Source: an optimization exercise on an open RTL-to-GDS flow (aim: small area and few clock cycles). Production flows keep margins and buffers that such runs may drop. RTL that was checked went through simulation tests only; none was proved equivalent to the original. The series may have gaps, and a smaller design here may also do less where the tests do not look. Function not checked in runs 9 to 11: the RTL went through the layout flow alone. Power is estimated from default activity; no workload was simulated.

`flow/run.sh`:
```
#!/bin/bash
# synth_recipe.tcl (not shown) runs the flow's synth.tcl, then flattens the netlist and writes it again
# the make line also repeats each setting of config.mk as NAME=value (left out here)
make -C /OpenROAD-flow-scripts/flow DESIGN_CONFIG=/design/flow/config.mk WORK_HOME=/design/flow/orfs CLKGATE_MAP_FILE= SYNTH_SCRIPT=/design/flow/synth_recipe.tcl finish
```
`flow/config.mk`:
```
export PLATFORM = sky130hd
export DESIGN_NAME = async_mmap
export DESIGN_NICKNAME = async_mmap
export VERILOG_FILES = /design/flow/design.v
export SDC_FILE = /design/flow/constraint.sdc
export NUM_CORES = 4
export LEC_CHECK = 0
export CAP_MARGIN = 20
export CORE_MARGIN = 2
export CORE_UTILIZATION = 50
export CTS_BUF_LIST = sky130_fd_sc_hd__clkbuf_4
export PLACE_DENSITY = 0.6
export SLEW_MARGIN = 20
```
`flow/constraint.sdc`:
```
create_clock -name core_clock -period 8.0 [get_ports {clk}]
set_input_delay 1.6000 -clock core_clock [delete_from_list [all_inputs] [get_ports {clk}]]
set_output_delay 1.6000 -clock core_clock [all_outputs]
set_load 0.01 [all_outputs]
```
`flow/design.v`:
```
`default_nettype none
module async_mmap #(
  parameter RdLenWidth = 5,   
  parameter LenWidth  = 4,    
  parameter QueueLog  = 2,    
  parameter RdDepthLog = 0,   
  parameter RdSplitLog = 10,  
  parameter WrSplitLog = 4    
) (
  input wire clk,
  input wire rst,  
  input wire [63:0] offset,
  output wire        m_axi_AWVALID,
  input  wire        m_axi_AWREADY,
  output wire [31:0] m_axi_AWADDR,
  output wire [0:0]  m_axi_AWID,
  output wire [7:0]  m_axi_AWLEN,
  output wire [2:0]  m_axi_AWSIZE,
  output wire [1:0]  m_axi_AWBURST,
  output wire [0:0]  m_axi_AWLOCK,
  output wire [3:0]  m_axi_AWCACHE,
  output wire [2:0]  m_axi_AWPROT,
  output wire [3:0]  m_axi_AWQOS,
  output wire        m_axi_WVALID,
  input  wire        m_axi_WREADY,
  output wire [31:0] m_axi_WDATA,
  output wire [3:0]  m_axi_WSTRB,
  output wire        m_axi_WLAST,
  input  wire       m_axi_BVALID,
  output wire       m_axi_BREADY,
  input  wire [1:0] m_axi_BRESP,
  input  wire [0:0] m_axi_BID,
  output wire        m_axi_ARVALID,
  input  wire        m_axi_ARREADY,
  output wire [31:0] m_axi_ARADDR,
  output wire [0:0]  m_axi_ARID,
  output wire [7:0]  m_axi_ARLEN,
  output wire [2:0]  m_axi_ARSIZE,
  output wire [1:0]  m_axi_ARBURST,
  output wire [0:0]  m_axi_ARLOCK,
  output wire [3:0]  m_axi_ARCACHE,
  output wire [2:0]  m_axi_ARPROT,
  output wire [3:0]  m_axi_ARQOS,
  input  wire        m_axi_RVALID,
  output wire        m_axi_RREADY,
  input  wire [31:0] m_axi_RDATA,
  input  wire        m_axi_RLAST,
  input  wire [0:0]  m_axi_RID,
  input  wire [1:0]  m_axi_RRESP,
  input  wire [31:0] read_addr_din,
  input  wire        read_addr_write,
  output wire        read_addr_full_n,
  output wire [31:0] read_data_dout,
  input  wire        read_data_read,
  output wire        read_data_empty_n,
  input  wire [31:0] write_addr_din,
  input  wire        write_addr_write,
  output wire        write_addr_full_n,
  input  wire [31:0] write_data_din,
  input  wire        write_data_write,
  output wire        write_data_full_n,
  output wire [7:0] write_resp_dout,
  input  wire       write_resp_read,
  output wire       write_resp_empty_n
);
  localparam QD = 1 << QueueLog;
  wire ar_free;
  wire [29:0] ar_word;
  wire [RdLenWidth-1:0] ar_len;
  wire ar_valid;
  burst_former #(.LenWidth(RdLenWidth), .SplitLog(RdSplitLog)) read_burst (
    .clk(clk), .rst(rst), .base(offset[31:2]),
    .din(read_addr_din[29:0]), .write(read_addr_write), .full_n(read_addr_full_n),
    .room(1'b1), .emit(), .emit_len(),
    .valid(ar_valid), .ready(m_axi_ARREADY), .word(ar_word), .len(ar_len)
  );
  assign m_axi_ARVALID = ar_valid;
  assign m_axi_ARADDR  = {ar_word, offset[1:0]};
  assign m_axi_ARID    = 1'b0;
  assign m_axi_ARLEN   = {{(8-RdLenWidth){1'b0}}, ar_len};
  assign m_axi_ARSIZE  = 3'd2;
  assign m_axi_ARBURST = 2'd1;
  assign m_axi_ARLOCK  = 1'b0;
  assign m_axi_ARCACHE = 4'b0011;
  assign m_axi_ARPROT  = 3'd0;
  assign m_axi_ARQOS   = 4'd0;
  generate
    if (RdDepthLog == 0) begin : rd_pass
      assign read_data_dout    = m_axi_RDATA;
      assign read_data_empty_n = m_axi_RVALID;
      assign m_axi_RREADY      = read_data_read;
    end else begin : rd_fifo
      localparam RD = 1 << RdDepthLog;
      reg [31:0] mem [0:RD-1];
      reg [RdDepthLog:0] wp, rp;
      wire [RdDepthLog:0] used = wp - rp;
      wire full  = used[RdDepthLog];
      wire push  = m_axi_RVALID && !full;
      wire pop   = read_data_read && (wp != rp);
      always @(posedge clk) begin
        if (rst) begin
          wp <= 0;
          rp <= 0;
        end else begin
          if (push) wp <= wp + 1'b1;
          if (pop)  rp <= rp + 1'b1;
        end
        if (push) mem[wp[RdDepthLog-1:0]] <= m_axi_RDATA;
      end
      assign m_axi_RREADY      = !full;
      assign read_data_empty_n = wp != rp;
      assign read_data_dout    = mem[rp[RdDepthLog-1:0]];
    end
  endgenerate
  reg  [LenWidth-1:0] q_len [0:QD-1];    
  reg  [QueueLog:0]   q_tail, q_w, q_b;   
  wire [QueueLog:0] q_used = q_tail - q_b;
  wire q_room = !q_used[QueueLog];
  wire aw_emit;
  wire [29:0] aw_word;
  wire [LenWidth-1:0] aw_len;
  wire aw_valid;
  wire [LenWidth-1:0] aw_len_next;
  burst_former #(.LenWidth(LenWidth), .SplitLog(WrSplitLog)) write_burst (
    .clk(clk), .rst(rst), .base(offset[31:2]),
    .din(write_addr_din[29:0]), .write(write_addr_write), .full_n(write_addr_full_n),
    .room(q_room), .emit(aw_emit), .emit_len(aw_len_next),
    .valid(aw_valid), .ready(m_axi_AWREADY), .word(aw_word), .len(aw_len)
  );
  assign m_axi_AWVALID = aw_valid;
  assign m_axi_AWADDR  = {aw_word, offset[1:0]};
  assign m_axi_AWID    = 1'b0;
  assign m_axi_AWLEN   = {{(8-LenWidth){1'b0}}, aw_len};
  assign m_axi_AWSIZE  = 3'd2;
  assign m_axi_AWBURST = 2'd1;
  assign m_axi_AWLOCK  = 1'b0;
  assign m_axi_AWCACHE = 4'b0011;
  assign m_axi_AWPROT  = 3'd0;
  assign m_axi_AWQOS   = 4'd0;
  reg        wd_valid;
  reg [31:0] wd_data;
  reg [LenWidth-1:0] w_beat;
  reg        b_done;    
  wire w_known = q_w != q_tail;
  wire w_last  = w_beat == q_len[q_w[QueueLog-1:0]];
  wire w_hs    = wd_valid && w_known && m_axi_WREADY;
  wire d_push  = write_data_write;
  wire b_hs    = m_axi_BVALID && !b_done;
  wire r_pop   = write_resp_read && b_done;
  assign write_data_full_n = !wd_valid || w_hs;
  assign m_axi_WVALID = wd_valid && w_known;
  assign m_axi_WDATA  = wd_data;
  assign m_axi_WSTRB  = 4'b1111;
  assign m_axi_WLAST  = w_last;
  assign m_axi_BREADY = !b_done;
  assign write_resp_empty_n = b_done;
  assign write_resp_dout = {{(8-LenWidth){1'b0}}, q_len[q_b[QueueLog-1:0]]};
  always @(posedge clk) begin
    if (rst) begin
      wd_valid <= 1'b0;
      w_beat   <= {LenWidth{1'b0}};
      q_tail   <= {(QueueLog+1){1'b0}};
      q_w      <= {(QueueLog+1){1'b0}};
      q_b      <= {(QueueLog+1){1'b0}};
      b_done   <= 1'b0;
    end else begin
      if (d_push) wd_valid <= 1'b1;
      else if (w_hs) wd_valid <= 1'b0;
      if (w_hs) begin
        if (w_last) begin
          w_beat <= {LenWidth{1'b0}};
          q_w <= q_w + 1'b1;
        end else begin
          w_beat <= w_beat + 1'b1;
        end
      end
      if (aw_emit) q_tail <= q_tail + 1'b1;
      if (b_hs) b_done <= 1'b1;
      else if (r_pop) b_done <= 1'b0;
      if (r_pop) q_b <= q_b + 1'b1;
    end
    if (d_push) wd_data <= write_data_din;
    if (aw_emit) q_len[q_tail[QueueLog-1:0]] <= aw_len_next;
  end
  wire _unused = &{1'b0, offset[63:32], read_addr_din[31:30], write_addr_din[31:30],
                   m_axi_BRESP, m_axi_BID, m_axi_RLAST, m_axi_RID, m_axi_RRESP, 1'b0};
endmodule   
module burst_former #(
  parameter LenWidth = 5,
  parameter SplitLog = 8     
) (
  input  wire        clk,
  input  wire        rst,
  input  wire [29:0] base,       
  input  wire [29:0] din,        
  input  wire        write,
  output wire        full_n,
  input  wire        room,       
  output wire        emit,       
  output wire [LenWidth-1:0] emit_len,
  output reg                 valid,
  input  wire                ready,
  output reg  [29:0]         word,
  output reg  [LenWidth-1:0] len
);
  reg                run;        
  reg [29:0]         run_addr;   
  reg [LenWidth-1:0] run_len;    
  reg                half;       
  reg                carry;      
  wire slot   = (valid ? ready : !half) && room;
  wire [SplitLog:0] next_lo = run_addr[SplitLog-1:0] + run_len + 1'b1;
  wire extend = run && din[29:SplitLog] == run_addr[29:SplitLog] &&
                next_lo == {1'b0, din[SplitLog-1:0]} && ~&run_len;
  assign full_n = slot;
  assign emit   = run && slot && !(write && extend);
  assign emit_len = run_len;
  wire [14:0] sum_lo, sum_hi;
  wire        carry_lo;
  ripple_add #(.W(15)) add_lo (
    .a(base[14:0]), .b(run_addr[14:0]), .ci(1'b0), .s(sum_lo), .co(carry_lo));
  ripple_add #(.W(15)) add_hi (
    .a(base[29:15]), .b(word[29:15]), .ci(carry), .s(sum_hi), .co());
  always @(posedge clk) begin
    if (rst) begin
      run   <= 1'b0;
      valid <= 1'b0;
      half  <= 1'b0;
    end else begin
      if (write) run <= 1'b1;
      else if (emit) run <= 1'b0;
      half <= emit;
      if (half) valid <= 1'b1;
      else if (ready) valid <= 1'b0;
    end
    if (write) begin
      if (extend) begin
        run_len <= run_len + 1'b1;
      end else begin
        run_addr <= din;
        run_len  <= {LenWidth{1'b0}};
      end
    end
    if (emit) begin
      word  <= {run_addr[29:15], sum_lo};
      carry <= carry_lo;
      len   <= run_len;
    end else if (half) begin
      word[29:15] <= sum_hi;
    end
  end
endmodule   
module ripple_add #(
  parameter W = 8
) (
  input  wire [W-1:0] a,
  input  wire [W-1:0] b,
  input  wire         ci,
  output wire [W-1:0] s,
  output wire         co
);
  wire [W:0] c;
  assign c[0] = ci;
  genvar i;
  generate
    for (i = 0; i < W; i = i + 1) begin : bit_
      wire p = a[i] ^ b[i];
      assign s[i]   = p ^ c[i];
      assign c[i+1] = (a[i] & b[i]) | (p & c[i]);
    end
  endgenerate
  assign co = c[W];
endmodule   
`default_nettype wire
```
Fig. 1: run 1, track usage over the die
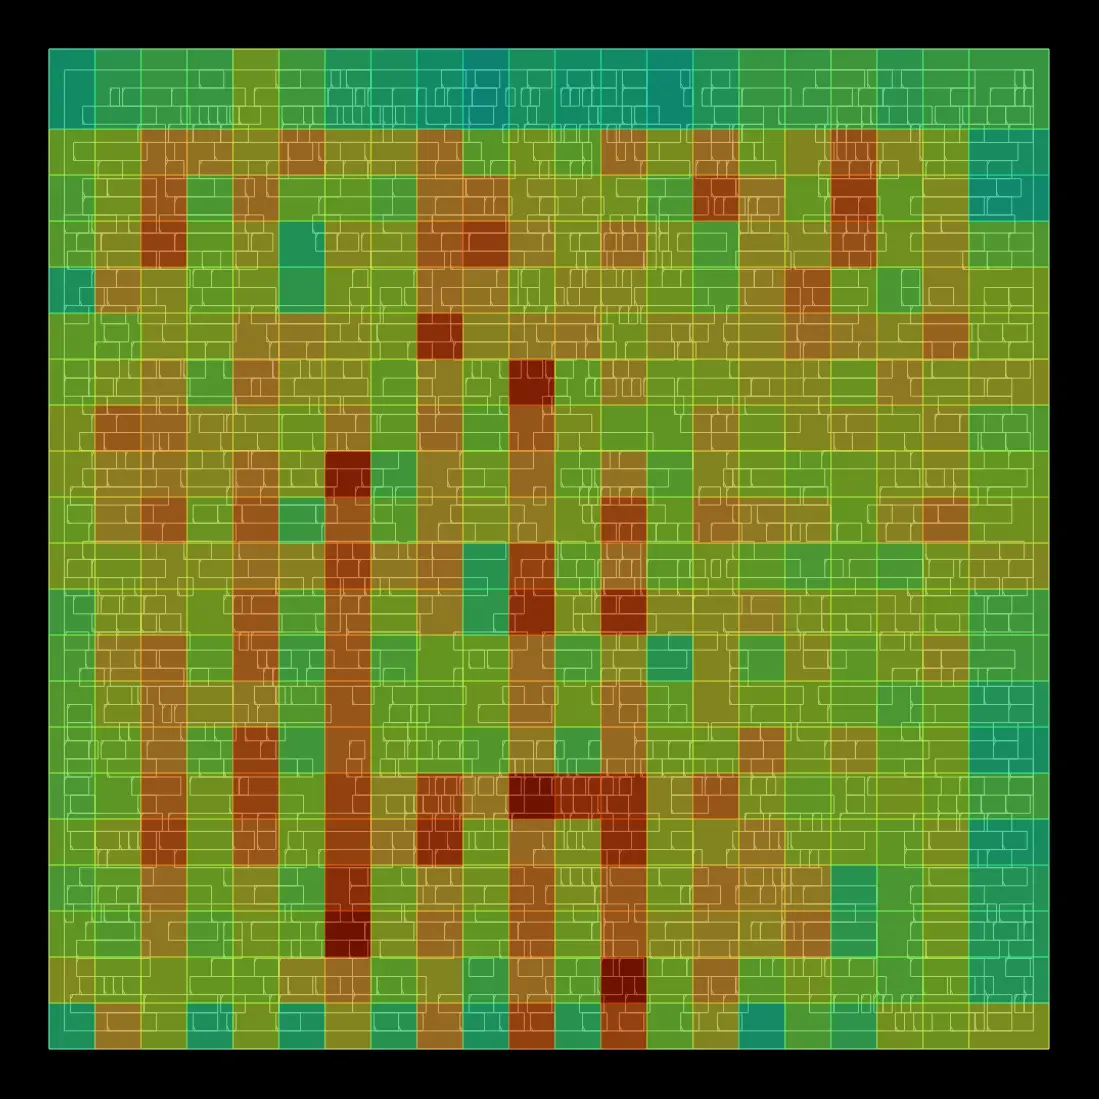
global routing usage on met1: 0.273
most congested layer reported by global routing: met2
met3 usage: 0.0762
Global Route met2 Usage: 0.382

Fig. 2: run 1, ports around the boundary
(3 px per um) Pins as bars across the die edge, other pins in grey.
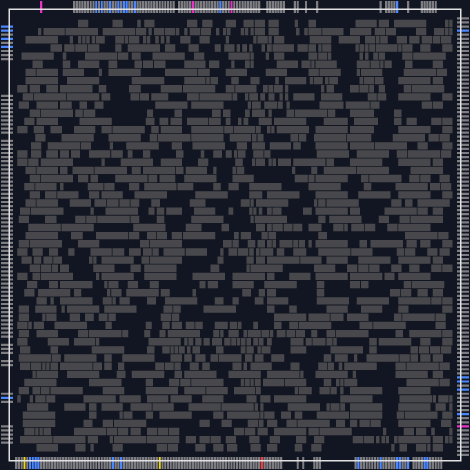
[m_axi_ARQOS] magenta | pins: 4 | direction: output | edge: 3 top, 1 right
[m_axi_BRESP] yellow | pins: 2 | direction: input | edge: bottom
[read_data_dout] blue | pins: 32 | direction: output | edge: 13 bottom, 9 top, 5 left, 5 right
[m_axi_ARREADY] red | pins: 1 | direction: input | edge: bottom

==> run summary, run 1 <==
Worst setup path
The kind of cell with the highest combined delay along the critical path is adder cells. The reg-to-reg critical path endpoint is write_burst.word[29]. The most critical setup path has its startpoint at offset[17].

In this run the number of cells on the critical path is 20. The logic depth of the worst register-to-register path is 19. Setup slack on the worst reg-to-reg path comes out at 1.22 ns. The startpoint of the worst register-to-register path is write_burst.word[15].

STA
The highest clock rate is 0.128 GHz. The setup TNS is 0 ns. The number of setup violations in the final report is 0. The number of failing hold endpoints at the final stage is 0. The tightest hold path in the finished design has a slack of 0.505 ns.

Floorplan
The count of pins on the block boundary is 414. For this configuration, the core starts out at a cell density of 0.509.

Final layout
The number of nets in the layout is 1263. Non-clock buffers in the final layout number 250. Multi-input logic gates represent a cell area share of 0.281. The number of sequential storage elements is 213. The post-route standard cell area excluding fillers is 13700 um^2. The count of fill cells added during filler insertion is 1629.

The number of clock buffer instances in the layout is 86. The area growth from synthesis to layout is 28.3%. In the layout the commonest cells are clkdlybuf4s50_1 (245), edfxtp_1 (188), clkbuf_4 (86). The flip-flop count of the largest register, all copies and words added is 32.

Clock network
Post-CTS timing repair inserted 0 buffers for setup. The clock drives 213 sinks. In this run the deepest clock path goes through 3 buffers.

Yosys
Sorting the synthesized cells by how often they occur yields edfxtp_1 (188), buf_4 (92), fa_1 (58), xor2_1 (57), inv_1 (38). Of the total synthesized cell area, the portion taken by AND, OR, NAND and NOR gates is 0.0526. The largest area contributor in the synthesized netlist is edfxtp_1. The share of flip-flops with an asynchronous set or reset after synthesis is 0.

Power
The peak supply drop is 0.000107 V. The top contributor to total power is registers. The reported sequential group power is 1.41 mW.

Place
The number of placed instances, taps included, is 1190. The post-place instance area is 13000 um^2. The final weighted congestion in routability-driven placement is 0.856.

Global routing
The initial antenna violation count is 1. Entering global routing, the biggest net connects 34 pins. The number of global-route vias before repair is 6910.

Run status
The flow ran to the end and the layout has no timing, DRC or antenna violations.
Testbench counts for the RTL of run 1, summed over its fixed seeds: cycles 7,842.
Fig. 3: run 1, the routed nets
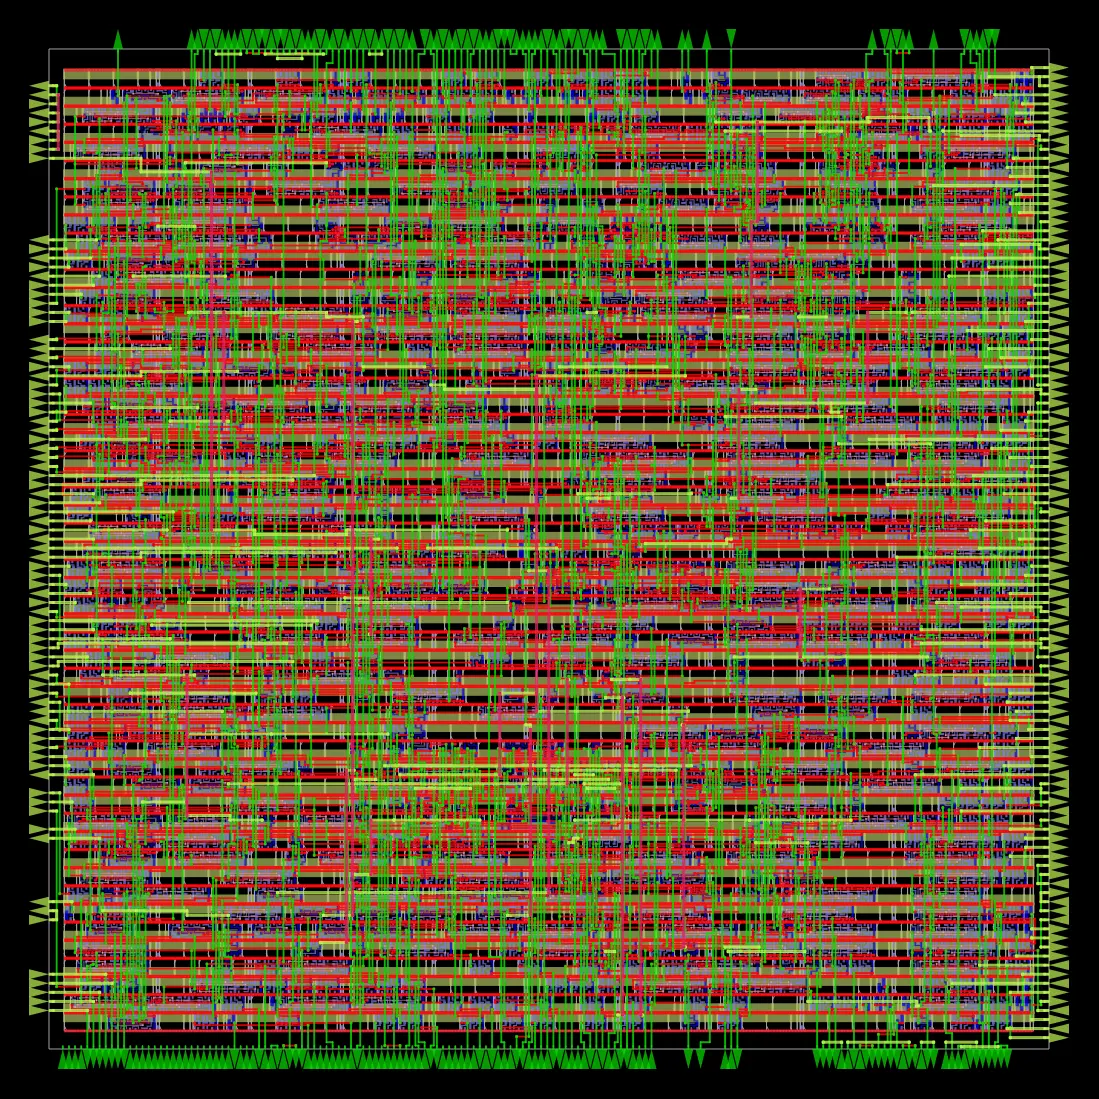
number of vias in the routed layout: 6414
DR top layer: met4
met3 layer wire length in the routed design: 2.36 mm
DR WL met2: 12.7 mm

## Run 2: what changed since run 1
--- a/flow/config.mk
+++ b/flow/config.mk
@@ -10,3 +10,5 @@
 export CORE_UTILIZATION = 50
-export CTS_BUF_LIST = sky130_fd_sc_hd__clkbuf_4
+export CTS_BUF_LIST = sky130_fd_sc_hd__clkbuf_8
+export CTS_CLUSTER_DIAMETER = 50
+export CTS_CLUSTER_SIZE = 18
 export PLACE_DENSITY = 0.6
Fig. 4: run 2, ports around the boundary
(3 px per um) Pins as bars across the die edge, other pins in grey.
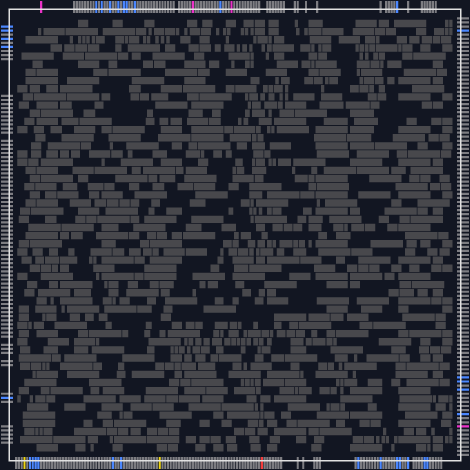
number of buffers added on ports: 245
DIE HEIGHT: 150 um

Fig. 5: run 2, the routed nets
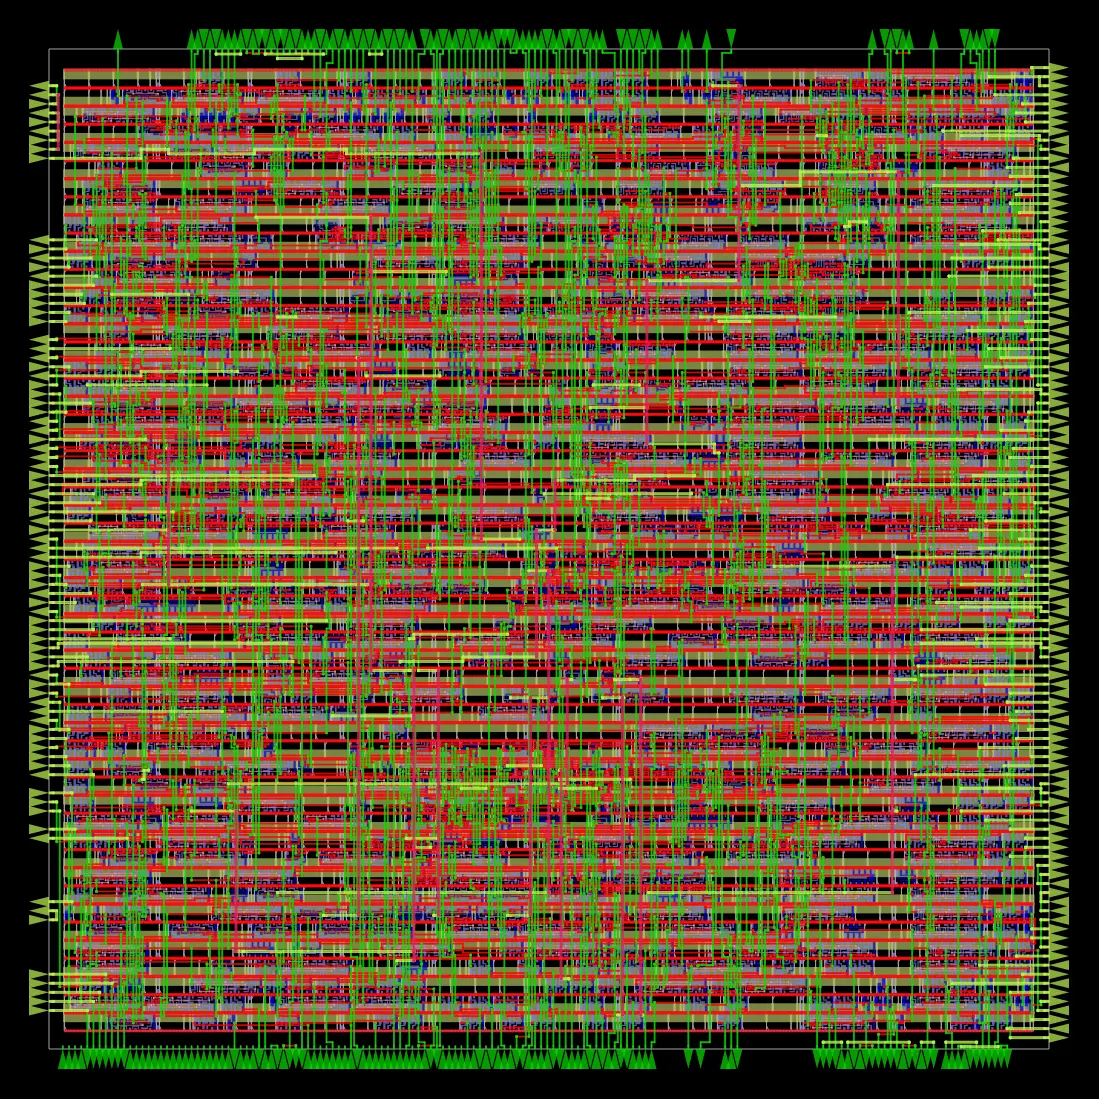
total track usage: 0.224
met3 layer wire length in the routed design: 2.07 mm
post-detailed-routing wire length: 25.2 mm
number of vias in the routed layout: 6209
DR WL met2: 12.5 mm

==> run 2 against run 1 <==
Via count decreased by 3.2%. Non-clock buffer count unchanged. Sequential power about the same. Core utilization decreased by 0.22 points. Die area unchanged. Worst setup slack improved by 0.027 ns. Largest power group unchanged. Register-to-register slack improved by 0.04 ns. Hold slack improved by 0.014 ns. Highest routed layer unchanged. Critical path type unchanged. Clock skew about the same. Count of clock-buffer cells in the layout decreased by 58. Total power about the same.
==> run summary, run 2 <==
Global routing
The initial antenna violation count is 0 (-1). The number of global-route vias before repair is 6687 (-3.2%). The global-route track usage on met3 is 0.0646 (-0.0116). The maximum number of pins on one net before global-route repair was 34 (unchanged). The met1 layer usage reported by global route came to 0.278 (+0.00542).

Worst setup path
In this run the critical register-to-register path is captured at write_burst.word[29]. The number of gates on the worst path with buffers counted is 20 (unchanged). The critical path launch point is offset[17].

In this run the critical register-to-register path is launched from write_burst.word[15]. The logic depth of the worst register-to-register path is 19 (unchanged). The worst-case register-to-register setup slack is 1.26 ns (+0.04 ns).

In this design, the stage delay of the slowest critical-path cell is 0.44 ns. On the critical path the largest part of the delay comes from adder cells.

Place
The post-place instance area came to 13000 um^2 (unchanged). The final weighted congestion in routability-driven placement is 0.856 (unchanged). The number of placed cells counting well taps came to 1190 (unchanged).

STA
The number of failing hold endpoints at the final stage is 0 (unchanged). The setup TNS is 0 ns (unchanged). The worst hold slack is 0.519 ns (+0.0143 ns). The number of setup violations in the final report is 0 (unchanged).

Yosys
The share of flip-flops with an asynchronous set or reset after synthesis was 0 (unchanged). The simple-gate share of the synthesized area came to 0.0526 (unchanged). Counting instances in the post-synthesis netlist gives the leading cell types as edfxtp_1 (188), buf_4 (92), fa_1 (58), xor2_1 (57), inv_1 (38).

Power
The peak supply drop is 0.000160 V (+49%). The reported sequential group power is 1.41 mW (about the same).

Clock network
The number of sinks on the clock net is 213 (unchanged). The count of buffers added by post-CTS timing repair for setup was 0 (unchanged).

Final layout
The count of fill cells added during filler insertion is 1605 (-1.5%). The post-route standard cell area excluding fillers is 13600 um^2 (-0.34%). The count of plain and timing-repair buffers was 250 (unchanged). From synthesis to final layout, the design area changed by 27.9%. The flip-flop count of the largest register, all copies and words added was 32 (unchanged). The top cell types in the final layout, fill and taps aside, are clkdlybuf4s50_1 (245), edfxtp_1 (188), fa_1 (58).

Run status
The flow ran to the end and the layout has no timing, DRC or antenna violations.

Routing
The uppermost layer routed is met4.

Floorplan
The starting density of the core is 0.509 (unchanged). The count of pins on the block boundary came to 414 (unchanged).
Fig. 6: run 2, selected gate families
(4 px per um)
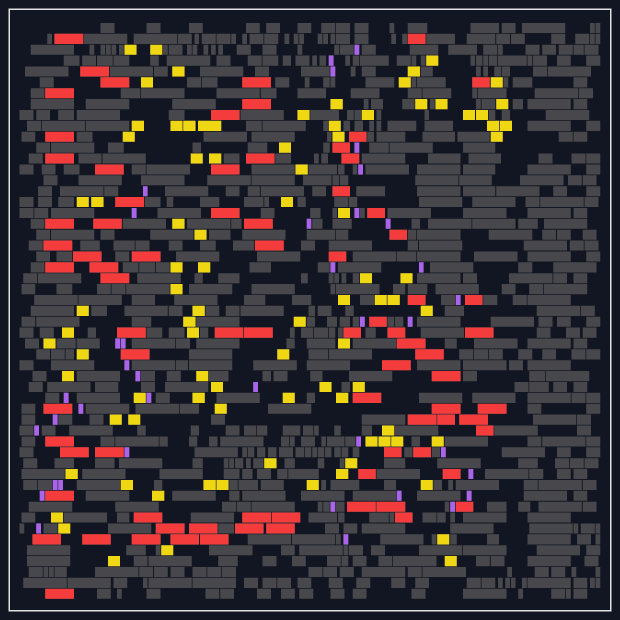
[inverters] purple | cells: 38 | most used: inv_1
[adder and majority cells] red | cells: 80 | most used: fa_1 | where: spread over the die
[XOR/XNOR gates] yellow | cells: 88 | most used: xor2_1
post-layout instance count excluding filler cells: 1242
multi-input gate share of total cell area: 0.282
most common cell after layout, fill and taps aside: clkdlybuf4s50_1

## Run 3: what changed since run 2
==> flow/flow/run.sh (new file) <==
#!/bin/bash
# The standard layout (standard.sh), except that the buffer placed on each
# input and output port is a buf_1 cell rather than the larger delay buffer
# that buffer_ports picks by default. make's full output goes to make.log.
set -euo pipefail
export BUFFER_PORTS_ARGS="-buffer_cell sky130_fd_sc_hd__buf_1"
bash standard.sh finish > make.log 2>&1
==> flow/standard.sh (new file) <==
#!/bin/bash
# synth_recipe.tcl (not shown) runs the flow's synth.tcl, then flattens the netlist and writes it again
# the make line also repeats each setting of config.mk as NAME=value (left out here)
make -C /OpenROAD-flow-scripts/flow DESIGN_CONFIG=/design/flow/config.mk WORK_HOME=/design/flow/orfs CLKGATE_MAP_FILE= SYNTH_SCRIPT=/design/flow/synth_recipe.tcl "${@:-finish}"
--- a/flow/config.mk
+++ b/flow/config.mk
@@ -10,5 +10,3 @@
 export CORE_UTILIZATION = 50
-export CTS_BUF_LIST = sky130_fd_sc_hd__clkbuf_8
-export CTS_CLUSTER_DIAMETER = 50
-export CTS_CLUSTER_SIZE = 18
+export CTS_BUF_LIST = sky130_fd_sc_hd__clkbuf_4
 export PLACE_DENSITY = 0.6
removed: flow/run.sh
Fig. 7: run 3, clock network drawn from the DEF
(3 px per um)
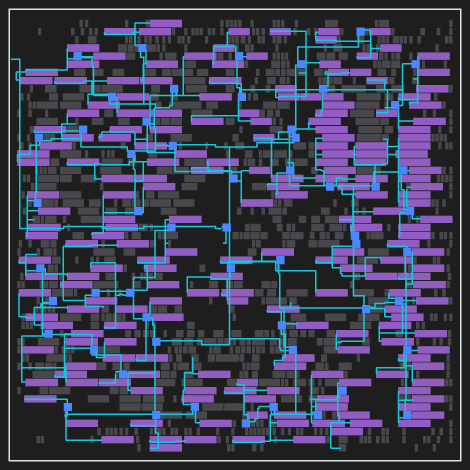
[flip-flops] purple | count: 213
[clock wires] cyan | length: 3000 um
[cells driving clock nets] blue | count: 55
routed clock nets: 56
relative contribution of the clock network to total power: 0.332
worst-skew pair later-pin latency: 0.66 ns

Fig. 8: run 3, the routed nets
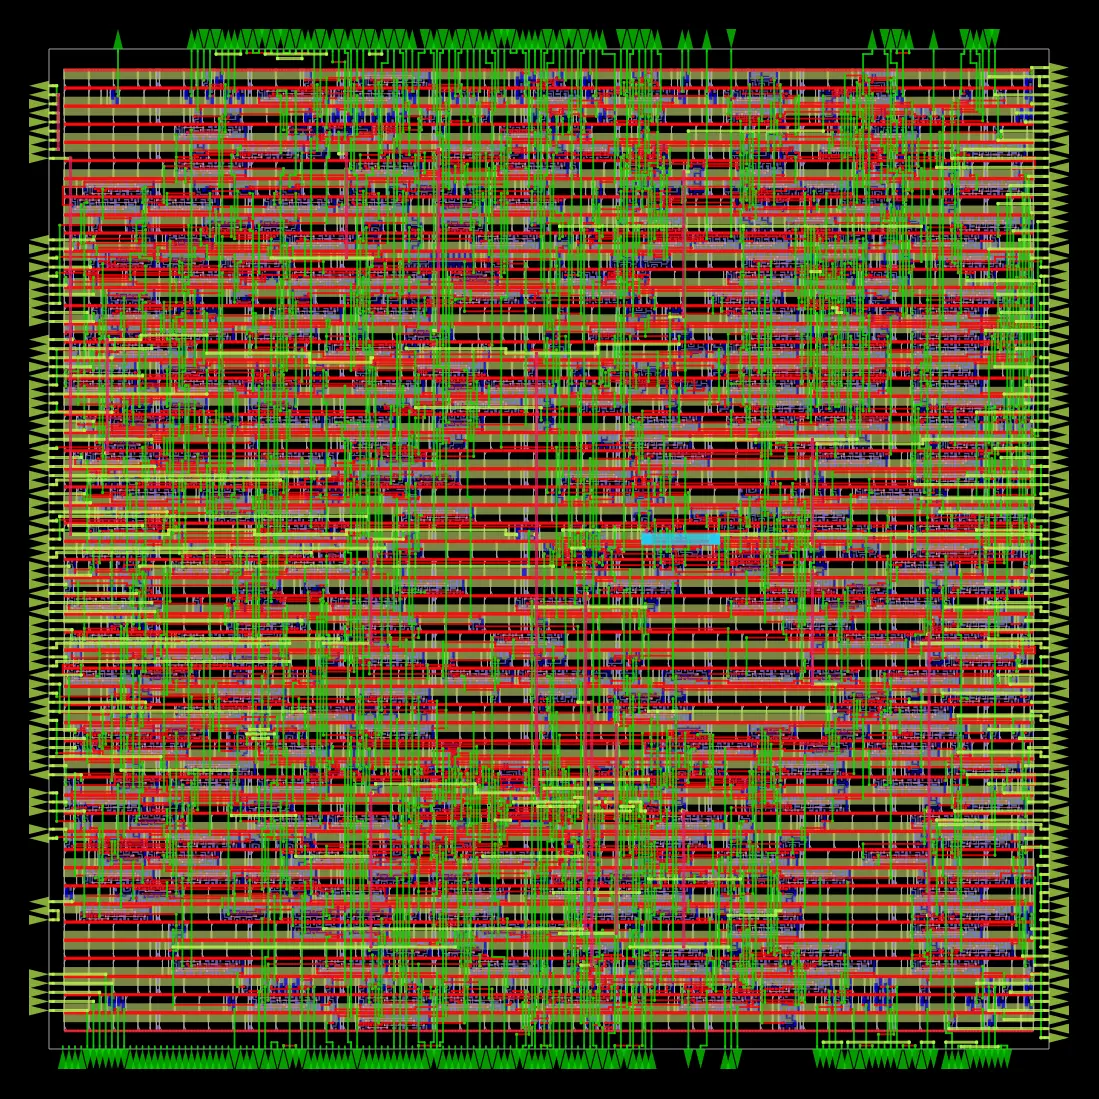
DR top layer: met5
total track usage: 0.218
DR WL met2: 12.3 mm
average routed wire per standard cell: 18.8 um
met3 layer wire length in the routed design: 2.29 mm

==> run 3 against run 2 <==
Sequential share of layout area up 5.5 points. Non-clock buffer count down 2. Hold slack worse by 0.027 ns. Total power down 3.9%. Clock skew down 0.0079 ns. Register-to-register slack better by 0.06 ns. Synthesized cell count unchanged. Clock power up 1%.
==> run summary, run 3 <==
Worst setup path
The reg-to-reg critical path endpoint is read_burst.word[29]. The most critical setup path has its startpoint at offset[17]. The delay of the slowest cell on the worst path is 0.45 ns (about the same). The startpoint of the worst register-to-register path is read_burst.word[15]. Among cell families on the critical path, the largest total delay comes from adder cells.

Final layout
The post-route non-filler standard cell count is 1290 (+3.9%). The multi-input gate share of the layout cell area was 0.317 (+0.0345). The count of plain and timing-repair buffers was 248 (-0.80%). The library cell used most frequently in the layout, excluding fill and tap cells, is buf_1. The post-route standard cell area excluding fillers is 12100 um^2 (-11%). The flip-flop count of the largest register, all copies and words added is 32 (unchanged). Compared with the post-synthesis result, the final layout area differs by 13.9%.

Power
The peak supply drop is 0.000142 V (-11%).

Floorplan
The die height is 150 um (unchanged).

Global routing
The met1 layer usage reported by global route is 0.256 (-0.0225). The number of global-route vias before repair is 6789 (+1.5%). The global-route track usage on met3 is 0.0811 (+0.0165). The initial antenna violation count is 2 (+2).

Run status
The flow ran to the end and the layout has no timing, DRC or antenna violations.

Place
The final weighted congestion in routability-driven placement was 0.875 (+2.2%). The number of placed cells counting well taps is 1188 (-0.17%).

STA
The setup TNS is 0 ns (unchanged). The number of setup violations in the final report is 0 (unchanged).

Yosys
The share of flip-flops with an asynchronous set or reset after synthesis is 0 (unchanged). Ranked by instance count, the synthesized netlist is headed by edfxtp_1 (188), buf_4 (92), fa_1 (58), xor2_1 (57), inv_1 (38).
Fig. 9: run 3, M1 wires
(4 px per um) Supply wires on this layer in grey.
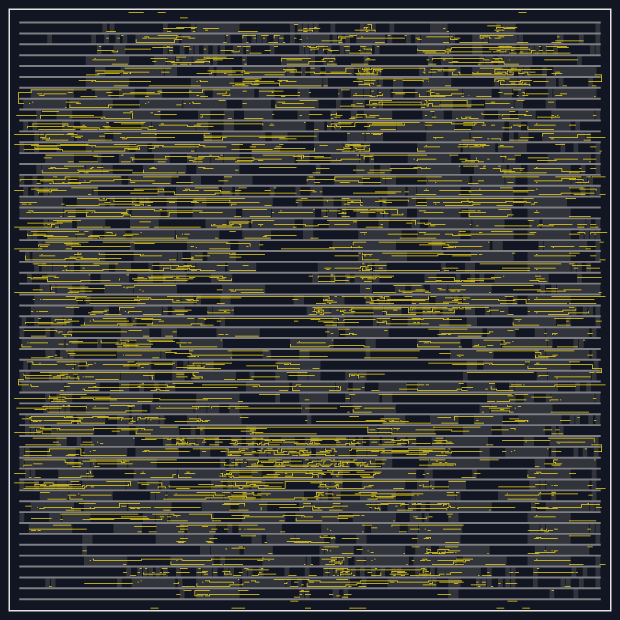
longest straight run: 47.4 um
wire length on this layer: 9220 um
main direction: horizontal
share of all routed wire: 38%
nets with wire on the layer: 1036
number of vias in the routed layout: 6326
post-detailed-routing wire length: 24.3 mm

Fig. 10: run 3, selected gate families
(4 px per um)
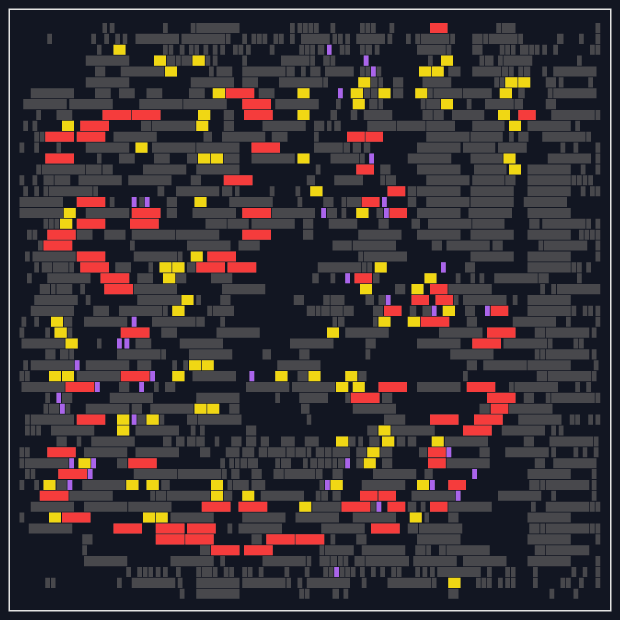

## Run 4: what changed since run 3
--- a/flow/config.mk
+++ b/flow/config.mk
@@ -9,5 +9,7 @@
 export CORE_MARGIN = 2
-export CORE_UTILIZATION = 50
-export CTS_BUF_LIST = sky130_fd_sc_hd__clkbuf_4
-export PLACE_DENSITY = 0.6
+export CORE_UTILIZATION = 65
+export CTS_BUF_LIST = sky130_fd_sc_hd__clkbuf_8
+export CTS_CLUSTER_DIAMETER = 50
+export CTS_CLUSTER_SIZE = 18
+export PLACE_DENSITY = 0.72
 export SLEW_MARGIN = 20
Fig. 11: run 4, selected gate families
(4 px per um)
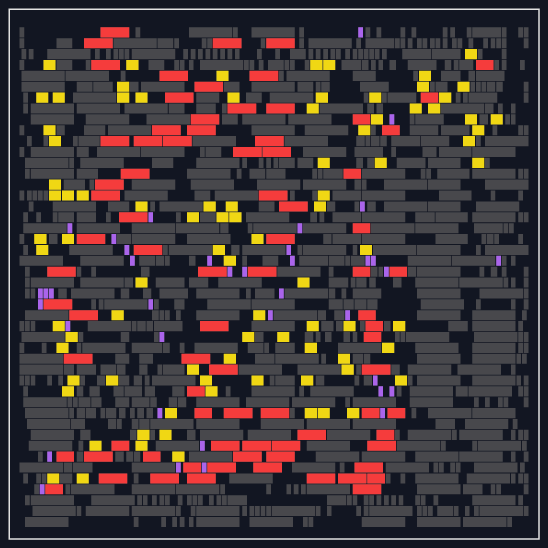
[inverters] purple | cells: 38 | most used: inv_1
[XOR/XNOR gates] yellow | cells: 88 | most used: xor2_1 | where: spread over the die
[adder and majority cells] red | cells: 80 | most used: fa_1

Fig. 12: run 4, clock network drawn from the DEF
(4 px per um)
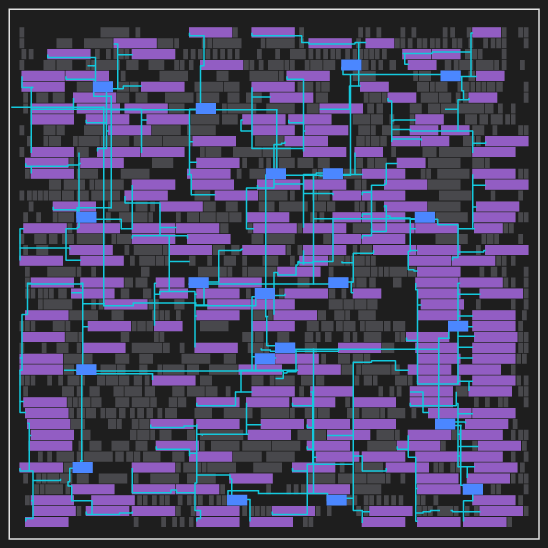
[clock wires] cyan | length: 2380 um
[cells driving clock nets] blue | count: 20
[flip-flops] purple | count: 213
routed clock nets: 21

==> run 4 against run 3 <==
Still clean. Sequential power about the same. Total power down 6.9%. Area after synthesis unchanged. Register-to-register slack worse by 0.13 ns. Core utilization up 16 points. First-iteration DRC count up 90%. Critical path depth unchanged. Critical path type unchanged.
==> run summary, run 4 <==
Final layout
The commonest non-fill, non-tap cell in the layout is buf_1. The count of plain and timing-repair buffers was 248 (unchanged). The flip-flop count of the largest register, all copies and words added was 32 (unchanged). The number of multi-input combinational cells in the layout is 414.

The post-route non-filler standard cell count is 1168 (-9.5%). The repair_antennas step left the layout with diodes totalling 3. The area growth from synthesis to layout is 10.8%.

Yosys
The sequential cell area fraction in the yosys report is 0.577. The library cell with the highest instance count after synthesis is edfxtp_1. The share of flip-flops with an asynchronous set or reset after synthesis is 0 (unchanged). The commonest cells after synthesis are edfxtp_1 (188), buf_4 (92), fa_1 (58), xor2_1 (57), inv_1 (38).

Worst setup path
In this run the register-to-register setup slack is 1.19 ns. The most critical setup path has its startpoint at offset[17]. In this run the critical register-to-register path is captured at write_burst.word[29].

At the worst endpoint, the required time is 8.28 ns. The delay of the slowest cell on the worst path was 0.42 ns (-0.03 ns). The startpoint of the worst register-to-register path is write_burst.word[15].

The gate family responsible for the most delay along the worst path is adder cells.

STA
The setup TNS is 0 ns (unchanged). The number of setup violations in the final report is 0 (unchanged). The number of failing hold endpoints at the final stage is 0.

Floorplan
The die height is 132 um (-12%). The number of rows in the core area is 46.

Global routing
The global-route track usage on met3 came to 0.0754 (-0.00574). The combined global-route utilization of all metal layers is 0.269 (+0.0507). The number of global-route vias before repair is 6514 (-4.1%).

The initial antenna violation count came to 3 (+1).

Routing
The met3 wire length was 2.09 mm (-8.8%). In the final routing, the length of wire on met1 measures 8.88 mm. The met2 wire length is 11.6 mm (-6.0%).

Power
The peak supply drop was 0.000145 V (+1.8%). Power comes to 2.63 mW. The clock group share of total power is 0.283 (-0.049).

Place
The final weighted congestion in routability-driven placement came to 0.873 (-0.25%). The number of placed cells counting well taps is 1129 (-5.0%).

Run status
The run finished with no timing, DRC or antenna violations.

Clock network
The worst-skew pair later-pin latency was 0.53 ns (-0.13 ns).
Fig. 13: run 4, M1 wires
(4 px per um) Supply wires on this layer in grey.
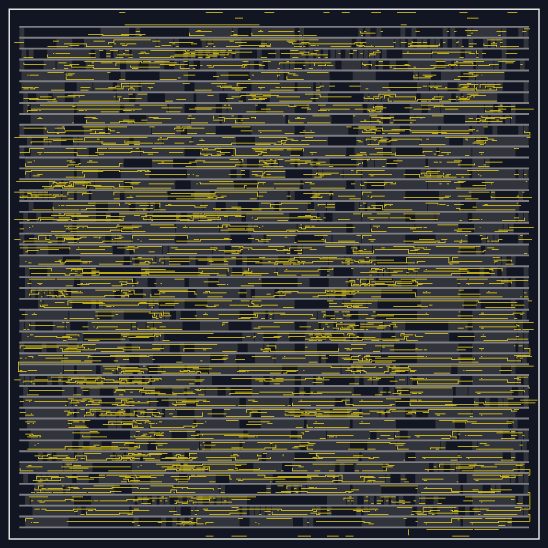
post-detailed-routing wire length: 23.5 mm
number of vias in the routed layout: 6239

## Run 5: what changed since run 4
--- a/flow/design.v
+++ b/flow/design.v
@@ -7,3 +7,3 @@
   parameter RdSplitLog = 10,  
-  parameter WrSplitLog = 4    
+  parameter WrSplitLog = 5    
 ) (
==> flow/flow/run.sh (replaced) <==
#!/bin/bash
# The standard layout (standard.sh), except that the buffer placed on each
# input and output port is a buf_1 cell rather than the larger delay buffer
# that buffer_ports picks by default, and constant outputs share their tie
# cells. make's full output goes to make.log.
set -euo pipefail
export BUFFER_PORTS_ARGS="-buffer_cell sky130_fd_sc_hd__buf_1"
export SKIP_REPAIR_TIE_FANOUT=1
bash standard.sh finish > make.log 2>&1
==> run 5 against run 4 <==
Hold slack worse by 0.011 ns. Total power hardly changed. Worst setup slack better by 0.16 ns. Flip-flop and latch count unchanged. Combinational power rose by 2%. Global-route usage fell by 0.31 points.
==> run summary, run 5 <==
Run status
The run finished with no timing, DRC or antenna violations.

Place
The final weighted congestion in routability-driven placement is 0.977 (+12%). The number of placed cells counting well taps is 1111 (-1.6%). Prior to clock tree synthesis, the placed netlist has a worst setup slack of -0.0689 ns. The post-place instance area is 11300 um^2.

Final layout
The flip-flop count of the largest register, all copies and words added is 32 (unchanged). The area growth from synthesis to layout is 8.96%. The count of plain and timing-repair buffers came to 248 (unchanged).

The multi-input combinational cell count is 392 (-5.3%). Summing all multi-input logic gate instances after layout gives 3800 um^2. The count of inserted antenna diode cells is 1 (-2).

Worst setup path
The slowest stage of the critical path is the fa_1 cell. The startpoint identified for the worst register-to-register timing path is write_burst.word[15]. The delay of the slowest cell on the worst path was 0.42 ns (about the same).

The most critical setup path has its startpoint at offset[17]. The worst register-to-register path ends at write_burst.word[29]. The critical path data required time is 8.30 ns (+0.02 ns). The kind of cell with the highest combined delay along the critical path is adder cells.

Yosys
The sequential cell area fraction in the yosys report came to 0.568 (-0.00880). Counting flops with a built-in enable in the synthesized netlist gives 188. The share of flip-flops with an asynchronous set or reset after synthesis is 0 (unchanged). The average instance area after synthesis is 14.6 um^2. The library cell with the highest instance count after synthesis is edfxtp_1. Sorting the synthesized cells by how often they occur yields edfxtp_1 (188), buf_4 (90), fa_1 (58), xor2_1 (46), xnor2_1 (43).

Power
The total power of the final layout is 2.63 mW (about the same). The peak supply drop was 0.000182 V (+26%). For this design the total switching power over the nets is 765 uW. The clock group share of total power came to 0.279 (-0.004). The top contributor to total power is registers.

Clock network
The number of sinks on the clock net is 213. The maximum level of the CTS H-tree is 1. The worst-skew pair later-pin latency is 0.54 ns (about the same).

Routing
The length of routed wiring on met1 was 8.80 mm (-0.90%). After detailed routing, the number of remaining DRC violations is 0. The met2 wire length was 11.8 mm (+1.8%).

Floorplan
The number of rows in the core area was 47 (+2.2%).

Global routing
The number of global-route vias before repair is 6890 (+5.8%). The combined global-route utilization of all metal layers was 0.266 (-0.00313). The global-route track usage on met3 is 0.0567 (-0.0187).

STA
The clock arrives with 0.0199 ns of skew. The final count of pins violating max slew came to 0. The number of failing hold endpoints at the final stage came to 0 (unchanged). The number of setup violations in the final report is 0 (unchanged).
Testbench counts for the RTL of run 5, summed over its fixed seeds: cycles 7,805.
Fig. 14: run 5, ports around the boundary
(4 px per um) Pins as bars across the die edge, other pins in grey.
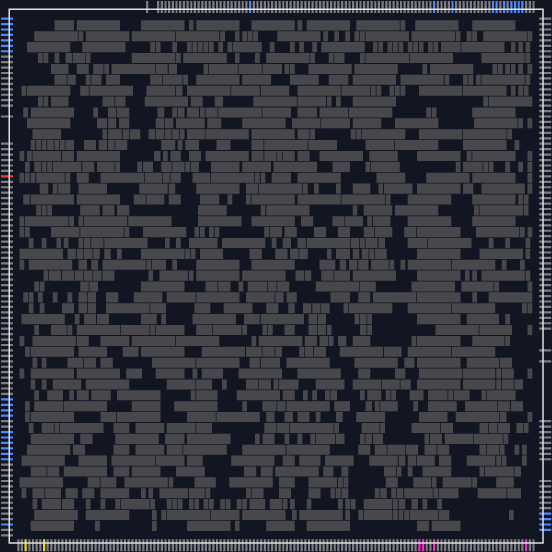
die width: 133 um
DIE HEIGHT: 133 um

Fig. 15: run 5, selected gate families
(4 px per um)
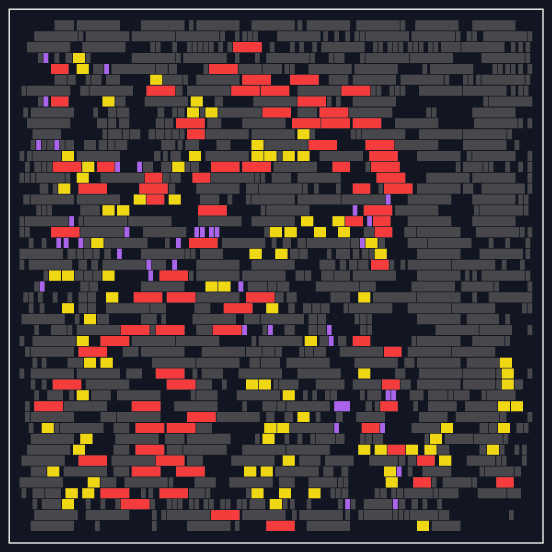
[adder and majority cells] red | cells: 80 | most used: fa_1
[XOR/XNOR gates] yellow | cells: 89 | most used: xor2_1 | where: spread over the die
[inverters] purple | cells: 39 | most used: inv_1
most common cell after layout, fill and taps aside: buf_1
post-layout instance count excluding filler cells: 1151
multi-input gate share of total cell area: 0.322

Fig. 16: run 5, the routed nets
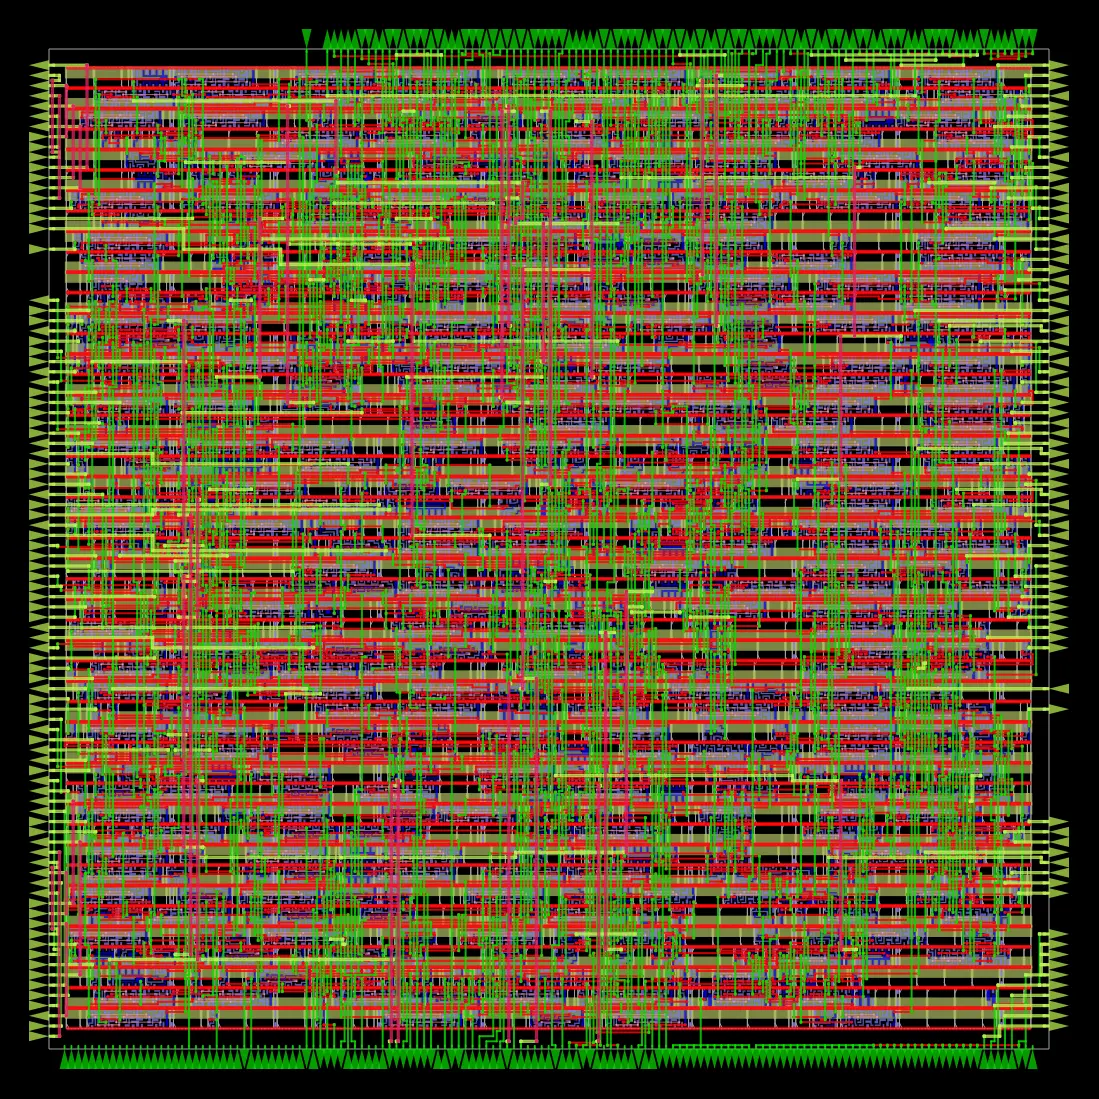
number of vias in the routed layout: 6489
met3 layer wire length in the routed design: 1.79 mm
post-detailed-routing wire length: 23.4 mm
DR top layer: met4

Fig. 17: run 5, clock network drawn from the DEF
(4 px per um)
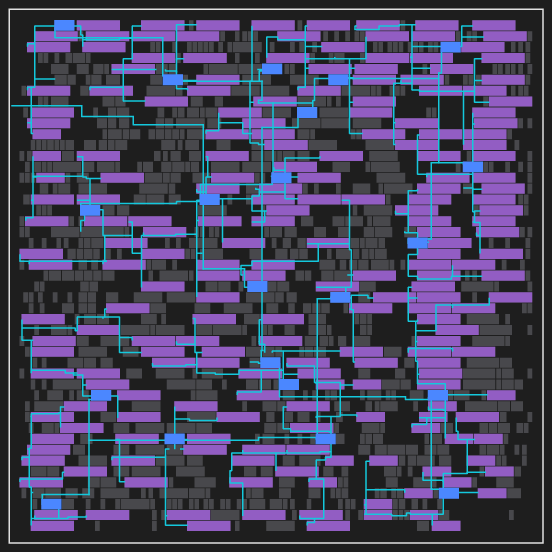

## Run 6: what changed since run 5
--- a/flow/config.mk
+++ b/flow/config.mk
@@ -9,3 +9,3 @@
 export CORE_MARGIN = 2
-export CORE_UTILIZATION = 65
+export CORE_UTILIZATION = 70
 export CTS_BUF_LIST = sky130_fd_sc_hd__clkbuf_8
@@ -13,3 +13,3 @@
 export CTS_CLUSTER_SIZE = 18
-export PLACE_DENSITY = 0.72
+export PLACE_DENSITY = 0.8
 export SLEW_MARGIN = 20
Fig. 18: run 6, clock network drawn from the DEF
(4 px per um)
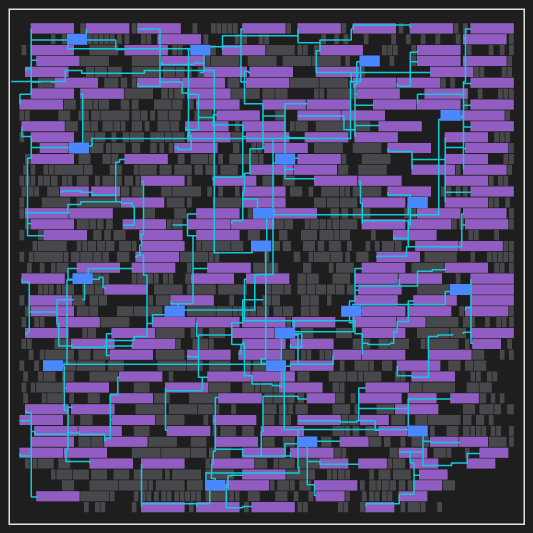
[clock wires] cyan | length: 2430 um
[flip-flops] purple | count: 213
[cells driving clock nets] blue | count: 19
flops lie: spread over the die
routed clock nets: 20
worst-skew pair later-pin latency: 0.54 ns
relative contribution of the clock network to total power: 0.264
setup skew after layout: 0.0419 ns
power of the clock network: 681 uW

Fig. 19: run 6, selected gate families
(4 px per um)
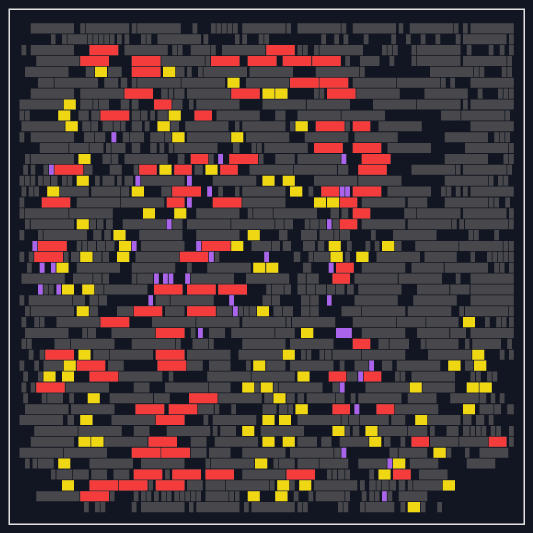
post-layout instance count excluding filler cells: 1113
multi-input gate share of total cell area: 0.326

==> run 6 against run 5 <==
Global-route usage grew 2.4 points. Count of clock-buffer cells in the layout fell by 1. Final area is 1.0% lower. Worst setup slack lost 0.018 ns. Largest cell class unchanged. Clock power decreased by 7.0%. Combinational power rose by 1%. Clock skew up 0.022 ns. Sequential power hardly changed. Synthesized cell count stayed put. Still clean. Highest routed layer unchanged. Sequential share of layout area rose by 0.54 points.
==> run summary, run 6 <==
Final layout
The count of inserted antenna diode cells is 1 (unchanged). The area used by multi-input combinational logic is 3800 um^2 (unchanged). The library cell used most frequently in the layout, excluding fill and tap cells, is buf_1. The share of final layout cell area taken by clock buffers and inverters is 0.0343.

The count of plain and timing-repair buffers is 247 (-0.40%). Compared with the post-synthesis result, the final layout area differs by 7.85%. The multi-input combinational cell count is 392 (unchanged).

Yosys
The synthesized design spends more area on one cell type than any other, namely edfxtp_1. Ranked by instance count, the synthesized netlist is headed by edfxtp_1 (188), buf_4 (90), fa_1 (58), xor2_1 (46), xnor2_1 (43). The share of flip-flops with an asynchronous set or reset after synthesis is 0 (unchanged). The number of synthesized flops with an enable pin is 188 (unchanged). The arithmetic-cell share of the synthesized area counting full adders, half adders and majority gates is 0.133.

Counting flops and latches in the post-synthesis netlist gives 213. The portion of netlist area occupied by mux cells is 0.0536. The average instance area after synthesis is 14.6 um^2 (unchanged).

By instance count, the leading cell after synthesis is edfxtp_1.

Routing
The final routed wirelength across all metal layers is 23.9 mm (+1.9%). The residual DRC count is 0 (unchanged). Signal routing reaches up to met4. The met3 wire length is 2.24 mm (+25%).

The length of routed wiring on met1 came to 9.06 mm (+2.9%). The met2 wire length was 11.6 mm (-1.3%).

Place
The placement-stage worst setup slack was -0.0226 ns (+0.0463 ns). The post-place instance area is 11300 um^2 (-0.35%). The final weighted congestion in routability-driven placement was 0.954 (-2.3%). The number of placed cells counting well taps came to 1079 (-2.9%).

Global routing
The number of global-route vias before repair is 6638 (-3.7%). For this run the aggregate overflow at the end of global routing stands at 0. The combined global-route utilization of all metal layers came to 0.290 (+0.0243).

Worst setup path
The critical path ends at write_burst.word[29]. The gate family responsible for the most delay along the worst path is adder cells. The critical path data arrival time is 7.80 ns.

In this run the critical register-to-register path is captured at write_burst.word[29]. The number of cells on the worst reg-to-reg path is 19. The critical path launch point is offset[17]. The startpoint of the worst register-to-register path is write_burst.word[15]. Traced cell by cell, the critical path runs through buf_1, inv_1, fa_1, inv_1, fa_1, fa_1, fa_1, fa_1, fa_1, fa_1, fa_1, fa_1, fa_1, fa_1, fa_1, fa_1, fa_1, xnor2_1, xnor2_1, mux2_2. The critical path data required time is 8.28 ns (-0.02 ns). The delay of the slowest cell on the worst path is 0.43 ns (about the same). The category of the most critical setup path is in -> reg. The sort of element at the end of the critical path is a register. The master of the slowest instance on the critical path is fa_1.

Clock network
The number of sinks on the clock net is 213 (unchanged). The maximum level of the CTS H-tree is 1 (unchanged). No sink is reached through more buffers than the 3 on the longest clock path.

STA
The smallest setup slack after layout is 0.481 ns. The number of failing hold endpoints at the final stage was 0 (unchanged). The number of setup violations in the final report came to 0 (unchanged). Headroom to the max-slew limit came out at 0.303.

Power
The power dissipated by switching net loads is 744 uW (-2.8%). The peak supply drop is 0.000171 V (-6.0%). The total power of the final layout was 2.58 mW (-1.8%). The group that draws the most power in this run is registers.

Floorplan
The die height came to 128 um (-3.5%). The number of rows in the core area is 45 (-4.3%).

Run status
The run finished with no timing, DRC or antenna violations.
Fig. 20: run 6, track usage over the die
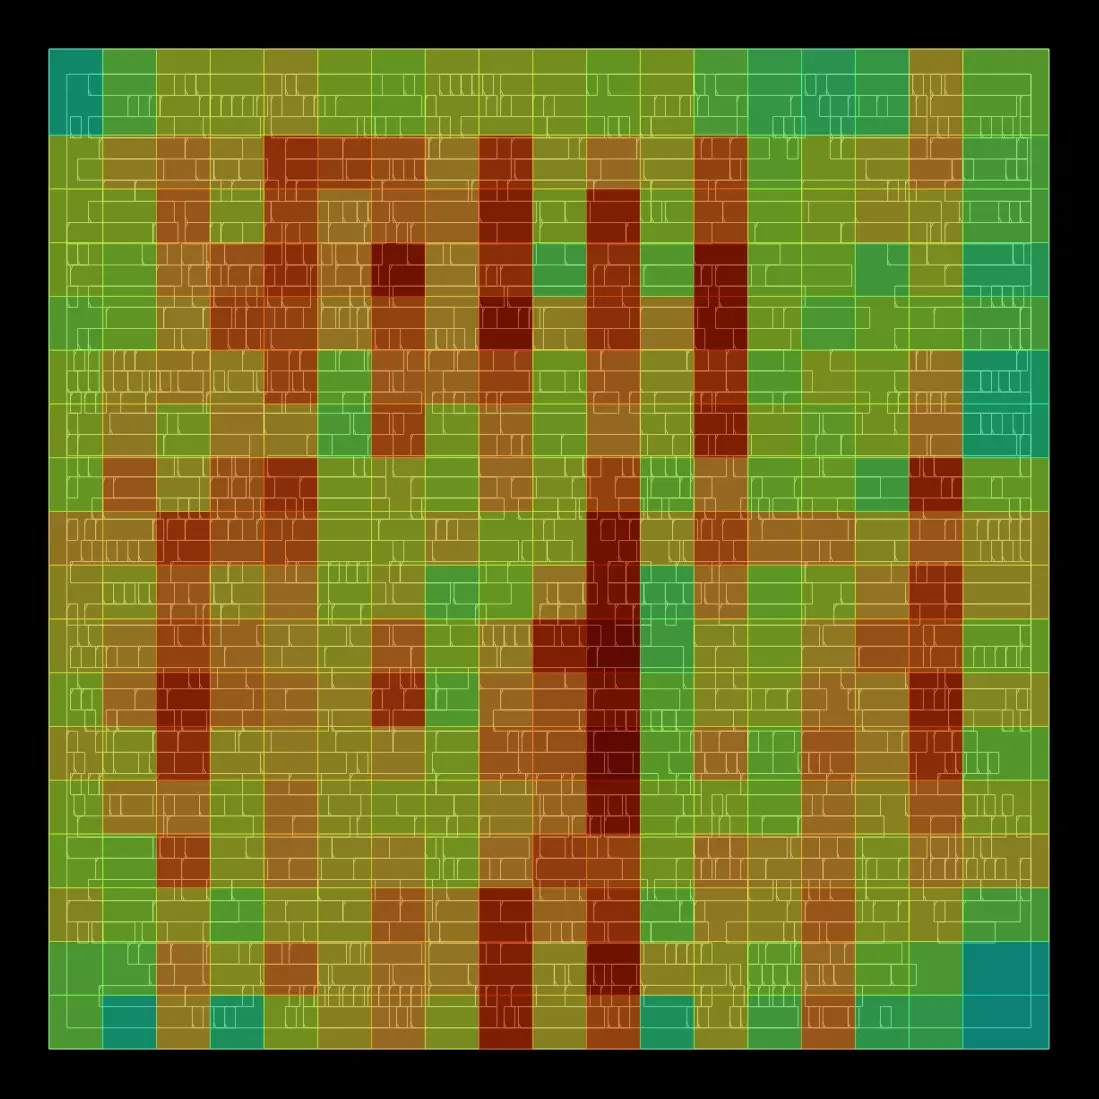
met3 usage: 0.0807
global routing usage on met1: 0.373

## Run 7: what changed since run 6
--- a/flow/design.v
+++ b/flow/design.v
@@ -7,3 +7,3 @@
   parameter RdSplitLog = 10,  
-  parameter WrSplitLog = 5    
+  parameter WrSplitLog = 4    
 ) (
--- a/flow/config.mk
+++ b/flow/config.mk
@@ -9,3 +9,3 @@
 export CORE_MARGIN = 2
-export CORE_UTILIZATION = 70
+export CORE_UTILIZATION = 50
 export CTS_BUF_LIST = sky130_fd_sc_hd__clkbuf_8
@@ -13,3 +13,3 @@
 export CTS_CLUSTER_SIZE = 18
-export PLACE_DENSITY = 0.8
+export PLACE_DENSITY = 0.6
 export SLEW_MARGIN = 20
Fig. 21: run 7, selected gate families
(4 px per um)
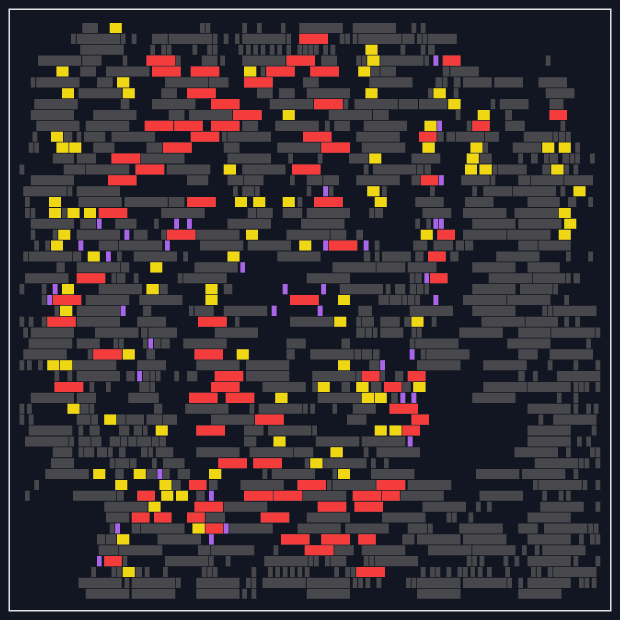
[inverters] purple | cells: 38 | most used: inv_1
[adder and majority cells] red | cells: 80 | most used: fa_1
[XOR/XNOR gates] yellow | cells: 88 | most used: xor2_1 | where: spread over the die
post-layout instance count excluding filler cells: 1184
multi-input gate share of total cell area: 0.309

Fig. 22: run 7, track usage over the die
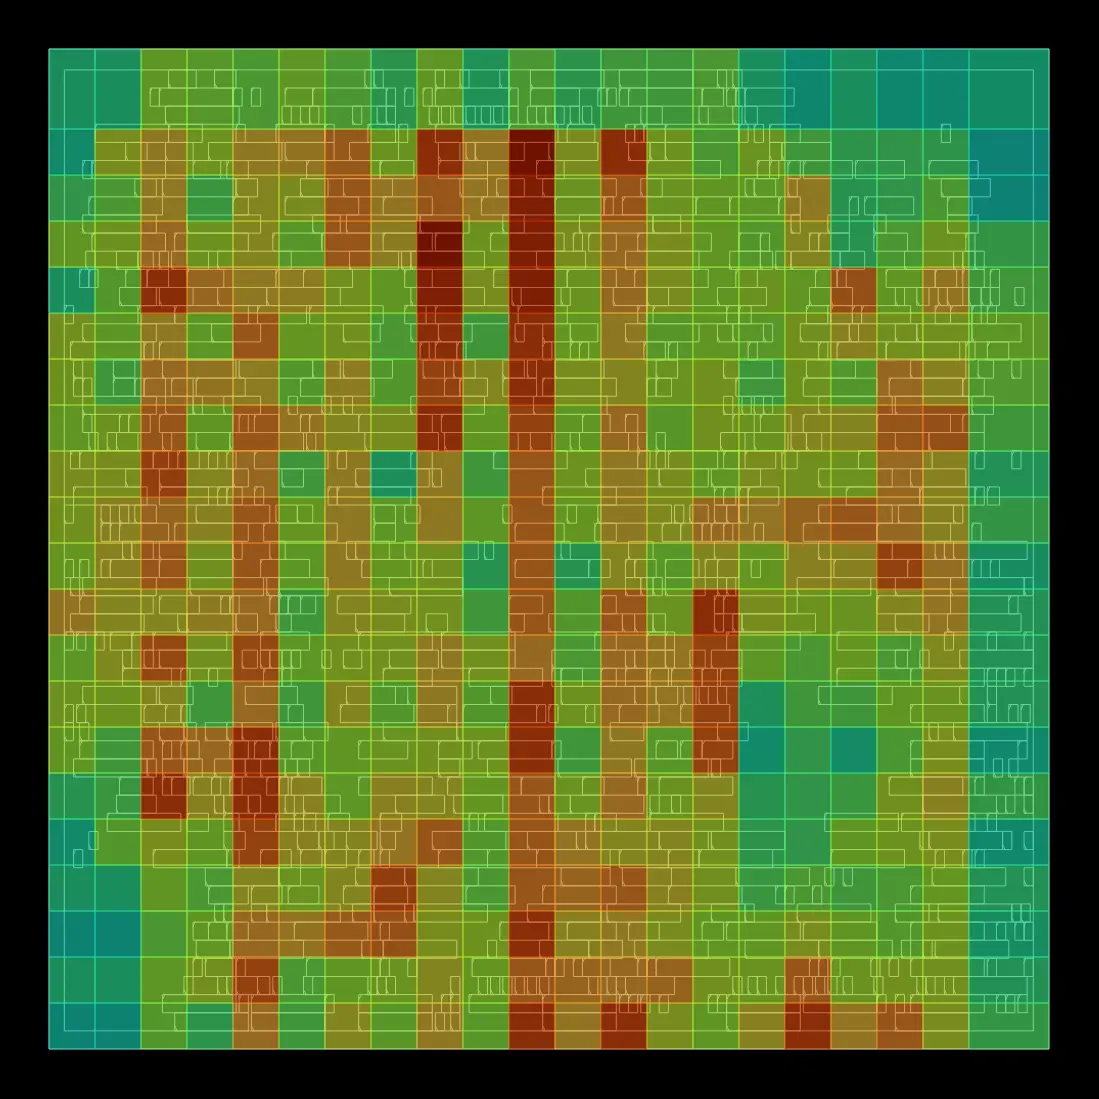
met3 usage: 0.0534
average routed wire per standard cell: 19.4 um
total track usage: 0.204

Fig. 23: run 7, ports around the boundary
(3 px per um) Pins as bars across the die edge, other pins in grey.
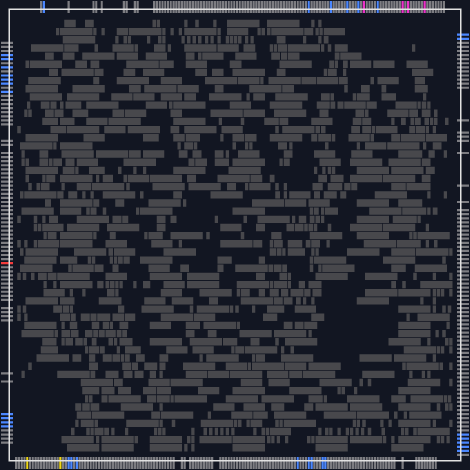
[m_axi_ARREADY] red | pins: 1 | direction: input | edge: left
[read_data_dout] blue | pins: 32 | direction: output | edge: 11 left, 8 bottom, 7 right, 6 top
[m_axi_ARQOS] magenta | pins: 4 | direction: output | edge: top
[m_axi_BRESP] yellow | pins: 2 | direction: input | edge: bottom
DIE HEIGHT: 150 um
die width: 150 um

==> run 7 against run 6 <==
Register-to-register slack better by 0.04 ns. Flip-flop and latch count stayed put. Routed wire length shrank 3.8%. Critical path type unchanged. Highest routed layer is now met5. Still clean. Hold slack lost 0.020 ns. Combinational power down 3%. Synthesized cell count is 3.8% lower. Non-clock buffer count grew 1. Critical endpoint unchanged. Clock power up 32%. Die area up 37%.
==> run summary, run 7 <==
Run status
The run finished with no timing, DRC or antenna violations.

Power
The clock group share of total power is 0.323 (+0.059). The peak supply drop is 0.000112 V (-34%). The power dissipated by switching net loads is 800 uW (+7.5%). The biggest slice of the total power is consumed by registers. The clock-net power came to 897 uW (+32%).

Yosys
The share of flip-flops with an asynchronous set or reset after synthesis came to 0 (unchanged). The parity-gate share of the synthesized area counting xor and xnor cells is 0.0723. The largest area contributor in the synthesized netlist is edfxtp_1.

The portion of netlist area occupied by mux cells is 0.0562 (+0.00259). The number of synthesized flops with an enable pin is 188 (unchanged). The commonest cells after synthesis are edfxtp_1 (188), buf_4 (92), fa_1 (58), xor2_1 (57), inv_1 (38). The average instance area after synthesis is 15.0 um^2 (+2.3%).

Worst setup path
The kind of cell with the highest combined delay along the critical path is adder cells. The sort of element at the end of the critical path is a register. The master of the slowest instance on the critical path is fa_1.

The critical path goes through buf_1, inv_1, fa_1, inv_1, fa_1, fa_1, fa_1, fa_1, fa_1, fa_1, fa_1, fa_1, fa_1, fa_1, fa_1, fa_1, fa_1, xnor2_1, xnor2_1, mux2_2. The critical path data required time is 8.31 ns (+0.03 ns). The worst register-to-register path ends at write_burst.word[29]. The delay of the slowest cell on the worst path is 0.43 ns (about the same).

The startpoint of the worst register-to-register path is write_burst.word[15]. In this run the worst setup path begins at offset[17]. In this run the worst setup path terminates at write_burst.word[29].

The worst setup path is of the in -> reg kind.

STA
The worst clock skew came to 0.0165 ns (-0.0254 ns). The number of failing hold endpoints at the final stage came to 0 (unchanged). Setup repair after global routing left no endpoint under its margin. The number of setup violations in the final report is 0 (unchanged).

The smallest setup slack after layout was 0.465 ns (-0.0166 ns).

Clock network
The maximum level of the CTS H-tree is 1 (unchanged). The worst-skew pair later-pin latency is 0.55 ns (about the same). The buffer levels on the longest clock path is 3 (unchanged).

Final layout
The flip-flop count of the largest register, all copies and words added is 32. The multi-input combinational cell count was 365 (-6.9%). The commonest non-fill, non-tap cell in the layout is buf_1. The area used by multi-input combinational logic is 3650 um^2 (-3.9%). The share of final layout cell area taken by clock buffers and inverters came to 0.0520 (+0.0177).

The count of inserted antenna diode cells is 0 (-1). The count of plain and timing-repair buffers was 248 (+0.40%). The post-layout utilization of the core is 0.565.

Routing
The length of routed wiring on met1 came to 8.76 mm (-3.2%). The met3 wire length is 1.90 mm (-15%). The met2 wire length is 11.8 mm (+1.2%).

The detailed router used layers up to and including met5. The final routed wirelength across all metal layers was 23.0 mm (-3.8%).

Global routing
The met1 layer usage reported by global route was 0.251 (-0.122). The initial antenna violation count came to 1. The number of global-route vias before repair is 6382 (-3.9%). The final global-route overflow total is 0 (unchanged).

Place
The post-place instance area is 11200 um^2 (-0.37%). The final weighted congestion in routability-driven placement was 0.857 (-10%). The placement-stage worst setup slack was -0.103 ns (-0.0807 ns).

Floorplan
The placeable core region is 21000 um^2.
Testbench counts for the RTL of run 7, summed over its fixed seeds: cycles 7,842.
## Run 8: what changed since run 7
--- a/flow/design.v
+++ b/flow/design.v
@@ -7,3 +7,3 @@
   parameter RdSplitLog = 10,  
-  parameter WrSplitLog = 4    
+  parameter WrSplitLog = 5    
 ) (
==> flow/flow/run.sh (replaced) <==
#!/bin/bash
# The standard layout (standard.sh), except that:
# - the buffer placed on each input and output port is a buf_1 cell rather
#   than the larger delay buffer that buffer_ports picks by default;
# - constant outputs share their tie cells;
# - clock tree synthesis inserts no dummy loads.
# make's full output goes to make.log.
set -euo pipefail
export BUFFER_PORTS_ARGS="-buffer_cell sky130_fd_sc_hd__buf_1"
export SKIP_REPAIR_TIE_FANOUT=1
export CTS_ARGS="-sink_clustering_enable -repair_clock_nets -dont_use_dummy_load -buf_list sky130_fd_sc_hd__clkbuf_8 -sink_clustering_size 18 -sink_clustering_max_diameter 50"
bash standard.sh finish > make.log 2>&1
--- a/flow/config.mk
+++ b/flow/config.mk
@@ -9,7 +9,4 @@
 export CORE_MARGIN = 2
-export CORE_UTILIZATION = 50
-export CTS_BUF_LIST = sky130_fd_sc_hd__clkbuf_8
-export CTS_CLUSTER_DIAMETER = 50
-export CTS_CLUSTER_SIZE = 18
-export PLACE_DENSITY = 0.6
+export CORE_UTILIZATION = 70
+export PLACE_DENSITY = 0.8
 export SLEW_MARGIN = 20
Fig. 24: run 8, clock network drawn from the DEF
(4 px per um)
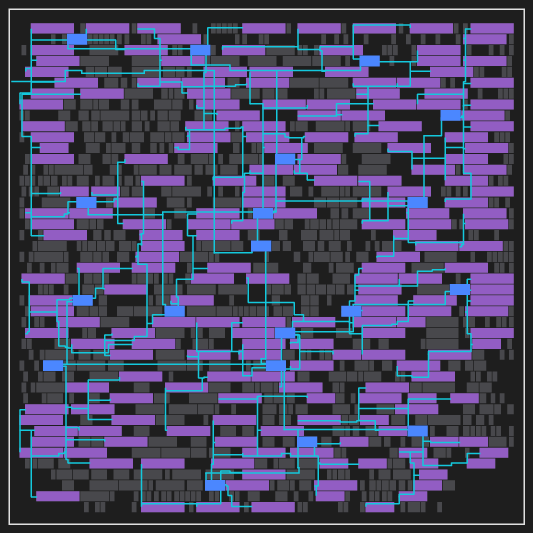
[clock wires] cyan | length: 2370 um
[flip-flops] purple | count: 213
[cells driving clock nets] blue | count: 19
routed clock nets: 20

Fig. 25: run 8, selected gate families
(4 px per um)
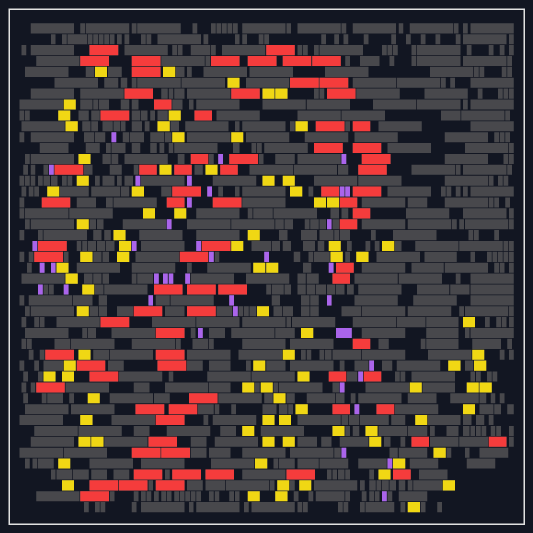
[inverters] purple | cells: 39 | most used: inv_1
[XOR/XNOR gates] yellow | cells: 89 | most used: xor2_1 | where: spread over the die
[adder and majority cells] red | cells: 80 | most used: fa_1

==> run 8 against run 7 <==
Die area decreased by 27%. Clock skew up 0.042 ns. Area after synthesis up 1.5%. Non-clock buffer count shrank 1. Critical path depth is the same. First-iteration DRC count rose by 140%. Flip-flop and latch count unchanged. Critical endpoint unchanged. Hold slack improved by 0.021 ns. Highest routed layer is now met4. Count of clock-buffer cells in the layout down 6. Largest cell class unchanged. Maximum frequency is 0.18% higher. Core utilization rose by 20 points. Final area down 2.6%.
==> run summary, run 8 <==
Routing
The met2 wire length was 11.5 mm (-2.6%). The final routed wirelength across all metal layers was 23.6 mm (+2.9%). The average detailed-routed wire length per instance was 21.5 um (+11%). The met3 wire length is 2.26 mm (+19%).

Worst setup path
The worst setup path endpoint is write_burst.word[29]. The critical path goes through buf_1, inv_1, fa_1, inv_1, fa_1, fa_1, fa_1, fa_1, fa_1, fa_1, fa_1, fa_1, fa_1, fa_1, fa_1, fa_1, fa_1, xnor2_1, xnor2_1, mux2_2. The critical path launch point is offset[17]. The worst setup path is captured at a register. The startpoint of the worst register-to-register path is write_burst.word[15].

The setup path with the least slack is of type in -> reg. The critical path data required time is 8.27 ns (-0.04 ns). The delay of the slowest cell on the worst path is 0.42 ns (about the same).

Place
The placement-stage worst setup slack is -0.0226 ns (+0.0807 ns). The post-place instance area is 11300 um^2 (+0.37%). The final weighted congestion in routability-driven placement is 0.954 (+11%).

Final layout
Leaving out fill and tap cells, the most frequent cell in the layout is buf_1. The multi-input gate share of the layout cell area is 0.330 (+0.0210). The post-layout utilization of the core is 0.762 (+0.196). The post-route non-filler standard cell count was 1099 (-7.2%).

Power
The dominant power group in this design is registers. The clock group share of total power was 0.224 (-0.099). The clock-net power was 547 uW (-39%).

Yosys
The portion of netlist area occupied by mux cells came to 0.0536 (-0.00259). The parity-gate share of the synthesized area counting xor and xnor cells is 0.0720 (-0.000294). The average instance area after synthesis is 14.6 um^2 (-2.3%).

Floorplan
The placeable core region is 15100 um^2 (-28%).

STA
The number of setup violations in the final report was 0 (unchanged). The worst clock skew is 0.0590 ns (+0.0425 ns). The number of failing hold endpoints at the final stage is 0 (unchanged). The smallest setup slack after layout came to 0.479 ns (+0.0137 ns).

Global routing
The met1 layer usage reported by global route is 0.374 (+0.123). The initial antenna violation count came to 0 (-1). The number of global-route vias before repair is 6611 (+3.6%). The final global-route overflow total is 0 (unchanged). The global-route track usage on met3 is 0.0778 (+0.0244).

The combined global-route utilization of all metal layers is 0.287 (+0.0835).

Run status
The flow ran to the end and the layout has no timing, DRC or antenna violations.

Clock network
The maximum level of the CTS H-tree is 1 (unchanged).
Testbench counts for the RTL of run 8, summed over its fixed seeds: cycles 7,805.
Fig. 26: run 8, ports around the boundary
(4 px per um) Pins as bars across the die edge, other pins in grey.
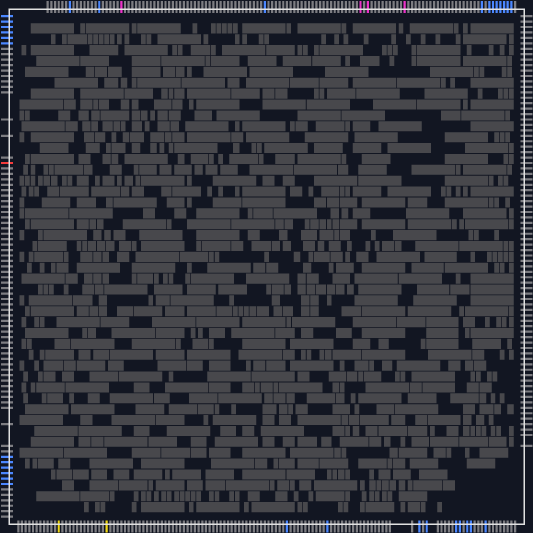
[m_axi_BRESP] yellow | pins: 2 | direction: input | edge: bottom
[m_axi_ARREADY] red | pins: 1 | direction: input | edge: left
[m_axi_ARQOS] magenta | pins: 4 | direction: output | edge: top
[read_data_dout] blue | pins: 32 | direction: output | edge: 12 left, 11 top, 9 bottom
DIE HEIGHT: 128 um
die width: 128 um

## Run 9: what changed since run 8
--- a/flow/design.v
+++ b/flow/design.v
@@ -2,8 +2,5 @@
 module async_mmap #(
-  parameter RdLenWidth = 5,   
-  parameter LenWidth  = 4,    
+  parameter LenWidth  = 5,    
   parameter QueueLog  = 2,    
-  parameter RdDepthLog = 0,   
-  parameter RdSplitLog = 10,  
-  parameter WrSplitLog = 5    
+  parameter RdDepthLog = 0    
 ) (
@@ -68,5 +65,5 @@
   wire [29:0] ar_word;
-  wire [RdLenWidth-1:0] ar_len;
+  wire [LenWidth-1:0] ar_len;
   wire ar_valid;
-  burst_former #(.LenWidth(RdLenWidth), .SplitLog(RdSplitLog)) read_burst (
+  burst_former #(.LenWidth(LenWidth)) read_burst (
     .clk(clk), .rst(rst), .base(offset[31:2]),
@@ -79,3 +76,3 @@
   assign m_axi_ARID    = 1'b0;
-  assign m_axi_ARLEN   = {{(8-RdLenWidth){1'b0}}, ar_len};
+  assign m_axi_ARLEN   = {{(8-LenWidth){1'b0}}, ar_len};
   assign m_axi_ARSIZE  = 3'd2;
@@ -123,3 +120,3 @@
   wire [LenWidth-1:0] aw_len_next;
-  burst_former #(.LenWidth(LenWidth), .SplitLog(WrSplitLog)) write_burst (
+  burst_former #(.LenWidth(LenWidth)) write_burst (
     .clk(clk), .rst(rst), .base(offset[31:2]),
@@ -188,4 +185,3 @@
 module burst_former #(
-  parameter LenWidth = 5,
-  parameter SplitLog = 8     
+  parameter LenWidth = 5
 ) (
@@ -208,8 +204,4 @@
   reg [LenWidth-1:0] run_len;    
-  reg                half;       
-  reg                carry;      
-  wire slot   = (valid ? ready : !half) && room;
-  wire [SplitLog:0] next_lo = run_addr[SplitLog-1:0] + run_len + 1'b1;
-  wire extend = run && din[29:SplitLog] == run_addr[29:SplitLog] &&
-                next_lo == {1'b0, din[SplitLog-1:0]} && ~&run_len;
+  wire slot   = (!valid || ready) && room;
+  wire extend = run && din == run_addr + run_len + 1'b1 && ~&run_len;
   assign full_n = slot;
@@ -217,8 +209,2 @@
   assign emit_len = run_len;
-  wire [14:0] sum_lo, sum_hi;
-  wire        carry_lo;
-  ripple_add #(.W(15)) add_lo (
-    .a(base[14:0]), .b(run_addr[14:0]), .ci(1'b0), .s(sum_lo), .co(carry_lo));
-  ripple_add #(.W(15)) add_hi (
-    .a(base[29:15]), .b(word[29:15]), .ci(carry), .s(sum_hi), .co());
   always @(posedge clk) begin
@@ -227,3 +213,2 @@
       valid <= 1'b0;
-      half  <= 1'b0;
     end else begin
@@ -231,4 +216,3 @@
       else if (emit) run <= 1'b0;
-      half <= emit;
-      if (half) valid <= 1'b1;
+      if (emit) valid <= 1'b1;
       else if (ready) valid <= 1'b0;
@@ -244,7 +228,4 @@
     if (emit) begin
-      word  <= {run_addr[29:15], sum_lo};
-      carry <= carry_lo;
-      len   <= run_len;
-    end else if (half) begin
-      word[29:15] <= sum_hi;
+      word <= base + run_addr;
+      len  <= run_len;
     end
@@ -252,23 +233,2 @@
 endmodule   
-module ripple_add #(
-  parameter W = 8
-) (
-  input  wire [W-1:0] a,
-  input  wire [W-1:0] b,
-  input  wire         ci,
-  output wire [W-1:0] s,
-  output wire         co
-);
-  wire [W:0] c;
-  assign c[0] = ci;
-  genvar i;
-  generate
-    for (i = 0; i < W; i = i + 1) begin : bit_
-      wire p = a[i] ^ b[i];
-      assign s[i]   = p ^ c[i];
-      assign c[i+1] = (a[i] & b[i]) | (p & c[i]);
-    end
-  endgenerate
-  assign co = c[W];
-endmodule   
 `default_nettype wire
==> flow/run.sh (new file) <==
#!/bin/bash
# synth_recipe.tcl (not shown) runs the flow's synth.tcl, then flattens the netlist and writes it again
# the make line also repeats each setting of config.mk as NAME=value (left out here)
make -C /OpenROAD-flow-scripts/flow DESIGN_CONFIG=/design/flow/config.mk WORK_HOME=/design/flow/orfs CLKGATE_MAP_FILE= SYNTH_SCRIPT=/design/flow/synth_recipe.tcl finish
--- a/flow/config.mk
+++ b/flow/config.mk
@@ -9,4 +9,4 @@
 export CORE_MARGIN = 2
-export CORE_UTILIZATION = 70
-export PLACE_DENSITY = 0.8
+export CORE_UTILIZATION = 35
+export PLACE_DENSITY = 0.5
 export SLEW_MARGIN = 20
removed: flow/flow/run.sh
removed: flow/standard.sh
==> run 9 against run 8 <==
Total power is 38% higher. Sequential power hardly changed. Worst setup slack better by 2.0 ns. Die area is 130% higher. Largest power group unchanged. Largest cell class unchanged. Via count is 43% higher. Count of clock-buffer cells in the layout is 22 higher. Still clean. Routed wire length is 45% higher. Core utilization is 31 points lower.
==> run summary, run 9 <==
Run status
The flow ran to the end and the layout has no timing, DRC or antenna violations.

Yosys
Of the total synthesized cell area, the portion taken by AND, OR, NAND and NOR gates is 0.119. After synthesis, the cell types taking the most area are edfxtp_1 (45%), ha_1 (7.8%), xnor2_1 (6.4%). The commonest cells after synthesis are edfxtp_1 (192), xnor2_1 (94), buf_4 (87), ha_1 (80), nor2_1 (72). The number of synthesized flops with an enable pin is 192. The share of synthesized area in the top cell type comes to 0.447.

The average instance area after synthesis is 11.4 um^2 (-22%). The parity-gate share of the synthesized area counting xor and xnor cells is 0.103 (+0.0306). The portion of netlist area occupied by mux cells is 0.0318 (-0.0219). The most used flip-flop cell after synthesis is edfxtp_1. For this run, the register share of the synthesized area comes to 0.485. edfxtp_1 takes more of the synthesized area than any other cell.

STA
The headroom to the max-slew limit is 0.361. The number of failing hold endpoints at the final stage is 0 (unchanged). The worst clock skew is 0.0114 ns (-0.0476 ns). The number of setup violations in the final report is 0 (unchanged). Setup repair after global routing left no endpoint under its margin. The smallest setup slack after layout is 2.53 ns (+2.05 ns).

Place
The post-place instance area came to 15500 um^2 (+37%). The final weighted congestion in routability-driven placement is 0.837 (-12%). The half-perimeter wire length after detailed placement is 27.0 mm. The placement-stage worst setup slack is 1.93 ns (+1.95 ns).

Clock network
Counting every sink on the clock net gives 216. The maximum level of the CTS H-tree was 1 (unchanged).

Final layout
The design has 216 sequential cells. The commonest non-fill, non-tap cell in the layout is clkdlybuf4s50_1. Registers represent a cell area share of 0.380.

The post-layout utilization of the core came to 0.451 (-0.311). The multi-input gate share of the layout cell area is 0.363 (+0.0331). The clock buffers instantiated in the layout total 41. The post-route non-filler standard cell count is 1853 (+69%).

Floorplan
The placeable core region is 36400 um^2 (+140%). The die height was 196 um (+53%). The die width came to 196 um (+53%). 414 I/O pins were placed.

Worst setup path
The critical path data required time came to 8.28 ns (about the same). The critical path starts at write_addr_din[0]. In this run the worst setup path terminates at q_len[2][0]. The startpoint of the worst register-to-register path is write_burst.run_len[0]. The delay of the slowest cell on the worst path is 0.53 ns (+0.11 ns). The sort of element at the end of the critical path is a register. Traced cell by cell, the critical path runs through clkdlybuf4s50_1, xor2_1, nand4b_1, or4_1, nor4_1, o21ai_1, or4b_1, or4_4, nor4b_4, a21oi_4, buf_4, and2_1. The category of the most critical setup path is in -> reg.

Power
The clock group share of total power is 0.375 (+0.151). The clock-net power is 1.26 mW (+130%). The switching power as a share of total power is 0.269. Of all power groups, the one with the highest power is registers. The proportion of power drawn by flip-flops and latches is 0.417.

Routing
The met2 wire length is 16.2 mm (+41%). In the routed design, unresolved DRC markers number 0. Using the TritonRoute via totals, the vias-per-cell ratio works out to 4.96.

Global routing
The final global-route overflow total came to 0 (unchanged). The number of global-route vias before repair is 9092 (+38%). The met2 usage is 0.299. The wire length of the first global-routing pass is 51.7 mm. The most congested layer reported by global routing is met2. The initial antenna violation count is 5 (+5). The global-route track usage on met3 is 0.0313 (-0.0465).

Flow run
The number of max-capacitance violations reported is 0.
Fig. 27: run 9, M1 wires
(3 px per um) Supply wires on this layer in grey.
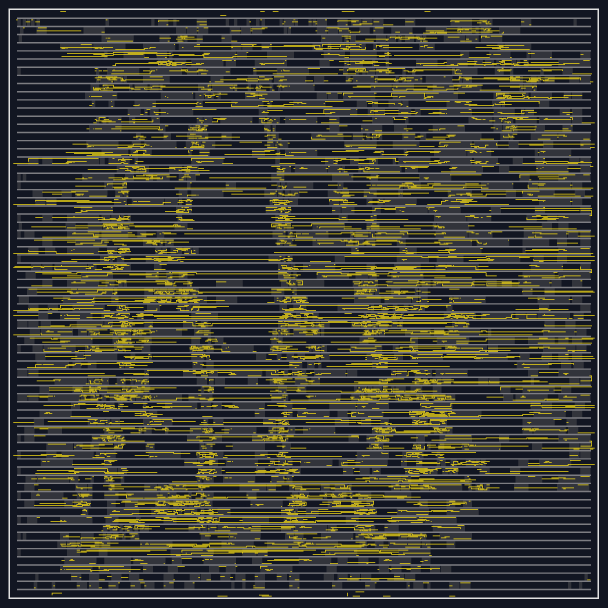
share of all routed wire: 44%
nets with wire on the layer: 1419

Fig. 28: run 9, the routed nets
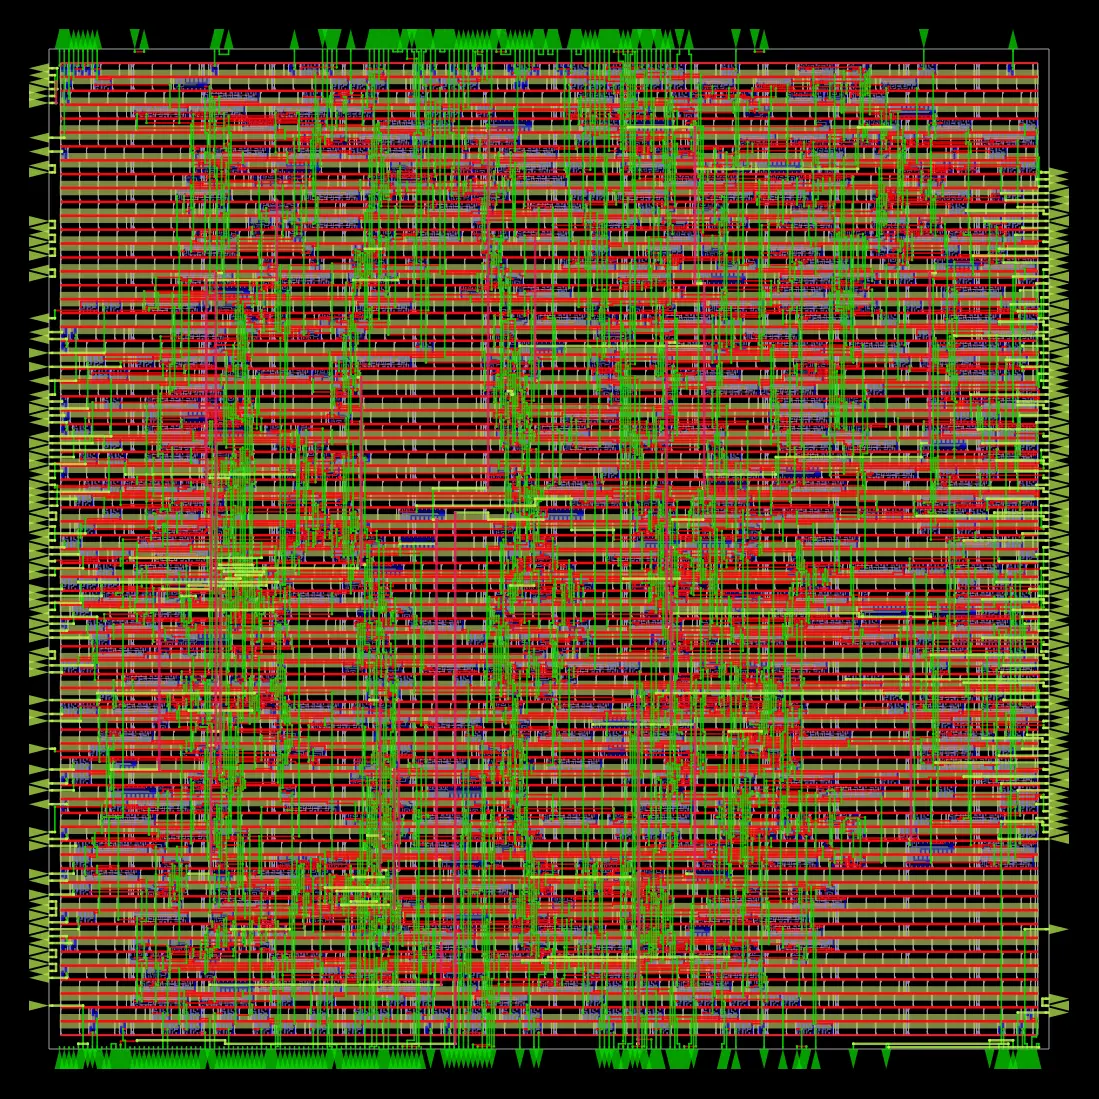
average routed wire per standard cell: 18.4 um
M1 WL: 14.9 mm
post-detailed-routing wire length: 34.2 mm
met3 layer wire length in the routed design: 1.99 mm

Fig. 29: run 9, track usage over the die
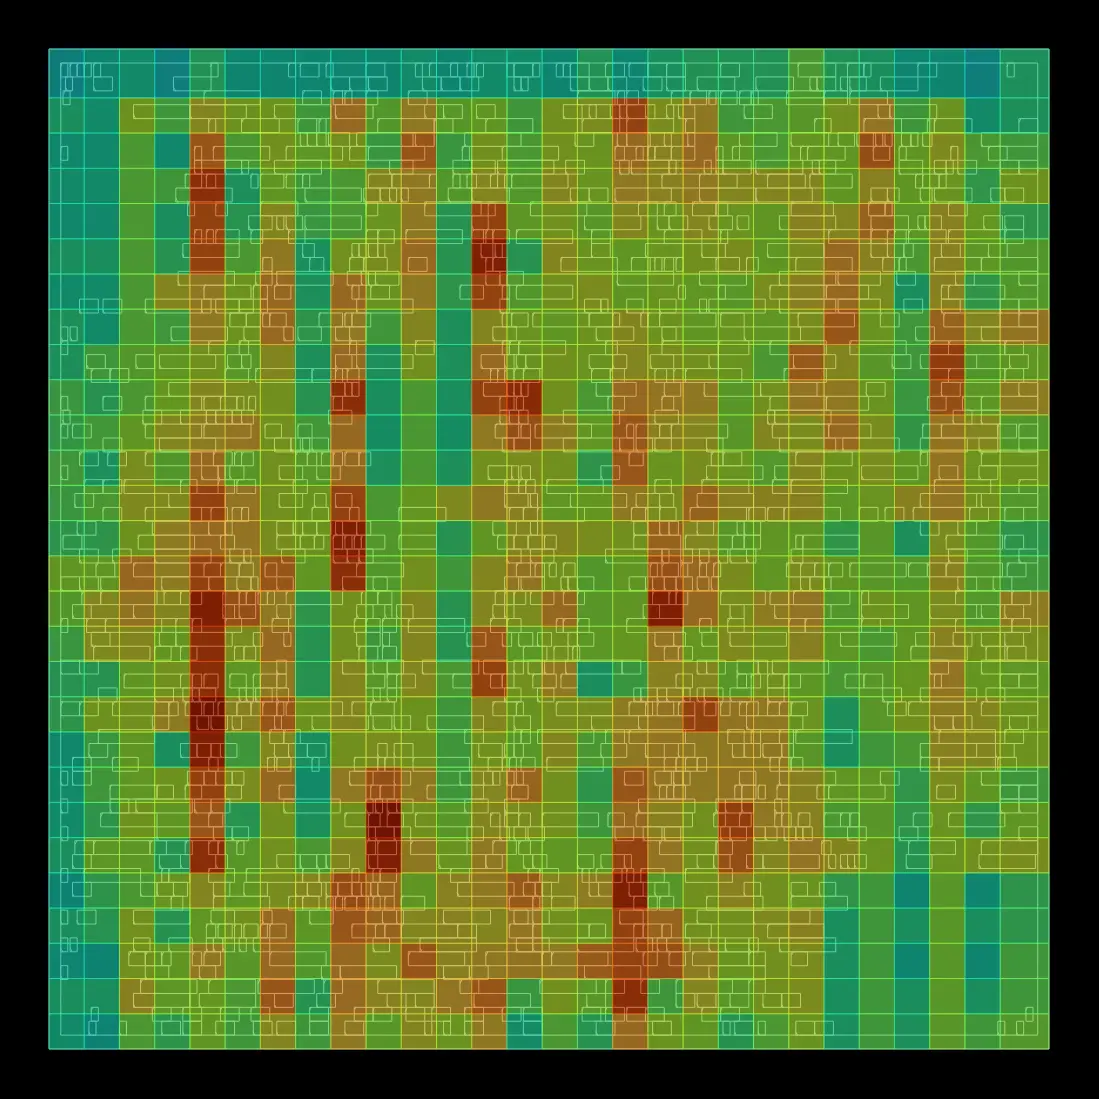
total track usage: 0.174
global routing usage on met1: 0.219

## Run 10: what changed since run 9
--- a/flow/config.mk
+++ b/flow/config.mk
@@ -7,6 +7,8 @@
 export LEC_CHECK = 0
+export ABC_AREA = 1
 export CAP_MARGIN = 20
 export CORE_MARGIN = 2
-export CORE_UTILIZATION = 35
-export PLACE_DENSITY = 0.5
+export CORE_UTILIZATION = 60
+export CTS_BUF_LIST = sky130_fd_sc_hd__clkbuf_4
+export PLACE_DENSITY = 0.7
 export SLEW_MARGIN = 20
==> run 10 against run 9 <==
Largest cell class is now multi-input gates. Register-to-register slack gained 1.2 ns. Flip-flop and latch count is the same. Non-clock buffer count is the same.
==> run summary, run 10 <==
Place
The final weighted congestion in routability-driven placement is 0.981 (+17%). The half-perimeter wire length after detailed placement is 30.3 mm (+13%). The post-place instance area is 16700 um^2 (+8.1%).

Clock network
The maximum level of the CTS H-tree is 2 (+1). The number of sinks on the clock net is 216 (unchanged).

Yosys
The area share of the largest cell type after synthesis was 0.403 (-0.0441). The most instantiated flip-flop cell in the synthesis netlist is edfxtp_1. The parity-gate share of the synthesized area counting xor and xnor cells is 0.0763 (-0.0263). The number of synthesized flops with an enable pin is 192 (unchanged). The portion of netlist area occupied by mux cells was 0.000700 (-0.0311).

Final layout
The number of clock buffer instances in the layout was 84 (+100%). The sequential share of cell area is 0.358 (-0.0226). The post-route non-filler standard cell count was 2304 (+24%). The multi-input gate share of the layout cell area is 0.386 (+0.0238). The commonest non-fill, non-tap cell in the layout is nand2_1.

Routing
The length of routed wiring on met1 came to 15.3 mm (+2.5%). The vias per cell is 5.34 (+7.7%). The residual DRC count is 0 (unchanged).

Worst setup path
The critical path data required time is 6.40 ns (-1.88 ns). The sort of element at the end of the critical path is an output port. The worst register-to-register path begins at write_burst.run_len[0].

The delay of the slowest cell on the worst path is 0.62 ns (+0.09 ns). Walking the worst path, the cells encountered are inv_2, o21ai_0, o22ai_1, xor2_1, nor4_2, clkdlybuf4s50_1.

Floorplan
The die height came to 158 um (-19%).

STA
The smallest setup slack after layout is 3.44 ns (+0.913 ns). The headroom to the max-slew limit is 0.361 (about the same). Setup repair after global routing left no endpoint under its margin.

Global routing
The initial antenna violation count was 2 (-3). The most congested layer reported by global routing is met2. The global-route track usage on met3 is 0.0512 (+0.0199). The met2 usage is 0.509 (+0.210). The number of global-route vias before repair is 11700 (+28%).

Power
The switching power as a share of total power came to 0.307 (+0.0382). The clock group share of total power is 0.306 (-0.069). The proportion of power drawn by flip-flops and latches is 0.444 (+0.027).

Flow run
The number of max-capacitance violations reported is 0 (unchanged).

Run status
The flow ran to the end and the layout has no timing, DRC or antenna violations.
Fig. 30: run 10, the routed nets
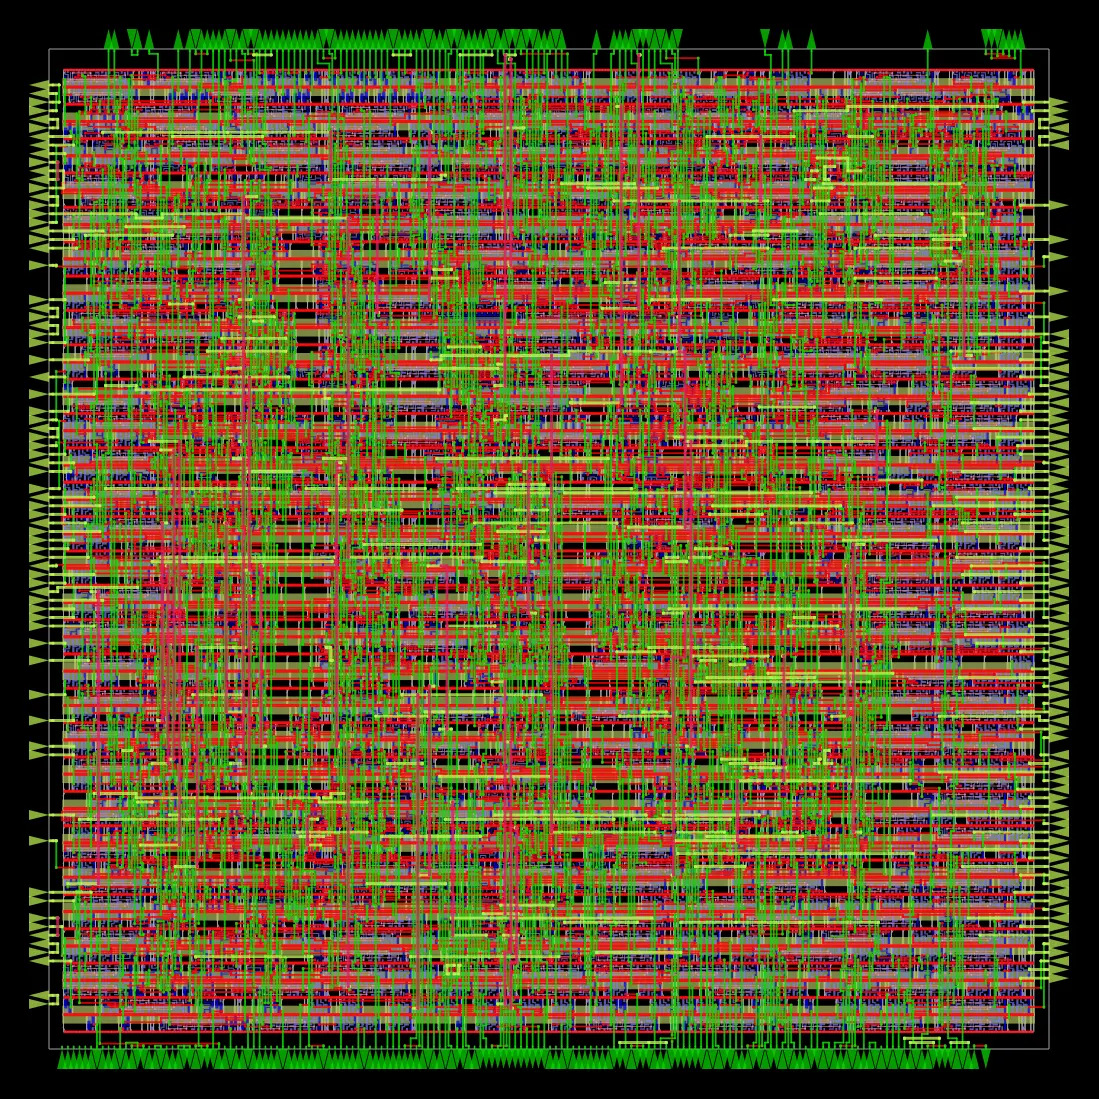
total track usage: 0.297
DR WL met2: 18.3 mm
post-detailed-routing wire length: 37.7 mm

Fig. 31: run 10, selected gate families
(4 px per um)
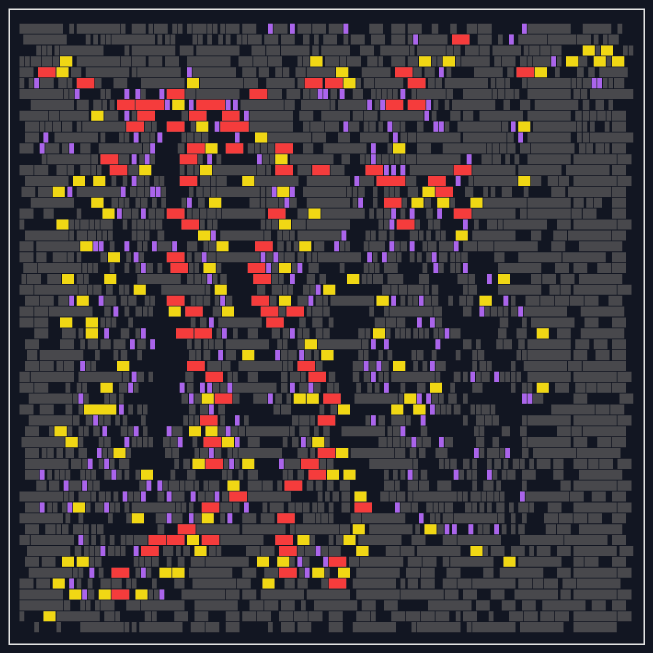
[XOR/XNOR gates] yellow | cells: 123 | most used: xor2_1 | where: spread over the die
[inverters] purple | cells: 216 | most used: inv_1
[adder and majority cells] red | cells: 84 | most used: ha_1

Fig. 32: run 10, track usage over the die
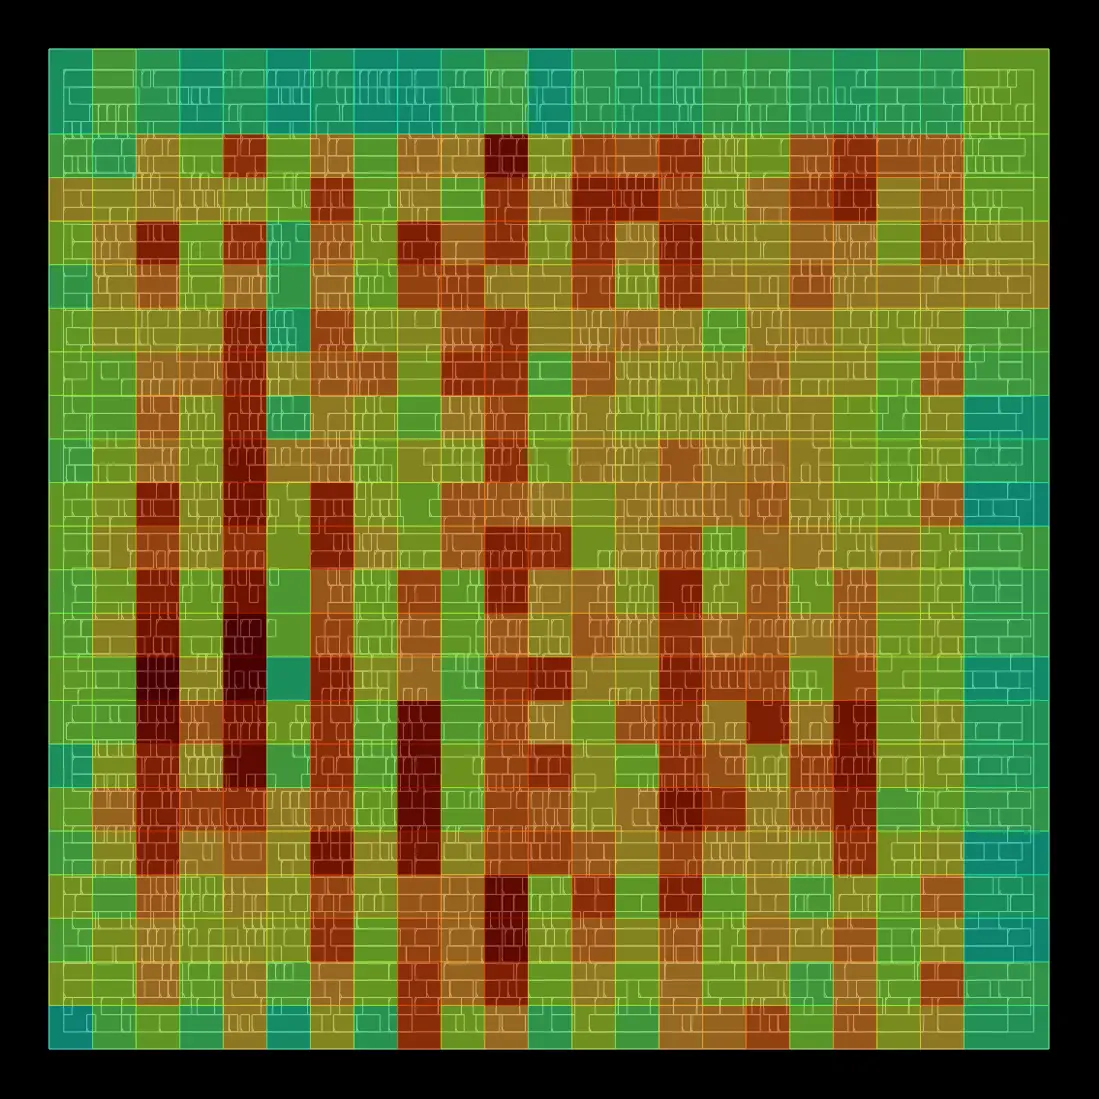
average routed wire per standard cell: 16.4 um
global routing usage on met1: 0.369

## Run 11: what changed since run 10
--- a/flow/design.v
+++ b/flow/design.v
@@ -2,5 +2,8 @@
 module async_mmap #(
-  parameter LenWidth  = 5,    
+  parameter RdLenWidth = 5,   
+  parameter LenWidth  = 4,    
   parameter QueueLog  = 2,    
-  parameter RdDepthLog = 0    
+  parameter RdDepthLog = 0,   
+  parameter RdSplitLog = 10,  
+  parameter WrSplitLog = 4    
 ) (
@@ -65,5 +68,5 @@
   wire [29:0] ar_word;
-  wire [LenWidth-1:0] ar_len;
+  wire [RdLenWidth-1:0] ar_len;
   wire ar_valid;
-  burst_former #(.LenWidth(LenWidth)) read_burst (
+  burst_former #(.LenWidth(RdLenWidth), .SplitLog(RdSplitLog)) read_burst (
     .clk(clk), .rst(rst), .base(offset[31:2]),
@@ -76,3 +79,3 @@
   assign m_axi_ARID    = 1'b0;
-  assign m_axi_ARLEN   = {{(8-LenWidth){1'b0}}, ar_len};
+  assign m_axi_ARLEN   = {{(8-RdLenWidth){1'b0}}, ar_len};
   assign m_axi_ARSIZE  = 3'd2;
@@ -120,3 +123,3 @@
   wire [LenWidth-1:0] aw_len_next;
-  burst_former #(.LenWidth(LenWidth)) write_burst (
+  burst_former #(.LenWidth(LenWidth), .SplitLog(WrSplitLog)) write_burst (
     .clk(clk), .rst(rst), .base(offset[31:2]),
@@ -185,3 +188,4 @@
 module burst_former #(
-  parameter LenWidth = 5
+  parameter LenWidth = 5,
+  parameter SplitLog = 8     
 ) (
@@ -204,4 +208,16 @@
   reg [LenWidth-1:0] run_len;    
+  wire [29:0] sum;
+  wire [30:0] carry;
+  assign carry[0] = 1'b0;
+  genvar i;
+  generate
+    for (i = 0; i < 30; i = i + 1) begin : add
+      assign sum[i] = base[i] ^ run_addr[i] ^ carry[i];
+      assign carry[i+1] = (base[i] & run_addr[i]) | (carry[i] & (base[i] ^ run_addr[i]));
+    end
+  endgenerate
   wire slot   = (!valid || ready) && room;
-  wire extend = run && din == run_addr + run_len + 1'b1 && ~&run_len;
+  wire [SplitLog:0] next_lo = run_addr[SplitLog-1:0] + run_len + 1'b1;
+  wire extend = run && din[29:SplitLog] == run_addr[29:SplitLog] &&
+                next_lo == {1'b0, din[SplitLog-1:0]} && ~&run_len;
   assign full_n = slot;
@@ -228,3 +244,3 @@
     if (emit) begin
-      word <= base + run_addr;
+      word <= sum;
       len  <= run_len;
--- a/flow/config.mk
+++ b/flow/config.mk
@@ -7,3 +7,2 @@
 export LEC_CHECK = 0
-export ABC_AREA = 1
 export CAP_MARGIN = 20
Fig. 33: run 11, M1 wires
(4 px per um) Supply wires on this layer in grey.
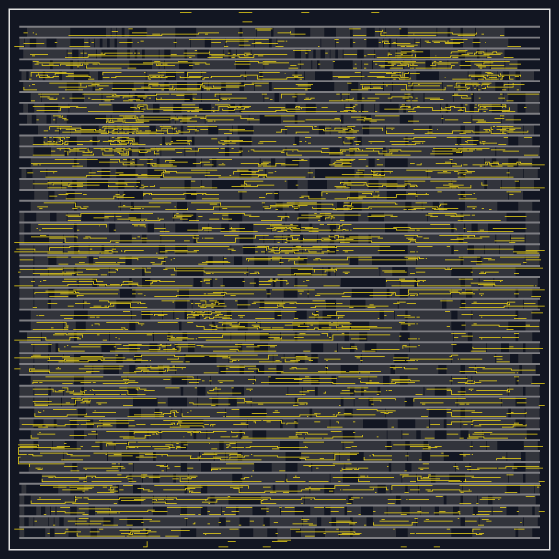
nets with wire on the layer: 1014
main direction: horizontal
wire length on this layer: 8770 um
share of all routed wire: 36%
longest straight run: 50.1 um
global routing usage on met1: 0.308
post-detailed-routing wire length: 24.6 mm
number of vias in the routed layout: 6320

Fig. 34: run 11, selected gate families
(4 px per um)
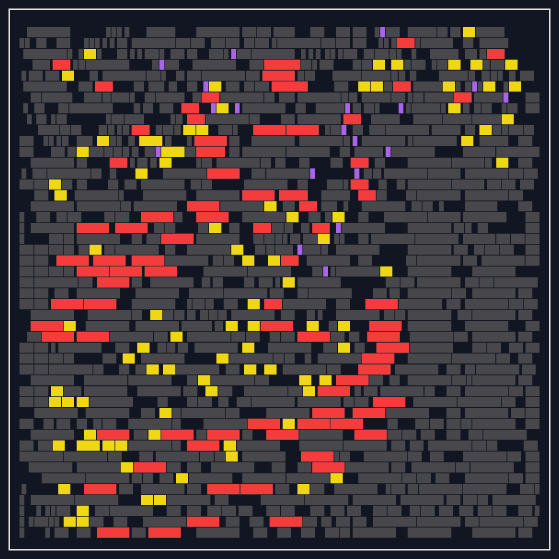
multi-input gate share of total cell area: 0.281
most common cell after layout, fill and taps aside: clkdlybuf4s50_1
post-layout instance count excluding filler cells: 1206

Fig. 35: run 11, the routed nets
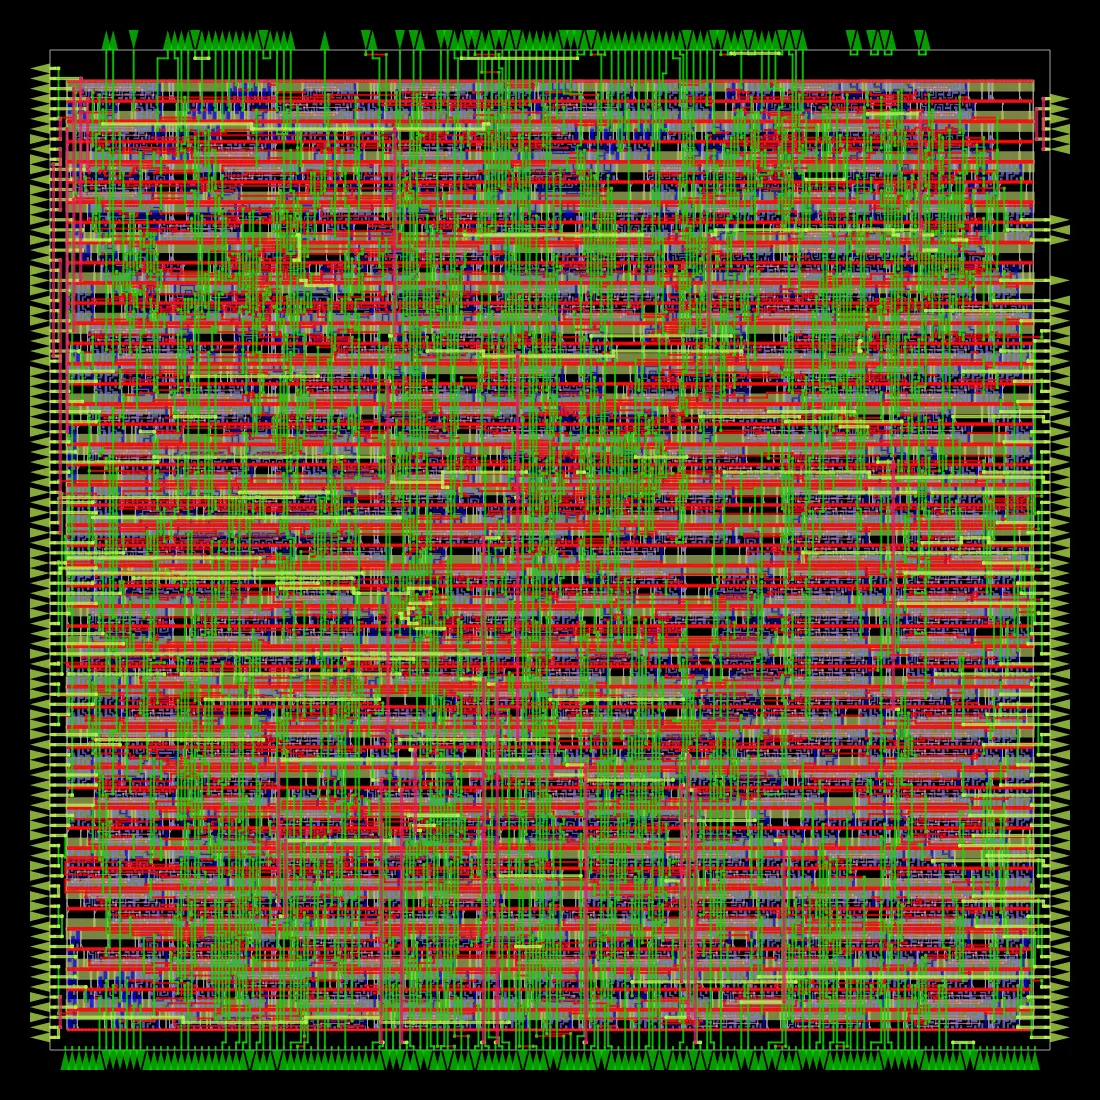
average routed wire per standard cell: 20.4 um
total track usage: 0.275
DR WL met2: 13.2 mm
met3 layer wire length in the routed design: 1.85 mm

==> run 11 against run 10 <==
Now fails the layout checks on negative setup slack. Area after synthesis is 28% lower. Global-route usage is 2.2 points lower. Die area is 28% lower. Flip-flop and latch count is 7 lower. Cell count is 48% lower. Count of clock-buffer cells in the layout is 2 higher. Register-to-register slack worse by 7.5 ns. Synthesized cell count is 61% lower. Critical path type is now in -> reg.
==> run summary, run 11 <==
Worst setup path
The critical path data required time is 8.37 ns (+1.97 ns). The startpoint kind of the worst setup timing path is an input pin. Tracing the worst setup path back leads to its startpoint at offset[2].

The logic depth of the worst register-to-register path is 31. In this run the critical register-to-register path is launched from read_burst.run_addr[0]. The sort of element at the end of the critical path is a register. By instance count, the cell type seen most on the critical path is fa_2. The delay of the slowest cell on the worst path is 0.42 ns (-0.20 ns).

Yosys
The most instantiated flip-flop cell in the synthesis netlist is edfxtp_1. The number of synthesized flops with an enable pin was 186 (-3.1%). The area share of the largest cell type after synthesis is 0.545 (+0.141). Sorting the synthesized cells by area gives the leading types as edfxtp_1 (54%), fa_1 (11%), buf_4 (6.6%). The portion of netlist area occupied by mux cells was 0.0253 (+0.0246).

Routing
The length of routed wiring on met1 is 8.77 mm (-43%). The residual DRC count came to 0 (unchanged). The vias per cell is 5.24 (-1.9%).

Final layout
The filler cells instantiated in the layout total 958. The portion of the layout cell area used by non-clock buffers is 0.199. Registers take 6050 um^2.

The sequential share of cell area is 0.445 (+0.0876). The number of nets in the layout is 1237. The number of clock buffer instances in the layout is 86 (+2.4%).

Global routing
The global routing stage identified its most utilized layer as met2. The initial antenna violation count came to 1 (-1). The global-route track usage on met3 is 0.0728 (+0.0217). The met2 usage came to 0.500 (-0.00890). The number of global-route vias before repair is 6718 (-42%).

Place
The post-place instance area is 12900 um^2 (-23%). The final weighted congestion in routability-driven placement is 0.908 (-7.4%). The half-perimeter wire length after detailed placement is 18.9 mm (-38%).

Clock network
The maximum level of the CTS H-tree is 2 (unchanged). After clock tree synthesis, the setup repair step added 0 buffers. The number of sinks on the clock net is 209 (-3.2%).

Run status
The run finished, with violations left. The checks that failed: negative setup slack.

STA
Setup repair after global routing could not meet its margin everywhere. The smallest setup slack after layout is -4.21 ns (-7.65 ns). The headroom to the max-slew limit is 0.256 (-0.105). The number of setup violations in the final report is 25. Timing would allow up to 0.0819 GHz.

Flow run
The number of max-capacitance violations reported is 0 (unchanged).

Floorplan
The die height was 135 um (-15%).

Power
The biggest slice of the total power is consumed by registers. The clock group share of total power was 0.328 (+0.022). The proportion of power drawn by flip-flops and latches is 0.491 (+0.047).

The power dissipated by switching net loads is 703 uW.

[port drivers added, routing unchanged]
No port has a modelled driver above. Below, the same layouts with a new extraction and two added sets of constraints.
Step 1, drivers: a clkbuf_16 drives clk and a buf_2 each remaining input, both assumed.
Step 2 also shifts input and output timing later by t, the mid clock arrival at the registers, as if the neighbouring blocks saw the same clock.
a / b / c = ideal / step 1 / step 2; a / b = the first two.
run | t, ns | setup slack, ns | hold WS [ns] | worst register clock-pin slew, ns
run 1 | 0.681 | 0.175 / 0.194 / -0.487 | 0.505 / 0.505 / 0.505 | 0.08 / 0.08
run 2 | 0.615 | 0.203 / 0.224 / -0.391 | 0.519 / 0.519 / 0.519 | 0.10 / 0.10
run 3 | 0.686 | 0.617 / 0.627 / -0.060 | 0.492 / 0.492 / 0.492 | 0.07 / 0.07
run 4 | 0.560 | 0.338 / 0.350 / -0.210 | 0.523 / 0.523 / 0.523 | 0.11 / 0.11
run 5 | 0.570 | 0.500 / 0.515 / -0.055 | 0.511 / 0.511 / 0.511 | 0.11 / 0.11
run 6 | 0.558 | 0.481 / 0.495 / -0.063 | 0.512 / 0.512 / 0.512 | 0.12 / 0.12
run 7 | 0.587 | 0.465 / 0.482 / -0.105 | 0.492 / 0.492 / 0.492 | 0.10 / 0.10
run 8 | 0.530 | 0.478 / 0.492 / -0.038 | 0.513 / 0.513 / 0.513 | 0.11 / 0.11
run 9 | 0.597 | 2.526 / 2.530 / 1.933 | 0.524 / 0.524 / 0.524 | 0.06 / 0.06
run 10 | 0.722 | 3.439 / 3.395 / 3.262 | 0.506 / 0.506 / 0.506 | 0.08 / 0.08
run 11 | 0.669 | -4.213 / -4.216 / -4.886 | 0.513 / 0.513 / 0.513 | 0.08 / 0.08
Met with ideal ports but missed after step 2: setup timing in 8 of these runs. The setup slack of run 3, which loses most, moves by +0.010 ns with the drivers and by -0.677 ns with both steps.
